This is an optimization exercise on Yosys and OpenROAD, whose aim is a short achievable clock period and few clock cycles, not a production implementation.
The RTL was checked by simulation tests, not by an equivalence proof against the original design.
Some runs may be left out. An edit can pass the tests and still lose a function that they never use.

==> design/flow/config.mk <==
export PLATFORM = sky130hd
export DESIGN_NAME = RISCV_Top
export DESIGN_NICKNAME = RISCV_Top
export VERILOG_FILES = /design/flow/design.v
export SDC_FILE = /design/flow/constraint.sdc
export NUM_CORES = 4
export LEC_CHECK = 0
export CAP_MARGIN = 20
export CORE_MARGIN = 2
export CORE_UTILIZATION = 28
export PLACE_DENSITY = 0.45
export SLEW_MARGIN = 20
==> design/flow/constraint.sdc <==
create_clock -name core_clock -period 200.0 [get_ports {clk}]
set_input_delay 40.0000 -clock core_clock [delete_from_list [all_inputs] [get_ports {clk}]]
set_output_delay 40.0000 -clock core_clock [all_outputs]
set_load 0.01 [all_outputs]
==> design/flow/design.v <==
`timescale 1ns / 1ps
module Division(
    input  [63:0] rx,
    input  [31:0] d,
    output [63:0] rx_out
);
    wire [63:0] s [0:8];
    assign s[0] = rx;
    genvar i;
    generate
        for (i = 0; i < 8; i = i + 1) begin : step
            wire [32:0] hi   = s[i][63:31];
            wire [33:0] diff = {1'b0, hi} - {2'b0, d};
            assign s[i+1] = diff[33] ? {s[i][62:0], 1'b0}
                                     : {diff[31:0], s[i][30:0], 1'b1};
        end
    endgenerate
    assign rx_out = s[8];
endmodule
`timescale 1ns / 1ps
module RISCV_Top(
    input clk,
    input rst,
    output [31:0] imem_addr,
    input  [31:0] imem_rdata,
    output [31:0] dmem_addr,
    output [31:0] dmem_wdata,
    output dmem_we,
    input  [31:0] dmem_rdata,
    output reg RegWriteW,
    output reg [4:0] RDW,
    output reg [31:0] ResultW
);
    reg  [31:0] pcF;
    reg  [31:0] irX, pcX;
    reg         vX;
    reg         mRW, mLoad, mWe;
    reg  [4:0]  mRd;
    reg  [31:0] mRes, mWdata;
    reg         wRW, wLoad;
    reg  [4:0]  wRd;
    reg  [31:0] wRes, wLd;
    reg  [31:0] rf [1:31];
    assign imem_addr  = pcF;
    assign dmem_addr  = mRes;
    assign dmem_wdata = mWdata;
    assign dmem_we    = mWe;
    wire [31:0] wVal = wLoad ? wLd : wRes;
    wire [6:0] op  = irX[6:0];
    wire [2:0] f3  = irX[14:12];
    wire [6:0] f7  = irX[31:25];
    wire [4:0] rs1 = irX[19:15];
    wire [4:0] rs2 = irX[24:20];
    wire [4:0] rd  = irX[11:7];
    wire isR = (op == 7'b0110011);
    wire isI = (op == 7'b0010011);
    wire isL = (op == 7'b0000011);
    wire isS = (op == 7'b0100011);
    wire isB = (op == 7'b1100011);
    wire isM = isR & (f7 == 7'b0000001);
    wire isMul = isM & (f3 == 3'b000);
    wire isDiv = isM & (f3 == 3'b100);
    wire isRem = isM & (f3 == 3'b110);
    wire isDR  = isDiv | isRem;
    wire use1 = isR | isI | isL | isS | isB;
    wire use2 = isR | isS | isB;
    wire wrX  = (isR | isI | isL) & (rd != 5'd0);
    wire [31:0] immI = {{20{irX[31]}}, irX[31:20]};
    wire [31:0] immS = {{20{irX[31]}}, irX[31:25], irX[11:7]};
    wire [31:0] immB = {{20{irX[31]}}, irX[7], irX[30:25], irX[11:8], 1'b0};
    wire fM1 = mRW & (mRd == rs1);
    wire fM2 = mRW & (mRd == rs2);
    wire fW1 = wRW & (wRd == rs1);
    wire fW2 = wRW & (wRd == rs2);
    wire [31:0] a = (rs1 == 5'd0) ? 32'h0 : fM1 ? mRes : fW1 ? wVal : rf[rs1];
    wire [31:0] b = (rs2 == 5'd0) ? 32'h0 : fM2 ? mRes : fW2 ? wVal : rf[rs2];
    wire stallLU = vX & mLoad & ((use1 & fM1) | (use2 & fM2));
    wire [31:0] bo  = isR ? b : immI;
    wire        sub = isR & f7[5];
    wire [31:0] sum = sub ? (a - bo) : (a + bo);
    wire [4:0]  sh  = bo[4:0];
    wire [31:0] sra = $signed(a) >>> sh;
    reg  [31:0] alu;
    always @(*) begin
        case (f3)
            3'd0: alu = sum;
            3'd1: alu = a << sh;
            3'd2: alu = {31'b0, $signed(a) < $signed(bo)};
            3'd3: alu = {31'b0, a < bo};
            3'd4: alu = a ^ bo;
            3'd5: alu = f7[5] ? sra : (a >> sh);
            3'd6: alu = a | bo;
            default: alu = a & bo;
        endcase
    end
    wire [31:0] prod = a * b;
    reg         dBusy;
    reg  [1:0]  dCnt;       
    reg  [63:0] dRx;
    reg  [31:0] dD;
    reg         dNegQ, dNegR;
    wire        sa = a[31], sb = b[31];
    wire [31:0] ax = sa ? -a : a;
    wire [31:0] bx = sb ? -b : b;
    wire        bz = (b == 32'h0);
    wire lt8  = (ax[31:8]  < bx);
    wire lt16 = (ax[31:16] < bx);
    wire lt24 = (ax[31:24] < bx);
    wire [1:0]  g0 = lt8 ? 2'd0 : lt16 ? 2'd1 : lt24 ? 2'd2 : 2'd3;
    wire [63:0] rx0 = lt8  ? {8'b0, ax, 24'b0}  :
                      lt16 ? {16'b0, ax, 16'b0} :
                      lt24 ? {24'b0, ax, 8'b0}  : {32'b0, ax};
    wire [63:0] rxIn = dBusy ? dRx : rx0;
    wire [31:0] dIn  = dBusy ? dD : bx;
    wire [63:0] rxOut;
    Division DIV(.rx(rxIn), .d(dIn), .rx_out(rxOut));
    wire        negQ = dBusy ? dNegQ : (sa ^ sb);
    wire        negR = dBusy ? dNegR : sa;
    wire        last = dBusy ? (dCnt == 2'd0) : (g0 == 2'd0);
    wire [31:0] qv   = negQ ? -rxOut[31:0] : rxOut[31:0];
    wire [31:0] rv   = negR ? -rxOut[63:32] : rxOut[63:32];
    wire [31:0] dres = (!dBusy & bz) ? 32'h0 : (isRem ? rv : qv);
    wire divHold = vX & isDR & !stallLU & !(bz & !dBusy) & !last;
    wire        eq     = (a == b);
    wire        taken  = isB & (eq ^ f3[0]);
    wire [31:0] pcPlus = pcX + 32'd4;
    wire [31:0] target = pcX + immB;
    wire [31:0] nextX  = taken ? target : pcPlus;
    wire stallX  = stallLU | divHold;
    wire goX     = vX & !stallX;
    wire mispred = goX & (nextX != pcF);
    reg  [15:0] bV;
    reg  [5:0]  bTag [0:15];
    reg  [9:0]  bTgt [0:15];
    wire [3:0]  fIdx = pcF[5:2];
    wire        bHit = bV[fIdx] & (bTag[fIdx] == pcF[11:6]) & (pcF[31:12] == 20'h0);
    wire [31:0] predF = bHit ? {20'h0, bTgt[fIdx], 2'b00} : (pcF + 32'd4);
    wire [3:0]  xIdx = pcX[5:2];
    always @(posedge clk or posedge rst) begin
        if (rst) begin
            bV <= 16'h0;
        end else if (goX & isB) begin
            if (taken) bV[xIdx] <= 1'b1;
            else if (bTag[xIdx] == pcX[11:6]) bV[xIdx] <= 1'b0;
        end
    end
    always @(posedge clk) begin
        if (goX & isB & taken) begin
            bTag[xIdx] <= pcX[11:6];
            bTgt[xIdx] <= target[11:2];
        end
    end
    always @(posedge clk or posedge rst) begin
        if (rst) begin
            pcF <= 32'h0;
            vX  <= 1'b0;
        end else if (!stallX) begin
            if (mispred) begin
                pcF <= nextX;
                vX  <= 1'b0;
            end else begin
                pcF <= predF;
                vX  <= 1'b1;
            end
        end
    end
    always @(posedge clk) begin
        if (!stallX & !mispred) begin
            irX <= imem_rdata;
            pcX <= pcF;
        end
    end
    always @(posedge clk or posedge rst) begin
        if (rst) begin
            dBusy <= 1'b0;
        end else if (divHold) begin
            dBusy <= 1'b1;
        end else begin
            dBusy <= 1'b0;
        end
    end
    always @(posedge clk) begin
        if (divHold) begin
            dRx   <= rxOut;
            dD    <= dIn;
            dNegQ <= negQ;
            dNegR <= negR;
            dCnt  <= dBusy ? dCnt - 2'd1 : g0 - 2'd1;
        end
    end
    wire [31:0] addr = a + (isS ? immS : immI);
    wire [31:0] resX = (isL | isS) ? addr : isMul ? prod : isDR ? dres : alu;
    always @(posedge clk or posedge rst) begin
        if (rst) begin
            mRW   <= 1'b0;
            mLoad <= 1'b0;
            mWe   <= 1'b0;
        end else begin
            mRW   <= goX & wrX;
            mLoad <= goX & isL;
            mWe   <= goX & isS;
        end
    end
    always @(posedge clk) begin
        mRd    <= rd;
        mRes   <= resX;
        mWdata <= b;
    end
    always @(posedge clk or posedge rst) begin
        if (rst) begin
            wRW   <= 1'b0;
        end else begin
            wRW   <= mRW;
        end
    end
    always @(posedge clk) begin
        wLoad <= mLoad;
        wRd   <= mRd;
        wRes  <= mRes;
        wLd   <= dmem_rdata;
    end
    always @(posedge clk) begin
        if (wRW) rf[wRd] <= wVal;
    end
    always @(posedge clk or posedge rst) begin
        if (rst) begin
            RegWriteW <= 1'b0;
            RDW       <= 5'd0;
            ResultW   <= 32'h0;
        end else begin
            RegWriteW <= wRW;
            RDW       <= wRd;
            ResultW   <= wVal;
        end
    end
endmodule
==> design/flow/run.sh <==
#!/bin/bash
# synth_recipe.tcl (not shown) runs the flow's synth.tcl, then flattens the netlist and writes it again
# the make line also repeats each setting of config.mk as NAME=value (left out here)
make -C /OpenROAD-flow-scripts/flow DESIGN_CONFIG=/design/flow/config.mk WORK_HOME=/design/flow/orfs CLKGATE_MAP_FILE= SYNTH_SCRIPT=/design/flow/synth_recipe.tcl finish
run_1/pdn.png
Pins as bars on the die edge. Tap cells in grey.
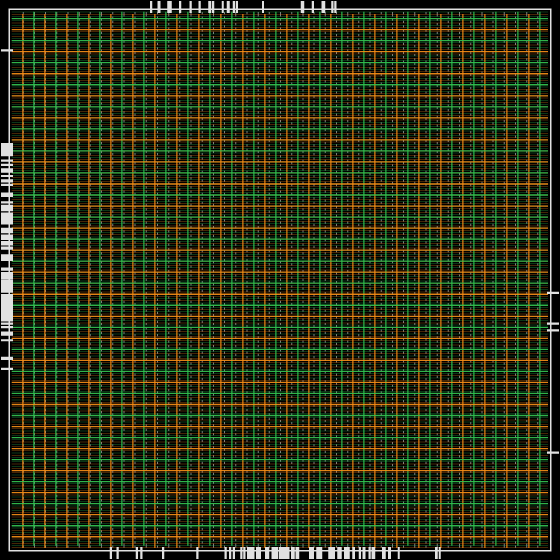
Green shows VDD. Orange shows VSS.
5757 tap cells. The core has 243 rows.

run_1/cell_classes.png
Scale: 1 px per um.
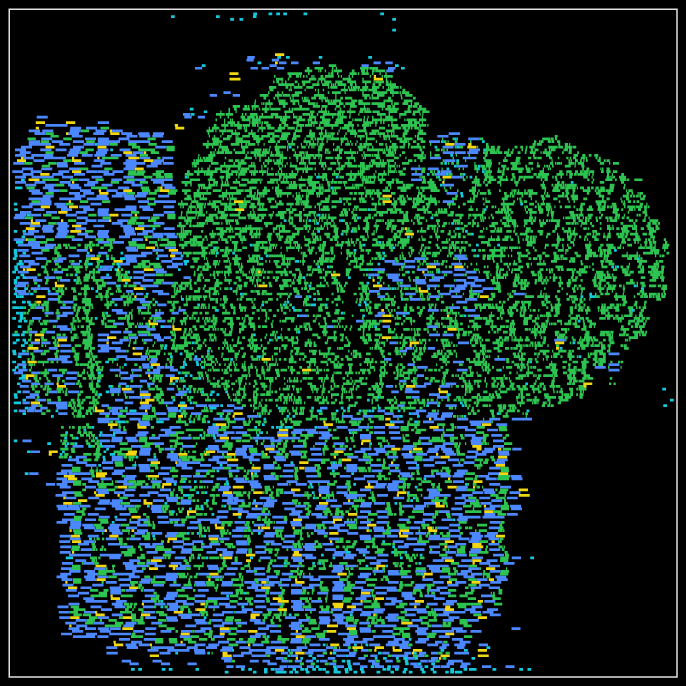
Blue shows flip-flops, cells 1657. Cyan shows other buffers and delay cells, cells 592. Yellow shows clock drivers and dummy loads, cells 369. Green shows all other logic, cells 9238.

run_1/clock_map.png
Scale: 1 px per um.
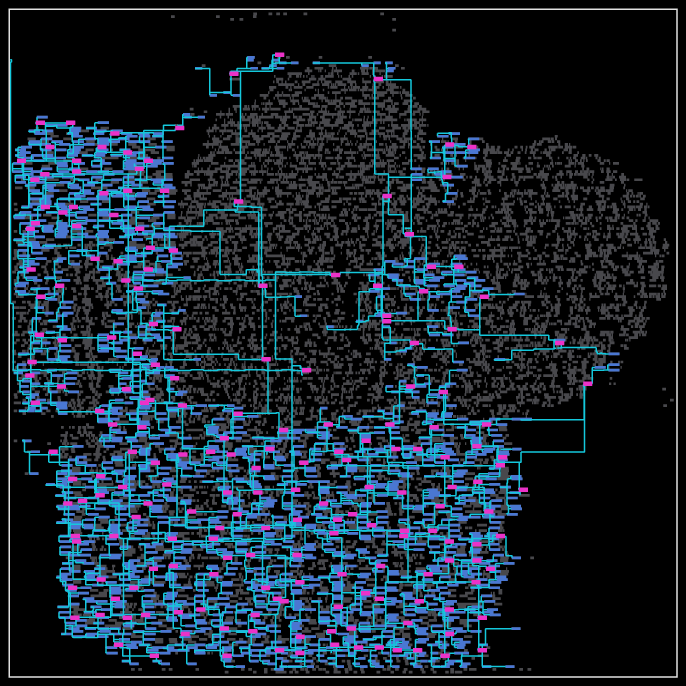
Magenta shows cells driving clock nets, count 199. Cyan shows clock wires, length 26.2 mm. Blue shows flip-flops, count 1657.
There are 200 routed clock nets.

==> summary.txt, run 1 <==
- CTS clock-pin slew for the worst setup and hold paths: about 0.06 ns
- Worst hold slack: ~0.38 ns
- Top cells by instance count after synthesis: sky130_fd_sc_hd__edfxtp_1, sky130_fd_sc_hd__nand2_1, sky130_fd_sc_hd__inv_1
- Wire length of the first global-routing pass: ~780000 um
- Result of the run: finished clean
- Final RePlAce weighted congestion: just over 1
- Depth of the most critical reg-to-reg path: about 160
- Slew @ Worst Pin: 1.23 ns
- WL/cell: 31.9 um
- Leading post-synthesis cells by cell area: sky130_fd_sc_hd__edfxtp_1, sky130_fd_sc_hd__mux4_2, sky130_fd_sc_hd__fa_1, sky130_fd_sc_hd__ha_1, sky130_fd_sc_hd__mux2i_1
- Top-area cell type share of the netlist area: 0.345
- Commonest non-fill, non-tap cell in the layout: sky130_fd_sc_hd__edfxtp_1
- WL final: between 500000 and 600000 um
- Part of the Yosys area used for sequential elements: 0.389
- Area fraction in and, or, nand and nor cells after synthesis: 0.113
- Synthesized area per cell: between 10 and 15 um2
- Number of global-route vias before repair: between 90000 and 100k
- Critical path launch point type: flip-flop
- Number of synthesis warnings: 2
- Maximum number of buffers from clock root to sink: 4
- Final max-slew violation count: 0
- Arr. time, crit path: 47.43 ns
- Delay of the slowest cell on the worst path: 0.84 ns
- Commonest register cell after synthesis: sky130_fd_sc_hd__edfxtp_1
- Post-route fraction of the period consumed by the critical path: 0.233
- CP Capture Type: flip-flop
- Initial drt markers: between 10000 and 15000
- CP Data Required Time: ~200 ns
- HP Class: flip-flop to flip-flop
- Worst hold path depth: 0
- Mux contribution to synthesized area: 0.130
- Most numerous cell in the Yosys netlist: sky130_fd_sc_hd__edfxtp_1
- Clock tree root buffer cell: sky130_fd_sc_hd__clkbuf_16
- Standard cell area after detailed placement: approximately 0.13 mm2
- Count of endpoints failing hold in the final timing report: 0
- Number of maximum-capacitance violations: 0
- Worst setup path class: flip-flop to flip-flop
- Most frequent cells in the layout: sky130_fd_sc_hd__edfxtp_1, sky130_fd_sc_hd__nand2_1, sky130_fd_sc_hd__inv_1, sky130_fd_sc_hd__nor2_1, sky130_fd_sc_hd__ha_1
- IO buf count: 200
- Core outline area: between 0.4 and 0.5 mm2
- Flip-flop and latch count after synthesis: between 1500 and 2000
- Fmax achieved: 21.5 MHz
- Share of flip-flops with an asynchronous set or reset after synthesis: 0.0555
- CTS resizes: 0
- Clock sinks: approximately 1700
- Fraction of final layout cells with drive strength greater than 1: 0.127
- Height of the die: about 670 um
- CP max stage cell: sky130_fd_sc_hd__buf_4
- Residual overflow from global routing: 0
- Setup skew after layout: about 0.089 ns
- Layout area overhead: 13.7%
- Die width: about 670 um
- Adder-cell share of the synthesized area: 0.130
- Combinational family with the most area after synthesis: compound AO/OA/AOI/OAI gates
- Placed Instances: approximately 17000
- Total track usage: 0.246
- Count of boundary I/O pins: between 200 and 250
- Routed via count divided by cell count: ~5.7
- Post-detailed-placement half-perimeter wirelength: roughly 390000 um
- Number of flops mapped to enable cells by yosys: roughly 1400
- Synth area leader: sky130_fd_sc_hd__edfxtp_1
- TritonCTS clock tree: yes
- Placement row count: about 240
- Count of TritonRoute iterations in the first routing pass: 6
- Maximum fanout count along the critical path: 94
- RSZ-0062 raised after global routing: false
- CTS Hold Buffers Added: 0
- Xor/xnor cell area share of the yosys netlist: 0.0411
- Setup-failing EPs final: 0
- Die Area: between 0.4 and 0.5 mm2
- Post-synthesis cell type count: about 130
- Number of buffers added by the clock tree synthesis step: about 200
- Post-CTS Setup Inserts: 0
- Normalized max-slew margin: 0.179
- Post-route setup TNS: 0 ns
- Maximum number of pins on one net before global-route repair: 102
- Gate count of the mapped netlist: roughly 12000
- Via count of the routed design: ~100000
- DR DRC count: 0
- Shortest clock period the worst path allows after layout: roughly 47 ns
- Compound-gate portion of the synthesized area: 0.143
- Net count, final: roughly 13000
- Number of H-tree branching levels: 4
- Non-Filler Cell Area, Final: between 0.1 and 0.15 mm2
- Fill cell total of the finished layout: 44800
- Number of antenna violations at the first check in global routing: between 40 and 50
- Post-detailed-route count of antenna-violating nets: 0
- Mapped cell area: approximately 0.12 mm2
Testbench counts for the RTL of run 1, summed over its fixed seeds: cycles 24,610.
## run 1: layer usage
metal  global-route usage  vias up  wire length (um)
met4                0.110       22             30400
met2                0.378     4762            246000
met5                    0        -               143
li1                     -    42800                 -
met1                0.337    51300            239000
met3               0.0444     1026             46700
## run 1: worst paths after layout
path | slack (ns) | to | startpoint
max | 153.42 | mRes[31]$_DFF_P_ | flip-flop
min | 0.38 | wLoad$_DFF_P_ | mLoad$_DFF_PP0_
max reg2reg | 153.42 | mRes[31]$_DFF_P_ | flip-flop
min reg2reg | 0.38 | wLoad$_DFF_P_ | mLoad$_DFF_PP0_
max in group asynchronous | 159.13 | ResultW[23]$_DFF_PP0_ | rst
min in group asynchronous | 39.60 | pcF[0]$_DFFE_PP0P_ | rst
## run 1: critical path: cells and delay by family (launching register included)
kind | cells | cell delay [ns]
compound gates | 79 | 21.80
xor+xnor | 1 | 0.36
fa+ha+maj | 9 | 2.81
buf+inv | 29 | 8.55
flops | 1 | 0.78
mux | 4 | 1.33
simple gates | 39 | 10.39
## run 1: final cells by class
| class | count | area [um2] | area share |
|---|---|---|---|
| sequential | 1657 | 47800 | 0.342 |
| clock inverter | 104 | 1060 | 0.00762 |
| tap | 5757 | 7200 | 0.0516 |
| multi-input combinational | 8331 | 69500 | 0.498 |
| clock buffer | 265 | 5560 | 0.0398 |
| antenna | 22 | 55.1 | 0.000394 |
| timing repair buffer | 592 | 5040 | 0.0361 |
| inverter | 907 | 3410 | 0.0244 |
## run 1: sequential cells by signal (all words and copies together) (netlist names), 32 cells and up, named ones only
| register | cells |
|---|---|
| bTgt | 160 |
| wRes | 32 |
| bTag | 96 |
| ResultW | 32 |
| mWdata | 32 |
| dD | 32 |
| pcX | 32 |
| dRx | 64 |
| wLd | 32 |
| irX | 32 |
| rf | 992 |
| mRes | 32 |
| pcF | 32 |
## run 1: stage by stage
stage,setup slack [ns],utilization
floorplan,157.61,-
finish,153.42,0.319
detailed placement,154.45,0.304
CTS,154.29,0.319
global placement,154.80,0.304
global route,150.32,0.319
run_1/metal_stack.png
Scale: 1 px per um.
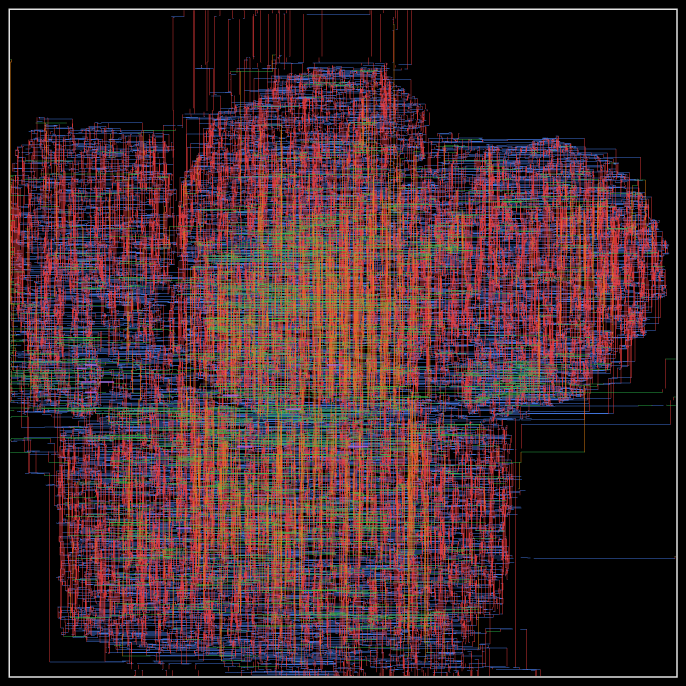

==> run 2: a larger rewrite; changed files in full <==
==> design/flow/design.v <==
`timescale 1ns / 1ps
module Division(
    input  [63:0] rx,
    input  [31:0] d,
    input  [33:0] d3,       
    output [63:0] rx_out
);
    wire [63:0] s [0:4];
    assign s[0] = rx;
    genvar i;
    generate
        for (i = 0; i < 4; i = i + 1) begin : step
            wire [33:0] r  = s[i][63:30];
            wire [34:0] t1 = {1'b0, r} - {3'b0, d};
            wire [34:0] t2 = {1'b0, r} - {2'b0, d, 1'b0};
            wire [34:0] t3 = {1'b0, r} - {1'b0, d3};
            assign s[i+1] = !t3[34] ? {t3[31:0], s[i][29:0], 2'b11} :
                            !t2[34] ? {t2[31:0], s[i][29:0], 2'b10} :
                            !t1[34] ? {t1[31:0], s[i][29:0], 2'b01} :
                                      {r[31:0],  s[i][29:0], 2'b00};
        end
    endgenerate
    assign rx_out = s[4];
endmodule
`timescale 1ns / 1ps
module RISCV_Top(
    input clk,
    input rst,
    output [31:0] imem_addr,
    input  [31:0] imem_rdata,
    output [31:0] dmem_addr,
    output [31:0] dmem_wdata,
    output dmem_we,
    input  [31:0] dmem_rdata,
    output reg RegWriteW,
    output reg [4:0] RDW,
    output reg [31:0] ResultW
);
    function [31:0] alu_op;
        input [31:0] x, y;
        input [2:0]  f3;
        input        sub, alt;
        reg   [31:0] sra;
        begin
            sra = $signed(x) >>> y[4:0];
            case (f3)
                3'd0: alu_op = sub ? (x - y) : (x + y);
                3'd1: alu_op = x << y[4:0];
                3'd2: alu_op = {31'b0, $signed(x) < $signed(y)};
                3'd3: alu_op = {31'b0, x < y};
                3'd4: alu_op = x ^ y;
                3'd5: alu_op = alt ? sra : (x >> y[4:0]);
                3'd6: alu_op = x | y;
                default: alu_op = x & y;
            endcase
        end
    endfunction
    reg  [9:0]  pcF, pcX;
    reg  [31:0] irX;
    reg         vX;
    reg         fX, fNeX;
    reg  [4:0]  fRs1X, fRs2X;
    reg  [9:0]  fTgtX;
    reg         lastV;
    reg  [9:0]  lastPc;
    reg  [31:0] lastIr;
    reg         mRW, mLoad, mWe, mLate;
    reg  [4:0]  mRd;
    reg  [31:0] mRes, mWdata;
    reg         mLA, mLB, mSub, mAlt;
    reg  [2:0]  mF3;
    reg  [31:0] mOpA, mOpB;
    reg         wRW, wLoad;
    reg  [4:0]  wRd;
    reg  [31:0] wRes, wLd;
    reg  [31:0] rf [1:31];
    assign imem_addr  = {20'h0, pcF, 2'b00};
    assign dmem_addr  = mRes;
    assign dmem_wdata = mWdata;
    assign dmem_we    = mWe;
    wire [31:0] wVal = wLoad ? wLd : wRes;
    wire [31:0] lateRes = alu_op(mLA ? wLd : mOpA, mLB ? wLd : mOpB, mF3, mSub, mAlt);
    wire [31:0] mVal    = mLate ? lateRes : mRes;
    wire [6:0] op  = irX[6:0];
    wire [2:0] f3  = irX[14:12];
    wire [6:0] f7  = irX[31:25];
    wire [4:0] rs1 = irX[19:15];
    wire [4:0] rs2 = irX[24:20];
    wire [4:0] rd  = irX[11:7];
    wire isR = (op == 7'b0110011);
    wire isI = (op == 7'b0010011);
    wire isL = (op == 7'b0000011);
    wire isS = (op == 7'b0100011);
    wire isB = (op == 7'b1100011);
    wire isM = isR & (f7 == 7'b0000001);
    wire isMul = isM & (f3 == 3'b000);
    wire isDiv = isM & (f3 == 3'b100);
    wire isRem = isM & (f3 == 3'b110);
    wire isDR  = isDiv | isRem;
    wire isAlu = (isR & !isM) | isI;
    wire use1 = isR | isI | isL | isS | isB;
    wire use2 = isR | isS | isB;
    wire wrX  = (isR | isI | isL) & (rd != 5'd0);
    wire [31:0] immI = {{20{irX[31]}}, irX[31:20]};
    wire [31:0] immS = {{20{irX[31]}}, irX[31:25], irX[11:7]};
    wire [31:0] immB = {{20{irX[31]}}, irX[7], irX[30:25], irX[11:8], 1'b0};
    wire fM1 = mRW & (mRd == rs1);
    wire fM2 = mRW & (mRd == rs2);
    wire fW1 = wRW & (wRd == rs1);
    wire fW2 = wRW & (wRd == rs2);
    wire [31:0] a = (rs1 == 5'd0) ? 32'h0 : fM1 ? mVal : fW1 ? wVal : rf[rs1];
    wire [31:0] b = (rs2 == 5'd0) ? 32'h0 : fM2 ? mVal : fW2 ? wVal : rf[rs2];
    wire depM1  = use1 & fM1;
    wire depM2  = use2 & fM2;
    wire depL   = vX & mLoad & (depM1 | depM2);
    wire goLate = depL & isAlu;
    wire stallLU = (depL & !isAlu) | (vX & mLate & isDR & (depM1 | depM2));
    wire [31:0] bo   = isR ? b : immI;
    wire        sub  = isR & f7[5];
    wire [31:0] alu  = alu_op(a, bo, f3, sub, f7[5]);
    wire [31:0] prod = a * b;
    reg         dBusy;
    reg  [1:0]  dCnt;       
    reg  [63:0] dRx;
    reg  [31:0] dD;
    reg  [33:0] dD3;
    reg         dNegQ, dNegR;
    wire        sa = a[31], sb = b[31];
    wire [31:0] ax = sa ? -a : a;
    wire [31:0] bx = sb ? -b : b;
    wire        bz = (b == 32'h0);
    wire lt8  = (ax[31:8]  < bx);
    wire lt16 = (ax[31:16] < bx);
    wire lt24 = (ax[31:24] < bx);
    wire [1:0]  g0 = lt8 ? 2'd0 : lt16 ? 2'd1 : lt24 ? 2'd2 : 2'd3;
    wire [63:0] rx0 = lt8  ? {8'b0, ax, 24'b0}  :
                      lt16 ? {16'b0, ax, 16'b0} :
                      lt24 ? {24'b0, ax, 8'b0}  : {32'b0, ax};
    wire [63:0] rxIn = dBusy ? dRx : rx0;
    wire [31:0] dIn  = dBusy ? dD : bx;
    wire [33:0] bx3  = {2'b0, bx} + {1'b0, bx, 1'b0};
    wire [33:0] d3In = dBusy ? dD3 : bx3;
    wire [63:0] rxOut;
    Division DIV(.rx(rxIn), .d(dIn), .d3(d3In), .rx_out(rxOut));
    wire        negQ = dBusy ? dNegQ : (sa ^ sb);
    wire        negR = dBusy ? dNegR : sa;
    wire        last = dBusy ? (dCnt == 2'd0) : (g0 == 2'd0);
    wire [31:0] qv   = negQ ? -rxOut[31:0] : rxOut[31:0];
    wire [31:0] rv   = negR ? -rxOut[63:32] : rxOut[63:32];
    wire [31:0] dres = (!dBusy & bz) ? 32'h0 : (isRem ? rv : qv);
    wire divHold = vX & isDR & !stallLU & !(bz & !dBusy) & !last;
    wire        eq     = (a == b);
    wire        taken  = isB & (eq ^ f3[0]);
    wire [9:0]  pcPlus = pcX + 10'd1;
    wire [9:0]  target = pcX + immB[11:2];
    function [32:0] fold_val;    
        input [4:0] r;
        begin
            if (r == 5'd0)                 fold_val = {1'b0, 32'h0};
            else if (wrX & (rd == r))      fold_val = {!isAlu | goLate, alu};
            else if (mRW & (mRd == r))     fold_val = {mLoad, mVal};
            else if (wRW & (wRd == r))     fold_val = {1'b0, wVal};
            else                           fold_val = {1'b0, rf[r]};
        end
    endfunction
    wire [32:0] fv1 = fold_val(fRs1X);
    wire [32:0] fv2 = fold_val(fRs2X);
    wire        fBad = fv1[32] | fv2[32];
    wire        fTaken = (fv1[31:0] == fv2[31:0]) ^ fNeX;
    wire [9:0]  pcPlus2 = pcX + 10'd2;
    wire [9:0]  nextF  = fBad ? pcPlus : fTaken ? fTgtX : pcPlus2;
    wire [9:0]  nextX  = fX ? nextF : taken ? target : pcPlus;
    wire stallX  = stallLU | divHold;
    wire goX     = vX & !stallX;
    wire mispred = goX & (nextX != pcF);
    reg  [15:0] bV;
    reg  [5:0]  bTag [0:15];
    reg  [9:0]  bTgt [0:15];
    reg  [4:0]  bRs1 [0:15];
    reg  [4:0]  bRs2 [0:15];
    reg  [15:0] bNe, bT, bPOK;
    reg  [31:0] bPrev [0:15];
    wire [3:0]  fIdx = pcF[3:0];
    wire [3:0]  xIdx = pcX[3:0];
    wire        bHit = bV[fIdx] & (bTag[fIdx] == pcF[9:4]);
    wire        xAluOut = vX & wrX & isAlu & !goLate;
    function [32:0] early_val;
        input [4:0] r;
        begin
            if (r == 5'd0)                    early_val = {1'b1, 32'h0};
            else if (vX & wrX & (rd == r))    early_val = {xAluOut, alu};
            else if (mRW & (mRd == r))        early_val = {!mLoad, mVal};
            else if (wRW & (wRd == r))        early_val = {1'b1, wVal};
            else                              early_val = {1'b1, rf[r]};
        end
    endfunction
    wire [32:0] e1 = early_val(bRs1[fIdx]);
    wire [32:0] e2 = early_val(bRs2[fIdx]);
    wire        eKnown = e1[32] & e2[32];
    wire        eTaken = (e1[31:0] == e2[31:0]) ^ bNe[fIdx];
    wire        pTaken = bHit & (eKnown ? eTaken : bT[fIdx]);
    wire [9:0]  pcF1  = pcF + 10'd1;
    wire [3:0]  gIdx  = pcF1[3:0];
    wire        gHit  = bV[gIdx] & bPOK[gIdx] & (bTag[gIdx] == pcF1[9:4]);
    wire [31:0] pI    = bPrev[gIdx];           
    wire [6:0]  pOp   = pI[6:0];
    wire [4:0]  pRd   = pI[11:7];
    wire        pR    = (pOp == 7'b0110011);
    wire        pI_   = (pOp == 7'b0010011);
    wire        pL    = (pOp == 7'b0000011);
    wire        pS    = (pOp == 7'b0100011);
    wire        pM    = pR & (pI[31:25] == 7'b0000001);
    wire        pAlu  = (pR & !pM) | pI_;
    wire        pWr   = (pR | pI_ | pL) & (pRd != 5'd0);
    wire        pOk   = pR | pI_ | pL | pS;    
    wire [32:0] p1    = early_val(pI[19:15]);
    wire [32:0] p2    = early_val(pI[24:20]);
    wire [31:0] pRes  = alu_op(p1[31:0], pR ? p2[31:0] : {{20{pI[31]}}, pI[31:20]},
                               pI[14:12], pR & pI[30], pI[30]);
    wire        pKnown = pAlu & p1[32] & (p2[32] | !pR);
    wire [4:0]  gRs1  = bRs1[gIdx];
    wire [4:0]  gRs2  = bRs2[gIdx];
    wire [32:0] g1e   = early_val(gRs1);
    wire [32:0] g2e   = early_val(gRs2);
    wire        g1I   = pWr & (pRd == gRs1);
    wire        g2I   = pWr & (pRd == gRs2);
    wire [31:0] g1    = g1I ? pRes : g1e[31:0];
    wire [31:0] g2    = g2I ? pRes : g2e[31:0];
    wire        gKnown = (g1I ? pKnown : g1e[32]) & (g2I ? pKnown : g2e[32]);
    wire        gTaken = (g1 == g2) ^ bNe[gIdx];
    wire        fold   = !bHit & gHit & pOk & gKnown;
    wire [9:0]  predF  = fold ? (gTaken ? bTgt[gIdx] : pcF + 10'd2) :
                         pTaken ? bTgt[fIdx] : pcF1;
    always @(posedge clk or posedge rst) begin
        if (rst) begin
            bV <= 16'h0;
        end else if (goX & isB) begin
            bV[xIdx] <= 1'b1;
        end
    end
    always @(posedge clk) begin
        if (goX & isB) begin
            bTag[xIdx] <= pcX[9:4];
            bTgt[xIdx] <= target;
            bRs1[xIdx] <= rs1;
            bRs2[xIdx] <= rs2;
            bNe[xIdx]  <= f3[0];
            bT[xIdx]   <= taken;
            bPOK[xIdx] <= lastV & (lastPc == pcX - 10'd1);
            bPrev[xIdx] <= lastIr;
        end
    end
    always @(posedge clk or posedge rst) begin
        if (rst) begin
            pcF <= 10'h0;
            vX  <= 1'b0;
            fX  <= 1'b0;
            lastV <= 1'b0;
        end else begin
            if (!stallX) begin
                if (mispred) begin
                    pcF <= nextX;
                    vX  <= 1'b0;
                    fX  <= 1'b0;
                end else begin
                    pcF <= predF;
                    vX  <= 1'b1;
                    fX  <= fold;
                end
            end
            if (goX) lastV <= 1'b1;
        end
    end
    always @(posedge clk) begin
        if (!stallX & !mispred) begin
            irX <= imem_rdata;
            pcX <= pcF;
            fNeX  <= bNe[gIdx];
            fRs1X <= gRs1;
            fRs2X <= gRs2;
            fTgtX <= bTgt[gIdx];
        end
    end
    always @(posedge clk) begin
        if (goX) begin
            lastPc <= pcX;
            lastIr <= irX;
        end
    end
    always @(posedge clk or posedge rst) begin
        if (rst) begin
            dBusy <= 1'b0;
        end else begin
            dBusy <= divHold;
        end
    end
    always @(posedge clk) begin
        if (divHold) begin
            dRx   <= rxOut;
            dD    <= dIn;
            dD3   <= d3In;
            dNegQ <= negQ;
            dNegR <= negR;
            dCnt  <= dBusy ? dCnt - 2'd1 : g0 - 2'd1;
        end
    end
    wire [31:0] addr = a + (isS ? immS : immI);
    wire [31:0] resX = (isL | isS) ? addr : isMul ? prod : isDR ? dres : alu;
    always @(posedge clk or posedge rst) begin
        if (rst) begin
            mRW   <= 1'b0;
            mLoad <= 1'b0;
            mWe   <= 1'b0;
            mLate <= 1'b0;
        end else begin
            mRW   <= goX & wrX;
            mLoad <= goX & isL;
            mWe   <= goX & isS;
            mLate <= goX & goLate;
        end
    end
    always @(posedge clk) begin
        mRd    <= rd;
        mRes   <= resX;
        mWdata <= b;
        mOpA   <= a;
        mOpB   <= bo;
        mLA    <= depM1;
        mLB    <= isR & fM2;
        mF3    <= f3;
        mSub   <= sub;
        mAlt   <= f7[5];
    end
    always @(posedge clk or posedge rst) begin
        if (rst) wRW <= 1'b0;
        else     wRW <= mRW;
    end
    always @(posedge clk) begin
        wLoad <= mLoad;
        wRd   <= mRd;
        wRes  <= mVal;
        wLd   <= dmem_rdata;
    end
    always @(posedge clk) begin
        if (wRW) rf[wRd] <= wVal;
    end
    always @(posedge clk or posedge rst) begin
        if (rst) RegWriteW <= 1'b0;
        else     RegWriteW <= wRW;
    end
    always @(posedge clk) begin
        RDW     <= wRd;
        ResultW <= wVal;
    end
endmodule
run_2/metal_stack.png
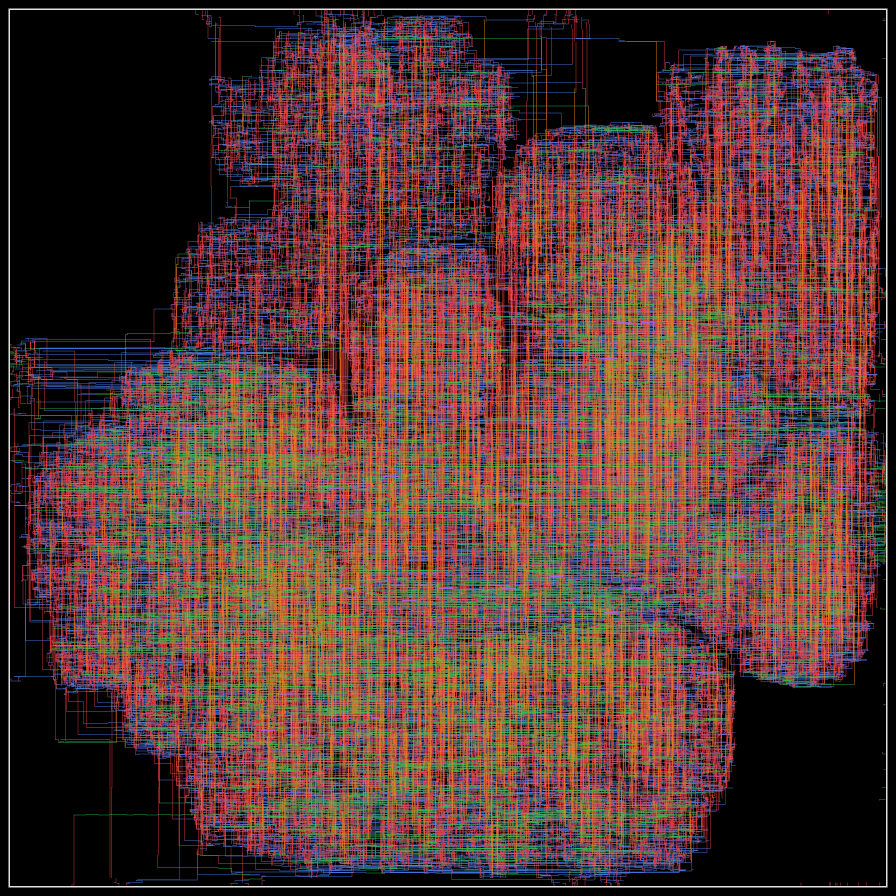
Purple shows met5, wire length 717 um. Orange shows met4, wire length 143 mm. Blue shows met1, wire length 674 mm. Green shows met3, wire length 208 mm. Red shows met2, wire length 710 mm.
total track usage: 0.342
WL final: 1740000 um
via count of the routed design: 267000

==> run 2 against run 1 <==
Critical path depth down 160. Still clean. Non-clock buffer count rose by 1008. Largest cell class unchanged. Sequential cell count up 853. Hold slack better by 0.12 ns.
==> summary.txt, run 2 <==
- Result of the run: finished clean
- HP Class: flip-flop to flip-flop
- Number of antenna violations at the first check in global routing: 221
- CP Data Required Time: approximately 160 ns
- Maximum fanout count along the critical path: 34
- Maximum number of pins on one net before global-route repair: roughly 140
- CTS resizes: 0
- HP Start: irX[15]$_DFFE_PP_
- Most numerous cell in the Yosys netlist: sky130_fd_sc_hd__a21oi_1
- Worst hold path depth: 1
- Shortest clock period the worst path allows after layout: 42.63 ns
- Normalized max-slew margin: 0.0784
- Start point of the critical path: pcF[0]$_DFFE_PP0P_
- Buffers & Inverters on Critical Path: 1
- Number of flip-flops in the largest register: between 900 and 1000
- Multi-input logic portion of the cell area: 0.607
- Setup-failing EPs final: 0
- Layout non-clock buf frac: 0.0436
- Commonest register cell after synthesis: sky130_fd_sc_hd__edfxtp_1
- Placement row count: 360
- Synthesized area per cell: 9.52 um2
- TritonCTS clock tree: yes
- Largest registers: rf (992), bPrev (512), bTgt (160)
- Slew @ Worst Pin: about 1.4 ns
- Post-detailed-route count of antenna-violating nets: 0
- Die Area: slightly below 1 mm2
- Post-synthesis cell type count: between 100 and 150
- Register area: between 0.07 and 0.08 mm2
- Wire length of the first global-routing pass: about 2300000 um
- Reg with most FFs: rf
- DR DRC count: 0
- Post-detailed-placement half-perimeter wirelength: roughly 1200000 um
- Height of the die: 986 um
- Number of global-route vias before repair: ~250k
- Initial drt markers: 41700
- Delay of the slowest cell on the worst path: between 0.9 and 1 ns
- WL/cell: 42.9 um
- Inverters, non-clock: 1236
- Number of H-tree branching levels: 5
- Count of boundary I/O pins: roughly 200
- R2R Setup Slk: between 150 and 200 ns
- Well-tap cell count: 12900
- Post-route setup TNS: 0 ns
Testbench counts for the RTL of run 2, summed over its fixed seeds: cycles 22,525.
run_2/cell_classes.png
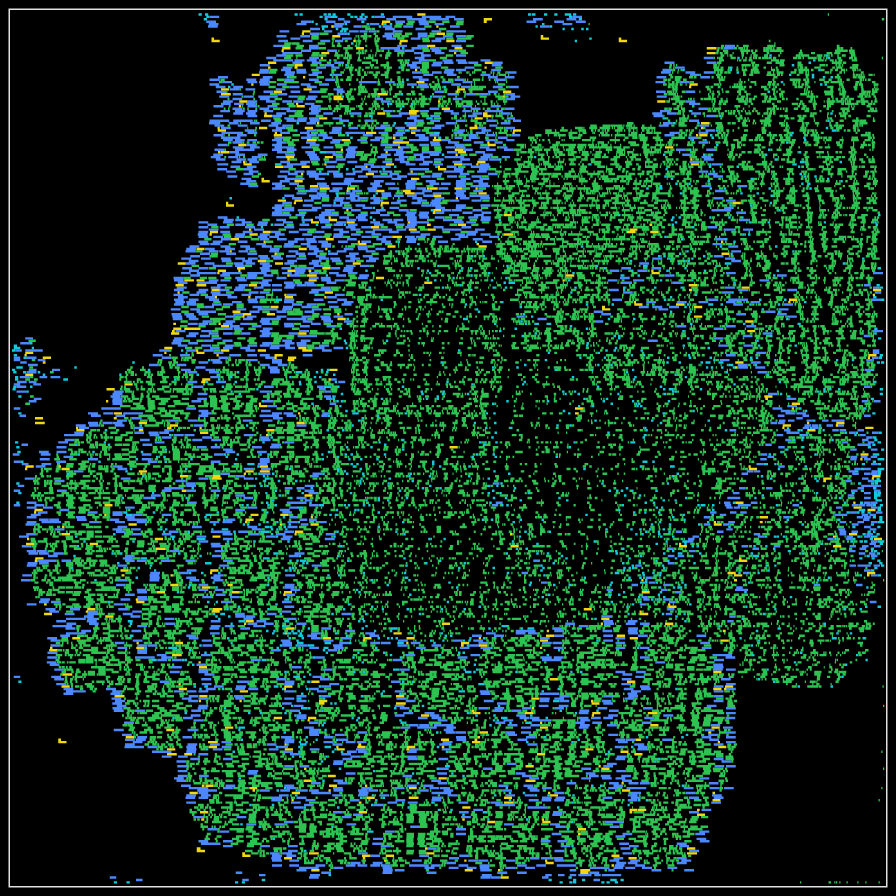
Blue shows flip-flops, cells 2510. Green shows all other logic, cells 22793. Cyan shows other buffers and delay cells, cells 1600. Yellow shows clock drivers and dummy loads, cells 602.
utilization after layout: 0.312
core outline area: 0.961 mm2
fraction of area in registers: 0.242
Non-Filler Cell Area, Final: 0.300 mm2

==> run 2: changes by cell type in the layout (fill, tap and decap cells not counted), moves of 291 or more <==
cell	delta
sky130_fd_sc_hd__a21oi_1	+1778
sky130_fd_sc_hd__nor2_1	+1013
sky130_fd_sc_hd__nand2_1	+872
sky130_fd_sc_hd__nor2b_1	+943
sky130_fd_sc_hd__buf_4	+985
sky130_fd_sc_hd__mux4_2	+1376
sky130_fd_sc_hd__mux2i_1	+1436
sky130_fd_sc_hd__inv_1	+291
sky130_fd_sc_hd__edfxtp_1	+795
sky130_fd_sc_hd__a211oi_1	+2186
sky130_fd_sc_hd__o21ai_0	+518
sky130_fd_sc_hd__ha_1	+357
==> run 2: per-stage QoR <==
step	cells	setup slack [ns]	hold slack (ns)	instance area (um2)
floorplan	28400	159.20	0.326	270000
global placement	39700	158.38	0.483	288000
detailed placement	39700	158.37	0.489	288000
CTS	40300	157.25	0.508	299000
global route	40400	157.24	0.519	299000
finish	40500	157.37	0.503	300000
==> run 2: routing by layer <==
layer,vias up,part of all wire,global-route usage
li1,106000,-,-
met1,137000,0.39,0.436
met2,19400,0.41,0.488
met3,4607,0.12,0.116
met4,102,0.083,0.235
met5,-,0.00041,0
==> run 2: how the worst max path moves through the flow <==
stage                           to  slack, ns  depth (start not counted)
6_report              imem_addr[2]     157.37                          1
5_1_grt               imem_addr[2]     157.24                          1
4_1_cts               imem_addr[2]     157.25                          1
3_5_place_dp          imem_addr[2]     158.37                          1
3_3_place_gp          imem_addr[2]     158.38                          1
2_1_floorplan  RegWriteW$_DFF_PP0_     159.20                          1
==> run 2: kinds of logic after synthesis <==
kind of cell / after synthesis / share of synthesized area
compound gates: 8563 / 0.211
fa+ha+maj: 1394 / 0.0766
xor+xnor: 817 / 0.0266
other cells: 1 / 0.0000139
flops: 2510 / 0.269
buf+inv: 4304 / 0.0643
simple gates: 6832 / 0.120
mux: 3929 / 0.233
run_2/clock_map.png
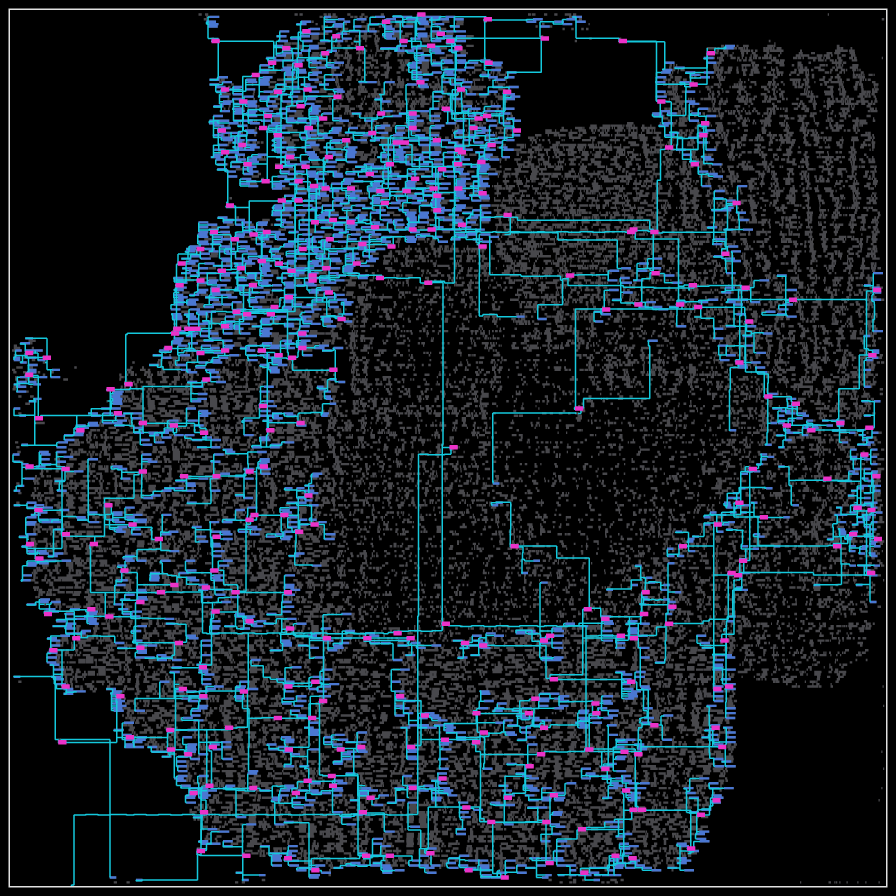

==> run 3: a larger rewrite; changed files in full <==
removed: design/flow/run.sh
==> design/flow/design.v <==
`timescale 1ns / 1ps
module Division(
    input  [67:0] rx,
    input  [31:0] d,
    input  [33:0] d3,       
    output [67:0] rx_out
);
    wire [67:0] s [0:3];
    assign s[0] = rx;
    genvar i;
    generate
        for (i = 0; i < 3; i = i + 1) begin : step
            wire [33:0] r  = s[i][67:34];
            wire [34:0] t1 = {1'b0, r} - {3'b0, d};
            wire [34:0] t2 = {1'b0, r} - {2'b0, d, 1'b0};
            wire [34:0] t3 = {1'b0, r} - {1'b0, d3};
            assign s[i+1] = !t3[34] ? {t3[31:0], s[i][33:0], 2'b11} :
                            !t2[34] ? {t2[31:0], s[i][33:0], 2'b10} :
                            !t1[34] ? {t1[31:0], s[i][33:0], 2'b01} :
                                      {r[31:0],  s[i][33:0], 2'b00};
        end
    endgenerate
    assign rx_out = s[3];
endmodule
`timescale 1ns / 1ps
module RISCV_Top(
    input clk,
    input rst,
    output [31:0] imem_addr,
    input  [31:0] imem_rdata,
    output [31:0] dmem_addr,
    output [31:0] dmem_wdata,
    output dmem_we,
    input  [31:0] dmem_rdata,
    output reg RegWriteW,
    output reg [4:0] RDW,
    output reg [31:0] ResultW
);
    function [31:0] alu_op;
        input [31:0] x, y;
        input [2:0]  f3;
        input        sub, alt;
        reg   [31:0] sra;
        begin
            sra = $signed(x) >>> y[4:0];
            case (f3)
                3'd0: alu_op = sub ? (x - y) : (x + y);
                3'd1: alu_op = x << y[4:0];
                3'd2: alu_op = {31'b0, $signed(x) < $signed(y)};
                3'd3: alu_op = {31'b0, x < y};
                3'd4: alu_op = x ^ y;
                3'd5: alu_op = alt ? sra : (x >> y[4:0]);
                3'd6: alu_op = x | y;
                default: alu_op = x & y;
            endcase
        end
    endfunction
    reg  [9:0]  pcF, pcX;
    reg  [9:0]  pcO;
    reg  [31:0] irX;
    reg         vX;
    reg         fX, fNeX;
    reg  [4:0]  fRs1X, fRs2X;
    reg  [9:0]  fTgtX;
    reg         pX;
    reg  [31:0] jX;
    reg         lastV;
    reg         rdy;
    reg  [9:0]  lastPc;
    reg  [31:0] lastIr;
    reg         mRW, mLoad, mWe, mLate;
    reg  [4:0]  mRd;
    reg  [31:0] mRes, mWdata;
    reg  [31:0] mAddr;
    reg         mLA, mLB, mSub, mAlt;
    reg  [2:0]  mF3;
    reg  [31:0] mOpA, mOpB;
    reg         mRW1;
    reg  [4:0]  mRd1;
    reg  [31:0] mRes1;
    reg         wRW, wLoad;
    reg  [4:0]  wRd;
    reg  [31:0] wRes, wLd;
    reg         wRW1;
    reg  [4:0]  wRd1;
    reg  [31:0] wRes1;
    reg  [31:0] rf [1:31];
    assign imem_addr  = {20'h0, pcO, 2'b00};
    assign dmem_addr  = mAddr;
    assign dmem_wdata = mWdata;
    assign dmem_we    = mWe;
    wire [31:0] wVal = wLoad ? wLd : wRes;
    wire [31:0] lateRes = alu_op(mLA ? wLd : mOpA, mLB ? wLd : mOpB, mF3, mSub, mAlt);
    wire [31:0] mVal    = mLate ? lateRes : mRes;
    function [32:0] mw_val;
        input [4:0] r;
        begin
            if (r == 5'd0)                 mw_val = {1'b0, 32'h0};
            else if (mRW1 & (mRd1 == r))   mw_val = {1'b0, mRes1};
            else if (mRW & (mRd == r))     mw_val = {mLoad, mVal};
            else if (wRW1 & (wRd1 == r))   mw_val = {1'b0, wRes1};
            else if (wRW & (wRd == r))     mw_val = {1'b0, wVal};
            else                           mw_val = {1'b0, rf[r]};
        end
    endfunction
    function [31:0] mw_val_d;
        input [4:0] r;
        begin
            if (r == 5'd0)                 mw_val_d = 32'h0;
            else if (mRW1 & (mRd1 == r))   mw_val_d = mRes1;
            else if (mRW & (mRd == r))     mw_val_d = mRes;
            else if (wRW1 & (wRd1 == r))   mw_val_d = wRes1;
            else if (wRW & (wRd == r))     mw_val_d = wVal;
            else                           mw_val_d = rf[r];
        end
    endfunction
    wire [6:0] op  = irX[6:0];
    wire [2:0] f3  = irX[14:12];
    wire [6:0] f7  = irX[31:25];
    wire [4:0] rs1 = irX[19:15];
    wire [4:0] rs2 = irX[24:20];
    wire [4:0] rd  = irX[11:7];
    wire isR = (op == 7'b0110011);
    wire isI = (op == 7'b0010011);
    wire isL = (op == 7'b0000011);
    wire isS = (op == 7'b0100011);
    wire isB = (op == 7'b1100011);
    wire isM = isR & (f7 == 7'b0000001);
    wire isMul = isM & (f3 == 3'b000);
    wire isDiv = isM & (f3 == 3'b100);
    wire isRem = isM & (f3 == 3'b110);
    wire isDR  = isDiv | isRem;
    wire isAlu = (isR & !isM) | isI;
    wire use1 = isR | isI | isL | isS | isB;
    wire use2 = isR | isS | isB;
    wire wrX  = (isR | isI | isL) & (rd != 5'd0);
    wire [31:0] immI = {{20{irX[31]}}, irX[31:20]};
    wire [31:0] immS = {{20{irX[31]}}, irX[31:25], irX[11:7]};
    wire [31:0] immB = {{20{irX[31]}}, irX[7], irX[30:25], irX[11:8], 1'b0};
    wire [32:0] o1 = mw_val(rs1);
    wire [32:0] o2 = mw_val(rs2);
    wire [31:0] a  = o1[31:0];
    wire [31:0] b  = o2[31:0];
    wire depM1  = use1 & o1[32];
    wire depM2  = use2 & o2[32];
    wire depL   = vX & (depM1 | depM2);
    wire goLate = depL & isAlu;
    wire stLd   = isS & depM2 & !depM1;
    wire lateSrc1 = mLate & mRW & (mRd == rs1) & !(mRW1 & (mRd1 == rs1));
    wire lateSrc2 = mLate & mRW & (mRd == rs2) & !(mRW1 & (mRd1 == rs2));
    wire stallLU = (depL & !isAlu & !stLd) | (vX & isDR & ((use1 & lateSrc1) | (use2 & lateSrc2)));
    wire [31:0] bo   = isR ? b : immI;
    wire        sub  = isR & f7[5];
    wire [31:0] alu  = alu_op(a, bo, f3, sub, f7[5]);
    wire [31:0] prod = a * b;
    wire [4:0]  jRs1 = jX[19:15];
    wire [4:0]  jRs2 = jX[24:20];
    wire [4:0]  jRd  = jX[11:7];
    wire        jR   = (jX[6:0] == 7'b0110011);
    wire        jWr  = (jRd != 5'd0);
    wire        j1I  = wrX & (rd == jRs1);              
    wire        j2I  = jR & wrX & (rd == jRs2);
    wire [32:0] jo1  = mw_val(jRs1);
    wire [32:0] jo2  = mw_val(jRs2);
    wire [31:0] resI = isMul ? prod : alu;
    wire [31:0] ja   = j1I ? resI : jo1[31:0];
    wire [31:0] jb   = j2I ? resI : jo2[31:0];
    wire [31:0] aluJ = alu_op(ja, jR ? jb : {{20{jX[31]}}, jX[31:20]}, jX[14:12], jR & jX[30], jX[30]);
    wire        jBadI = (j1I | j2I) & (!(isAlu | isMul) | goLate);
    wire        jBadM = (!j1I & jo1[32]) | (jR & !j2I & jo2[32]);
    wire        splitJ = pX & (jBadI | jBadM);
    reg         dBusy;
    reg  [2:0]  dCnt;       
    reg  [67:0] dRx;
    reg  [31:0] dD;
    reg  [33:0] dD3;
    reg         dNegQ, dNegR;
    wire [31:0] da = mw_val_d(rs1);
    wire [31:0] db = mw_val_d(rs2);
    wire        sa = da[31], sb = db[31];
    wire [31:0] ax = sa ? -da : da;
    wire [31:0] bx = sb ? -db : db;
    wire        bz = (db == 32'h0);
    wire lt6  = (ax[31:6]  < bx);
    wire lt12 = (ax[31:12] < bx);
    wire lt18 = (ax[31:18] < bx);
    wire lt24 = (ax[31:24] < bx);
    wire lt30 = (ax[31:30] < bx);
    wire [2:0]  g0 = lt6 ? 3'd0 : lt12 ? 3'd1 : lt18 ? 3'd2 : lt24 ? 3'd3 : lt30 ? 3'd4 : 3'd5;
    wire [67:0] rx0 = lt6  ? {6'b0, ax, 30'b0}  :
                      lt12 ? {12'b0, ax, 24'b0} :
                      lt18 ? {18'b0, ax, 18'b0} :
                      lt24 ? {24'b0, ax, 12'b0} :
                      lt30 ? {30'b0, ax, 6'b0}  : {36'b0, ax};
    wire [67:0] rxIn = dBusy ? dRx : rx0;
    wire [31:0] dIn  = dBusy ? dD : bx;
    wire [33:0] bx3  = {2'b0, bx} + {1'b0, bx, 1'b0};
    wire [33:0] d3In = dBusy ? dD3 : bx3;
    wire [67:0] rxOut;
    Division DIV(.rx(rxIn), .d(dIn), .d3(d3In), .rx_out(rxOut));
    wire        negQ = dBusy ? dNegQ : (sa ^ sb);
    wire        negR = dBusy ? dNegR : sa;
    wire        last = dBusy ? (dCnt == 3'd0) : (g0 == 3'd0);
    wire [31:0] qv   = negQ ? -rxOut[31:0] : rxOut[31:0];
    wire [31:0] rv   = negR ? -rxOut[67:36] : rxOut[67:36];
    wire [31:0] dres = (!dBusy & bz) ? 32'h0 : (isRem ? rv : qv);
    reg  [4:0]  qRd  [0:31];
    reg  [31:0] qVal [0:31];
    reg  [4:0]  qHead, qTail;
    reg  [5:0]  qCnt;
    wire        qFull = (qCnt >= 6'd16);
    wire divHold = vX & isDR & !stallLU & !qFull & !(bz & !dBusy) & !last;
    wire        eq     = (a == b);
    wire        taken  = isB & (eq ^ f3[0]);
    wire [9:0]  pcPlus = pcX + 10'd1;
    wire [9:0]  target = pcX + immB[11:2];
    function [32:0] fold_val;    
        input [4:0] r;
        reg   [32:0] v;
        begin
            v = mw_val(r);
            if (r == 5'd0)                 fold_val = {1'b0, 32'h0};
            else if (pX & jWr & (jRd == r)) fold_val = {1'b0, aluJ};
            else if (wrX & (rd == r))      fold_val = {!isAlu | goLate, alu};
            else                           fold_val = v;
        end
    endfunction
    wire [32:0] fv1 = fold_val(fRs1X);
    wire [32:0] fv2 = fold_val(fRs2X);
    wire        fBad = fv1[32] | fv2[32];
    wire        fTaken = (fv1[31:0] == fv2[31:0]) ^ fNeX;
    wire [9:0]  pcPlus2 = pcX + 10'd2;
    wire [9:0]  nextSeq  = pX ? pcPlus2 : pcPlus;
    wire [9:0]  nextSkip = pX ? pcX + 10'd3 : pcPlus2;
    wire [9:0]  nextF  = fBad ? nextSeq : fTaken ? fTgtX : nextSkip;
    wire [9:0]  nextX  = fX ? nextF : pX ? pcPlus2 : taken ? target : pcPlus;
    wire stallX  = stallLU | qFull | divHold;
    wire goX     = vX & !stallX;
    wire goJ     = goX & pX & !splitJ;
    wire split   = goX & pX & splitJ;
    wire mispred = goX & !splitJ & (nextX != pcF);
    reg  [15:0] bV;
    reg  [5:0]  bTag [0:15];
    reg  [9:0]  bTgt [0:15];
    reg  [4:0]  bRs1 [0:15];
    reg  [4:0]  bRs2 [0:15];
    reg  [15:0] bNe, bT, bPOK;
    reg  [31:0] bPrev [0:15];
    wire [3:0]  fIdx = pcF[3:0];
    wire [3:0]  xIdx = pcX[3:0];
    wire [15:0] bVr  = rdy ? bV : 16'h0;
    wire        bHit = bVr[fIdx] & (bTag[fIdx] == pcF[9:4]);
    wire        xAluOut = vX & wrX & isAlu & !goLate;
    function [32:0] early_val;
        input [4:0] r;
        reg   [32:0] v;
        begin
            v = mw_val(r);
            if (r == 5'd0)                         early_val = {1'b1, 32'h0};
            else if (pX & jWr & (jRd == r))        early_val = {1'b1, aluJ};
            else if (vX & wrX & (rd == r))         early_val = {xAluOut, alu};
            else                                   early_val = {!v[32], v[31:0]};
        end
    endfunction
    reg  [15:0] nV;
    reg  [5:0]  nTag [0:15];
    reg  [31:0] nI   [0:15];
    reg  [31:0] nJ   [0:15];
    wire [15:0] nVr  = rdy ? nV : 16'h0;
    wire        nHit = nVr[fIdx] & (nTag[fIdx] == pcF[9:4]);
    wire [31:0] qI   = nI[fIdx];
    wire [31:0] qJ   = nJ[fIdx];
    wire        qIok = (qI[6:0] == 7'b0110011) ? (qI[31:25] != 7'b0000001 | !qI[14])
                     : (qI[6:0] == 7'b0010011) | (qI[6:0] == 7'b0000011) | (qI[6:0] == 7'b0100011);
    wire        qJok = ((qJ[6:0] == 7'b0110011) & (qJ[31:25] != 7'b0000001)) | (qJ[6:0] == 7'b0010011);
    wire        pairF = !bHit & nHit & qIok & qJok;
    wire [9:0]  pcF1  = pcF + 10'd1;
    wire [9:0]  pcF2  = pcF + 10'd2;
    wire [3:0]  gIdx  = pcF1[3:0];
    wire [3:0]  hIdx  = pcF2[3:0];
    wire        gHit  = bVr[gIdx] & bPOK[gIdx] & (bTag[gIdx] == pcF1[9:4]);
    wire        hHit  = bVr[hIdx] & bPOK[hIdx] & (bTag[hIdx] == pcF2[9:4]);
    wire [3:0]  kIdx  = bHit ? fIdx : pairF ? hIdx : gIdx;
    wire [4:0]  kRs1  = bRs1[kIdx];
    wire [4:0]  kRs2  = bRs2[kIdx];
    wire [32:0] k1e   = early_val(kRs1);
    wire [32:0] k2e   = early_val(kRs2);
    wire [31:0] cW    = pairF ? qJ : bPrev[gIdx];
    wire [6:0]  cOp   = cW[6:0];
    wire [4:0]  cRd   = cW[11:7];
    wire        cR    = (cOp == 7'b0110011);
    wire        cI    = (cOp == 7'b0010011);
    wire        cL    = (cOp == 7'b0000011);
    wire        cS    = (cOp == 7'b0100011);
    wire        cMx   = cR & (cW[31:25] == 7'b0000001);
    wire        cAlu  = (cR & !cMx) | cI;
    wire        cWr   = (cR | cI | cL) & (cRd != 5'd0);
    wire        cOk   = cR | cI | cL | cS;    
    wire [32:0] c1    = early_val(cW[19:15]);
    wire [32:0] c2    = early_val(cW[24:20]);
    wire [31:0] cRes  = alu_op(c1[31:0], cR ? c2[31:0] : {{20{cW[31]}}, cW[31:20]},
                               cW[14:12], cR & cW[30], cW[30]);
    wire        cKnown = cAlu & c1[32] & (c2[32] | !cR);
    wire        k1C   = !bHit & cWr & (cRd == kRs1);
    wire        k2C   = !bHit & cWr & (cRd == kRs2);
    wire [31:0] k1    = k1C ? cRes : k1e[31:0];
    wire [31:0] k2    = k2C ? cRes : k2e[31:0];
    wire        kKnown = (k1C ? cKnown : k1e[32]) & (k2C ? cKnown : k2e[32]);
    wire        kTaken = (k1 == k2) ^ bNe[kIdx];
    wire        pTaken = bHit & (kKnown ? kTaken : bT[fIdx]);
    wire        fold   = !bHit & !pairF & gHit & cOk & kKnown;
    wire [4:0]  qIrd  = qI[11:7];
    wire        qIwr  = ((qI[6:0] == 7'b0110011) | (qI[6:0] == 7'b0010011) | (qI[6:0] == 7'b0000011)) & (qIrd != 5'd0);
    wire        qIhit = qIwr & ((qIrd == qJ[19:15]) | (cR & (qIrd == qJ[24:20])) |
                                (qIrd == kRs1) | (qIrd == kRs2));
    wire        fold2  = pairF & hHit & !qIhit & kKnown;
    wire        sUse  = !bHit & !pairF & !fold;
    wire        sBr   = (imem_rdata[6:0] == 7'b1100011);
    wire        sTk   = sBr & ((imem_rdata[19:15] == imem_rdata[24:20]) ^ imem_rdata[12]);
    wire [9:0]  sTgt  = pcF + {imem_rdata[7], imem_rdata[30:25], imem_rdata[11:9]};
    wire [9:0]  predF  = pairF ? (fold2 ? (kTaken ? bTgt[hIdx] : pcF + 10'd3) : pcF2) :
                         fold ? (kTaken ? bTgt[gIdx] : pcF2) :
                         pTaken ? bTgt[fIdx] : pcF1;
    always @(posedge clk) begin
        if (!rdy) begin
            bV <= 16'h0;
            nV <= 16'h0;
        end else begin
            if (goX & isB) bV[xIdx] <= 1'b1;
            if (goX & lastV & (lastPc == pcX - 10'd1)) nV[lastPc[3:0]] <= 1'b1;
        end
    end
    always @(posedge clk) begin
        if (goX & isB) begin
            bTag[xIdx] <= pcX[9:4];
            bTgt[xIdx] <= target;
            bRs1[xIdx] <= rs1;
            bRs2[xIdx] <= rs2;
            bNe[xIdx]  <= f3[0];
            bT[xIdx]   <= taken;
            bPOK[xIdx] <= lastV & (lastPc == pcX - 10'd1);
            bPrev[xIdx] <= lastIr;
        end
        if (goX & lastV & (lastPc == pcX - 10'd1)) begin
            nTag[lastPc[3:0]] <= lastPc[9:4];
            nI[lastPc[3:0]]   <= lastIr;
            nJ[lastPc[3:0]]   <= irX;
        end
    end
    wire [9:0] pcEarly = mispred ? nextX : predF;
    wire       sSel    = !mispred & sUse & sTk;
    always @(posedge clk or posedge rst) begin
        if (rst) begin
            pcF <= 10'h0;
            vX  <= 1'b0;
            fX  <= 1'b0;
            pX  <= 1'b0;
            lastV <= 1'b0;
            rdy <= 1'b0;
        end else begin
            rdy <= 1'b1;
            if (split) begin
                pX  <= 1'b0;
            end else if (!stallX) begin
                if (mispred) begin
                    pcF <= nextX;
                    vX  <= 1'b0;
                    fX  <= 1'b0;
                    pX  <= 1'b0;
                end else begin
                    pcF <= sSel ? sTgt : pcEarly;
                    vX  <= 1'b1;
                    fX  <= pairF ? fold2 : fold;
                    pX  <= pairF;
                end
            end
            if (goX) lastV <= 1'b1;
        end
    end
    always @(posedge clk) begin
        if (rst)
            pcO <= 10'h0;
        else if (!split & !stallX)
            pcO <= sSel ? sTgt : pcEarly;
    end
    always @(posedge clk) begin
        if (split) begin
            irX <= jX;
            pcX <= pcPlus;
        end else if (!stallX & !mispred) begin
            irX <= imem_rdata;
            pcX <= pcF;
            jX  <= qJ;
            fNeX  <= pairF ? bNe[hIdx] : bNe[gIdx];
            fRs1X <= kRs1;
            fRs2X <= kRs2;
            fTgtX <= pairF ? bTgt[hIdx] : bTgt[gIdx];
        end
    end
    always @(posedge clk) begin
        if (goX) begin
            lastPc <= goJ ? pcPlus : pcX;
            lastIr <= goJ ? jX : irX;
        end
    end
    always @(posedge clk or posedge rst) begin
        if (rst) begin
            dBusy <= 1'b0;
        end else begin
            dBusy <= divHold;
        end
    end
    always @(posedge clk) begin
        if (divHold) begin
            dRx   <= rxOut;
            dD    <= dIn;
            dD3   <= d3In;
            dNegQ <= negQ;
            dNegR <= negR;
            dCnt  <= dBusy ? dCnt - 3'd1 : g0 - 3'd1;
        end
    end
    wire [31:0] addr = a + (isS ? immS : immI);
    wire [31:0] resX = (isL | isS) ? addr : isMul ? prod : isDR ? dres : alu;
    always @(posedge clk or posedge rst) begin
        if (rst) begin
            mRW   <= 1'b0;
            mLoad <= 1'b0;
            mWe   <= 1'b0;
            mLate <= 1'b0;
            mRW1  <= 1'b0;
        end else begin
            mRW   <= goX & wrX;
            mLoad <= goX & isL;
            mWe   <= goX & isS;
            mLate <= goX & goLate;
            mRW1  <= goJ & jWr;
        end
    end
    always @(posedge clk) begin
        mRd    <= rd;
        mRes   <= resX;
        mAddr  <= addr;
        mWdata <= (vX & stLd) ? dmem_rdata : b;
        mOpA   <= a;
        mOpB   <= bo;
        mLA    <= depM1;
        mLB    <= isR & depM2;
        mF3    <= f3;
        mSub   <= sub;
        mAlt   <= f7[5];
        mRd1   <= jRd;
        mRes1  <= aluJ;
    end
    always @(posedge clk or posedge rst) begin
        if (rst) begin
            wRW  <= 1'b0;
            wRW1 <= 1'b0;
        end else begin
            wRW  <= mRW;
            wRW1 <= mRW1;
        end
    end
    always @(posedge clk) begin
        wLoad <= mLoad;
        wRd   <= mRd;
        wRes  <= mVal;
        wLd   <= dmem_rdata;
        wRd1  <= mRd1;
        wRes1 <= mRes1;
    end
    always @(posedge clk) begin
        if (wRW)  rf[wRd]  <= wVal;
        if (wRW1) rf[wRd1] <= wRes1;
    end
    wire       qPop  = (qCnt != 6'd0);
    wire [4:0] qT1   = qTail + {4'b0, wRW};
    always @(posedge clk) begin
        if (!rdy) begin
            qHead <= 5'd0;
            qTail <= 5'd0;
            qCnt  <= 6'd0;
        end else begin
            qHead <= qHead + {4'b0, qPop};
            qTail <= qTail + {4'b0, wRW} + {4'b0, wRW1};
            qCnt  <= qCnt + {5'b0, wRW} + {5'b0, wRW1} - {5'b0, qPop};
        end
    end
    always @(posedge clk or posedge rst) begin
        if (rst) RegWriteW <= 1'b0;
        else     RegWriteW <= rdy & qPop;
    end
    always @(posedge clk) begin
        if (wRW) begin
            qRd[qTail]  <= wRd;
            qVal[qTail] <= wVal;
        end
        if (wRW1) begin
            qRd[qT1]  <= wRd1;
            qVal[qT1] <= wRes1;
        end
        RDW     <= qRd[qHead];
        ResultW <= qVal[qHead];
    end
endmodule
==> design/flow/flow/run.sh <==
#!/bin/bash
# The standard layout, with the timing repair after clock tree synthesis and
# global routing aiming at a larger setup slack, so that the paths from the
# inputs and to the outputs (which set the achieved period) get repaired too.
# The design's constraints are unchanged. Gate cloning stays off so that the
# netlist keeps the standard synthesis's cells apart from sizing and buffers.
set -euo pipefail
bash standard.sh SETUP_SLACK_MARGIN=158.8 SKIP_GATE_CLONING=1 finish > standard.log 2>&1
==> design/flow/standard.sh <==
#!/bin/bash
# synth_recipe.tcl (not shown) runs the flow's synth.tcl, then flattens the netlist and writes it again
# the make line also repeats each setting of config.mk as NAME=value (left out here)
make -C /OpenROAD-flow-scripts/flow DESIGN_CONFIG=/design/flow/config.mk WORK_HOME=/design/flow/orfs CLKGATE_MAP_FILE= SYNTH_SCRIPT=/design/flow/synth_recipe.tcl "${@:-finish}"
==> design/flow/config.mk <==
export PLATFORM = sky130hd
export DESIGN_NAME = RISCV_Top
export DESIGN_NICKNAME = RISCV_Top
export VERILOG_FILES = /design/flow/design.v
export SDC_FILE = /design/flow/constraint.sdc
export NUM_CORES = 4
export LEC_CHECK = 0
export CAP_MARGIN = 20
export CORE_MARGIN = 2
export CORE_UTILIZATION = 30
export PLACE_DENSITY = 0.36
export SLEW_MARGIN = 20
run_3/clock_map.png
Scale: 0.5 px per um.
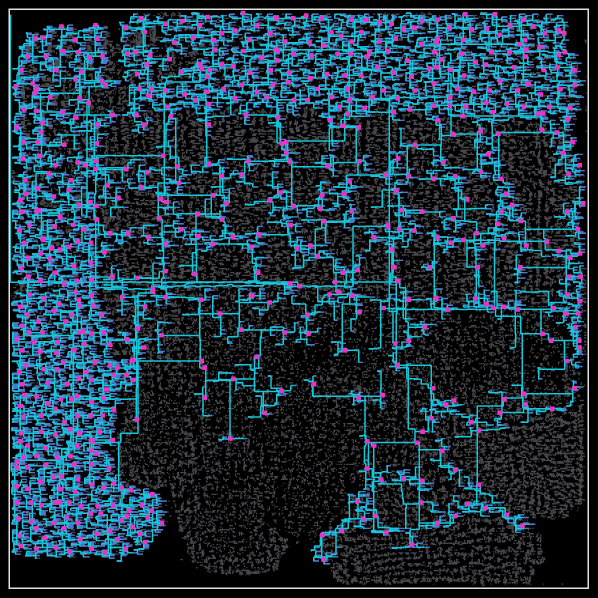
Cyan shows clock wires, length 85.4 mm. Blue shows flip-flops, count 4821. Magenta shows cells driving clock nets, count 623.
There are 624 routed clock nets. Position of the flops: widely spread.
setup skew after layout: 0.129 ns
clock latency reported for the late side of the worst-skew pair: 1.36 ns

==> run 3 against run 2 <==
Critical path type unchanged. Still clean. Routed wire length is 59% higher. Clock-buffer cell count is 376 higher.
==> summary.txt, run 3 <==
- Compound-gate portion of the synthesized area: 0.177
- Post-synthesis cell type count: 161
- Number of synthesis warnings: 2
- HP Class: flip-flop to flip-flop
- Dominant delay contributor by cell family on the critical path: flip-flops
- Flip-flop and latch count after synthesis: between 4000 and 5000
- Combinational family with the most area after synthesis: multiplexers
- Maximum fanout count along the critical path: 1
- Setup ws final: between 150 and 200 ns
- CTS clock-pin slew for the worst setup and hold paths: ~0.060 ns
- Maximum number of buffers from clock root to sink: 5
- RSZ-0062 raised after global routing: true
- Synthesized area per cell: around 9.7 um2
- Most frequent cells in the layout: sky130_fd_sc_hd__nand2_1, sky130_fd_sc_hd__nor2_1, sky130_fd_sc_hd__edfxtp_1, sky130_fd_sc_hd__a21oi_1, sky130_fd_sc_hd__mux4_2
- Number of buffers added by the clock tree synthesis step: 623
- Initial drt markers: between 60000 and 70000
- Number of flops mapped to enable cells by yosys: around 4400
- Height of the die: 1160 um
- Wl on met1: approximately 1100000 um
- Non-Filler Cell Area, Final: ~0.45 mm2
- Register area: ~0.14 mm2
- Wire length of the first global-routing pass: between 3000000 and 4000000 um
- Net count, final: 41000
- Layout area overhead: 12.2%
- Top cells by instance count after synthesis: sky130_fd_sc_hd__nand2_1, sky130_fd_sc_hd__nor2_1, sky130_fd_sc_hd__edfxtp_1
- Buffers & Inverters on Critical Path: 1
- Final RePlAce weighted congestion: ~1.1
- Xor/xnor cell area share of the yosys netlist: 0.0204
- Mux contribution to synthesized area: 0.197
- Commonest non-fill, non-tap cell in the layout: sky130_fd_sc_hd__nand2_1
- Area fraction in and, or, nand and nor cells after synthesis: 0.135
- Post-route setup TNS: 0 ns
- Worst hold slack: 0.487 ns
- Critical path launch point type: flip-flop
- CP max stage cell: sky130_fd_sc_hd__dfrtp_4
- IO buf count: around 180
- Top-area cell type share of the netlist area: 0.329
- Fmax achieved: between 20 and 25 MHz
- Setup-failing EPs final: 0
- Die width: between 1000 and 1500 um
- Post-placement worst setup slack: ~160 ns
- Result of the run: finished clean
- Core outline area: ~1.3 mm2
- Part of the Yosys area used for sequential elements: 0.353
- Normalized max-slew margin: 0.0440
- Count of endpoints failing hold in the final timing report: 0
- Synth area leader: sky130_fd_sc_hd__edfxtp_1
- Routed via count divided by cell count: between 6 and 7
- Highest routed layer: met5
- Utilization after layout: 0.338
- Die Area: approximately 1.3 mm2
- Delay of the slowest cell on the worst path: 0.64 ns
- Count of TritonRoute iterations in the first routing pass: 10
- Maximum number of pins on one net before global-route repair: 103
- Number of maximum-capacitance violations: 0
- Routed length on met3: ~340000 um
- Standard cell area after detailed placement: between 0.4 and 0.5 mm2
- Number of global-route vias before repair: about 350k
- Gate count of the mapped netlist: 41100
Testbench counts for the RTL of run 3, summed over its fixed seeds: cycles 20,170.
run_3/metal_stack.png
Scale: 0.5 px per um.
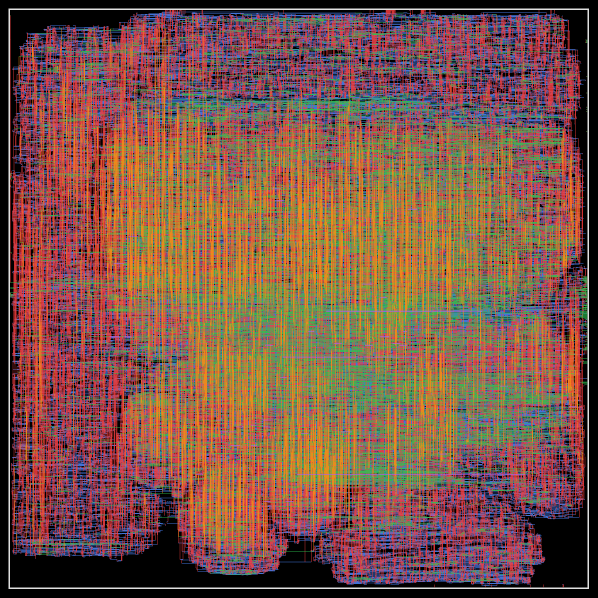
WL final: 2760000 um
via count of the routed design: 385000
WL/cell: 47.8 um
total track usage: 0.397

[run 3: changes by cell type in the layout (fill, tap and decap cells not counted), sizes merged, moves of 533 or more]
cell    before   now
nand2     2118  4611
mux4      1845  2624
o21ai     1095  1628
a21oi     2415  3989
a211oi    2376  1157
nor2      1840  4533
nor2b     1028   194
edfxtp    2207  4356
buf       1420  2343
[run 3: cell families (layout without fill, tap and decap cells)]
logic type | count (synthesis) | count (layout)
muxes | 4474 | 4474
other | 2 | 320
adders and majority gates | 1450 | 1450
and+or+nand+nor | 12400 | 12400
AOI/OAI and AO/OA | 10900 | 10900
buffers and inverters | 6107 | 5021
xor gates and xnor gates | 914 | 914
DFF | 4821 | 4821
[run 3: final timing paths]
path | depth (start not counted) | startpoint | endpoint | slack, ns
setup / recovery | 1 | mWe$_DFF_PP0_ | dmem_we | 157.88
min in group asynchronous | 2 | rst | RegWriteW$_DFF_PP0_ | 39.15
hold reg to reg | 1 | nV[8]$_SDFFE_PN0P_ | nV[8]$_SDFFE_PN0P_ | 0.49
max in group asynchronous | 3 | rst | mWe$_DFF_PP0_ | 159.51
hold / removal | 1 | nV[8]$_SDFFE_PN0P_ | nV[8]$_SDFFE_PN0P_ | 0.49
setup reg to reg | 122 | irX[24]$_DFFE_PN_ | mRes[22]$_DFF_P_ | 162.81
[run 3: layout make-up]
cell class / count / area share
clock inverters: 333 / 0.00765
diodes: 297 / 0.00167
inverters: 1500 / 0.0128
multi-input cells: 30100 / 0.532
repair buffers: 2402 / 0.0432
well taps: 17600 / 0.0494
flip-flops and latches: 4821 / 0.315
clock buffers: 786 / 0.0375
[run 3: layer usage]
layer	track usage	vias to the layer above
met4	0.253	134
met2	0.544	28900
li1	-	151000
met3	0.143	5965
met1	0.527	199000
met5	0.00298	-
[run 3: repair_timing]
action | in CTS | in global routing
setup buffers | 21 | 6
endpoints found under the setup margin | 133 | 133
endpoints found under the hold margin | 0 | 0
resized for setup | 679 | 93
gates cloned | 0 | 0
pin swaps | 30 | 40

==> notes/layouts.md <==
Pictures saved along the way, in no particular order.

Clock routing.
picture 1
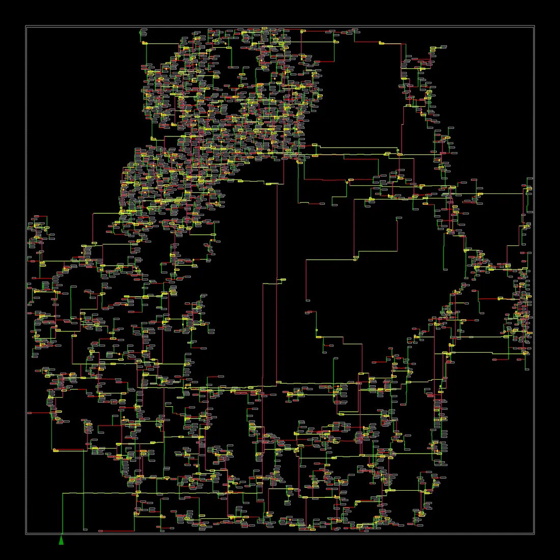
picture 2
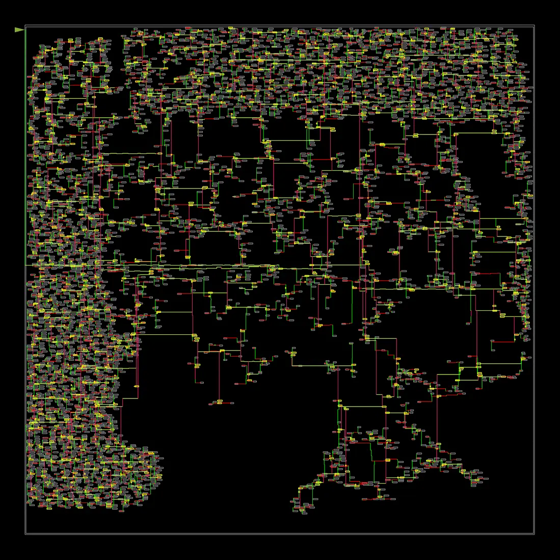
picture 3
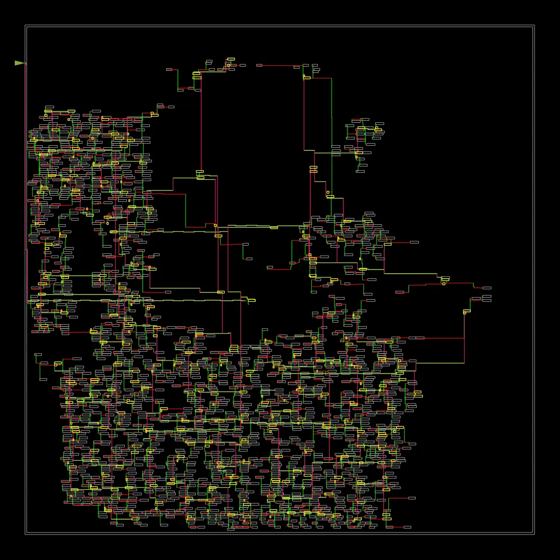
- most sequential cells: picture 2
- fewest clock buffers: picture 3
run 2 -> picture 1
run 3 -> picture 2
run 1 -> picture 3

==> port drivers added, routing unchanged <==
In the flow no input, the clock included, has a driving cell. The finished layouts below were timed again as built, in two steps. Step 1: set_driving_cell puts a clkbuf_16 on clk and a buf_2 on each other input, an assumption about the parent block. Step 2 moves the port delays by t, midway between the first and last clock arrival at a register: inputs arrive t later, outputs are due t later. That takes back most of the time a late clock gives input paths. a / b / c = ideal ports / drivers / drivers and shift; a / b = the first two.
run	t (ns)	slack for setup (ns)	worst setup path at the end
run 1	1.022	153.416 / 153.416 / 153.416	register to register
run 2	1.199	157.368 / 157.210 / 158.409	register to output
run 3	1.421	157.880 / 157.755 / 157.341	input to register
After both steps every run listed still meets setup and hold. The setup slack of run 3, which loses most, moves by -0.125 ns with the drivers and by -0.539 ns with both steps.
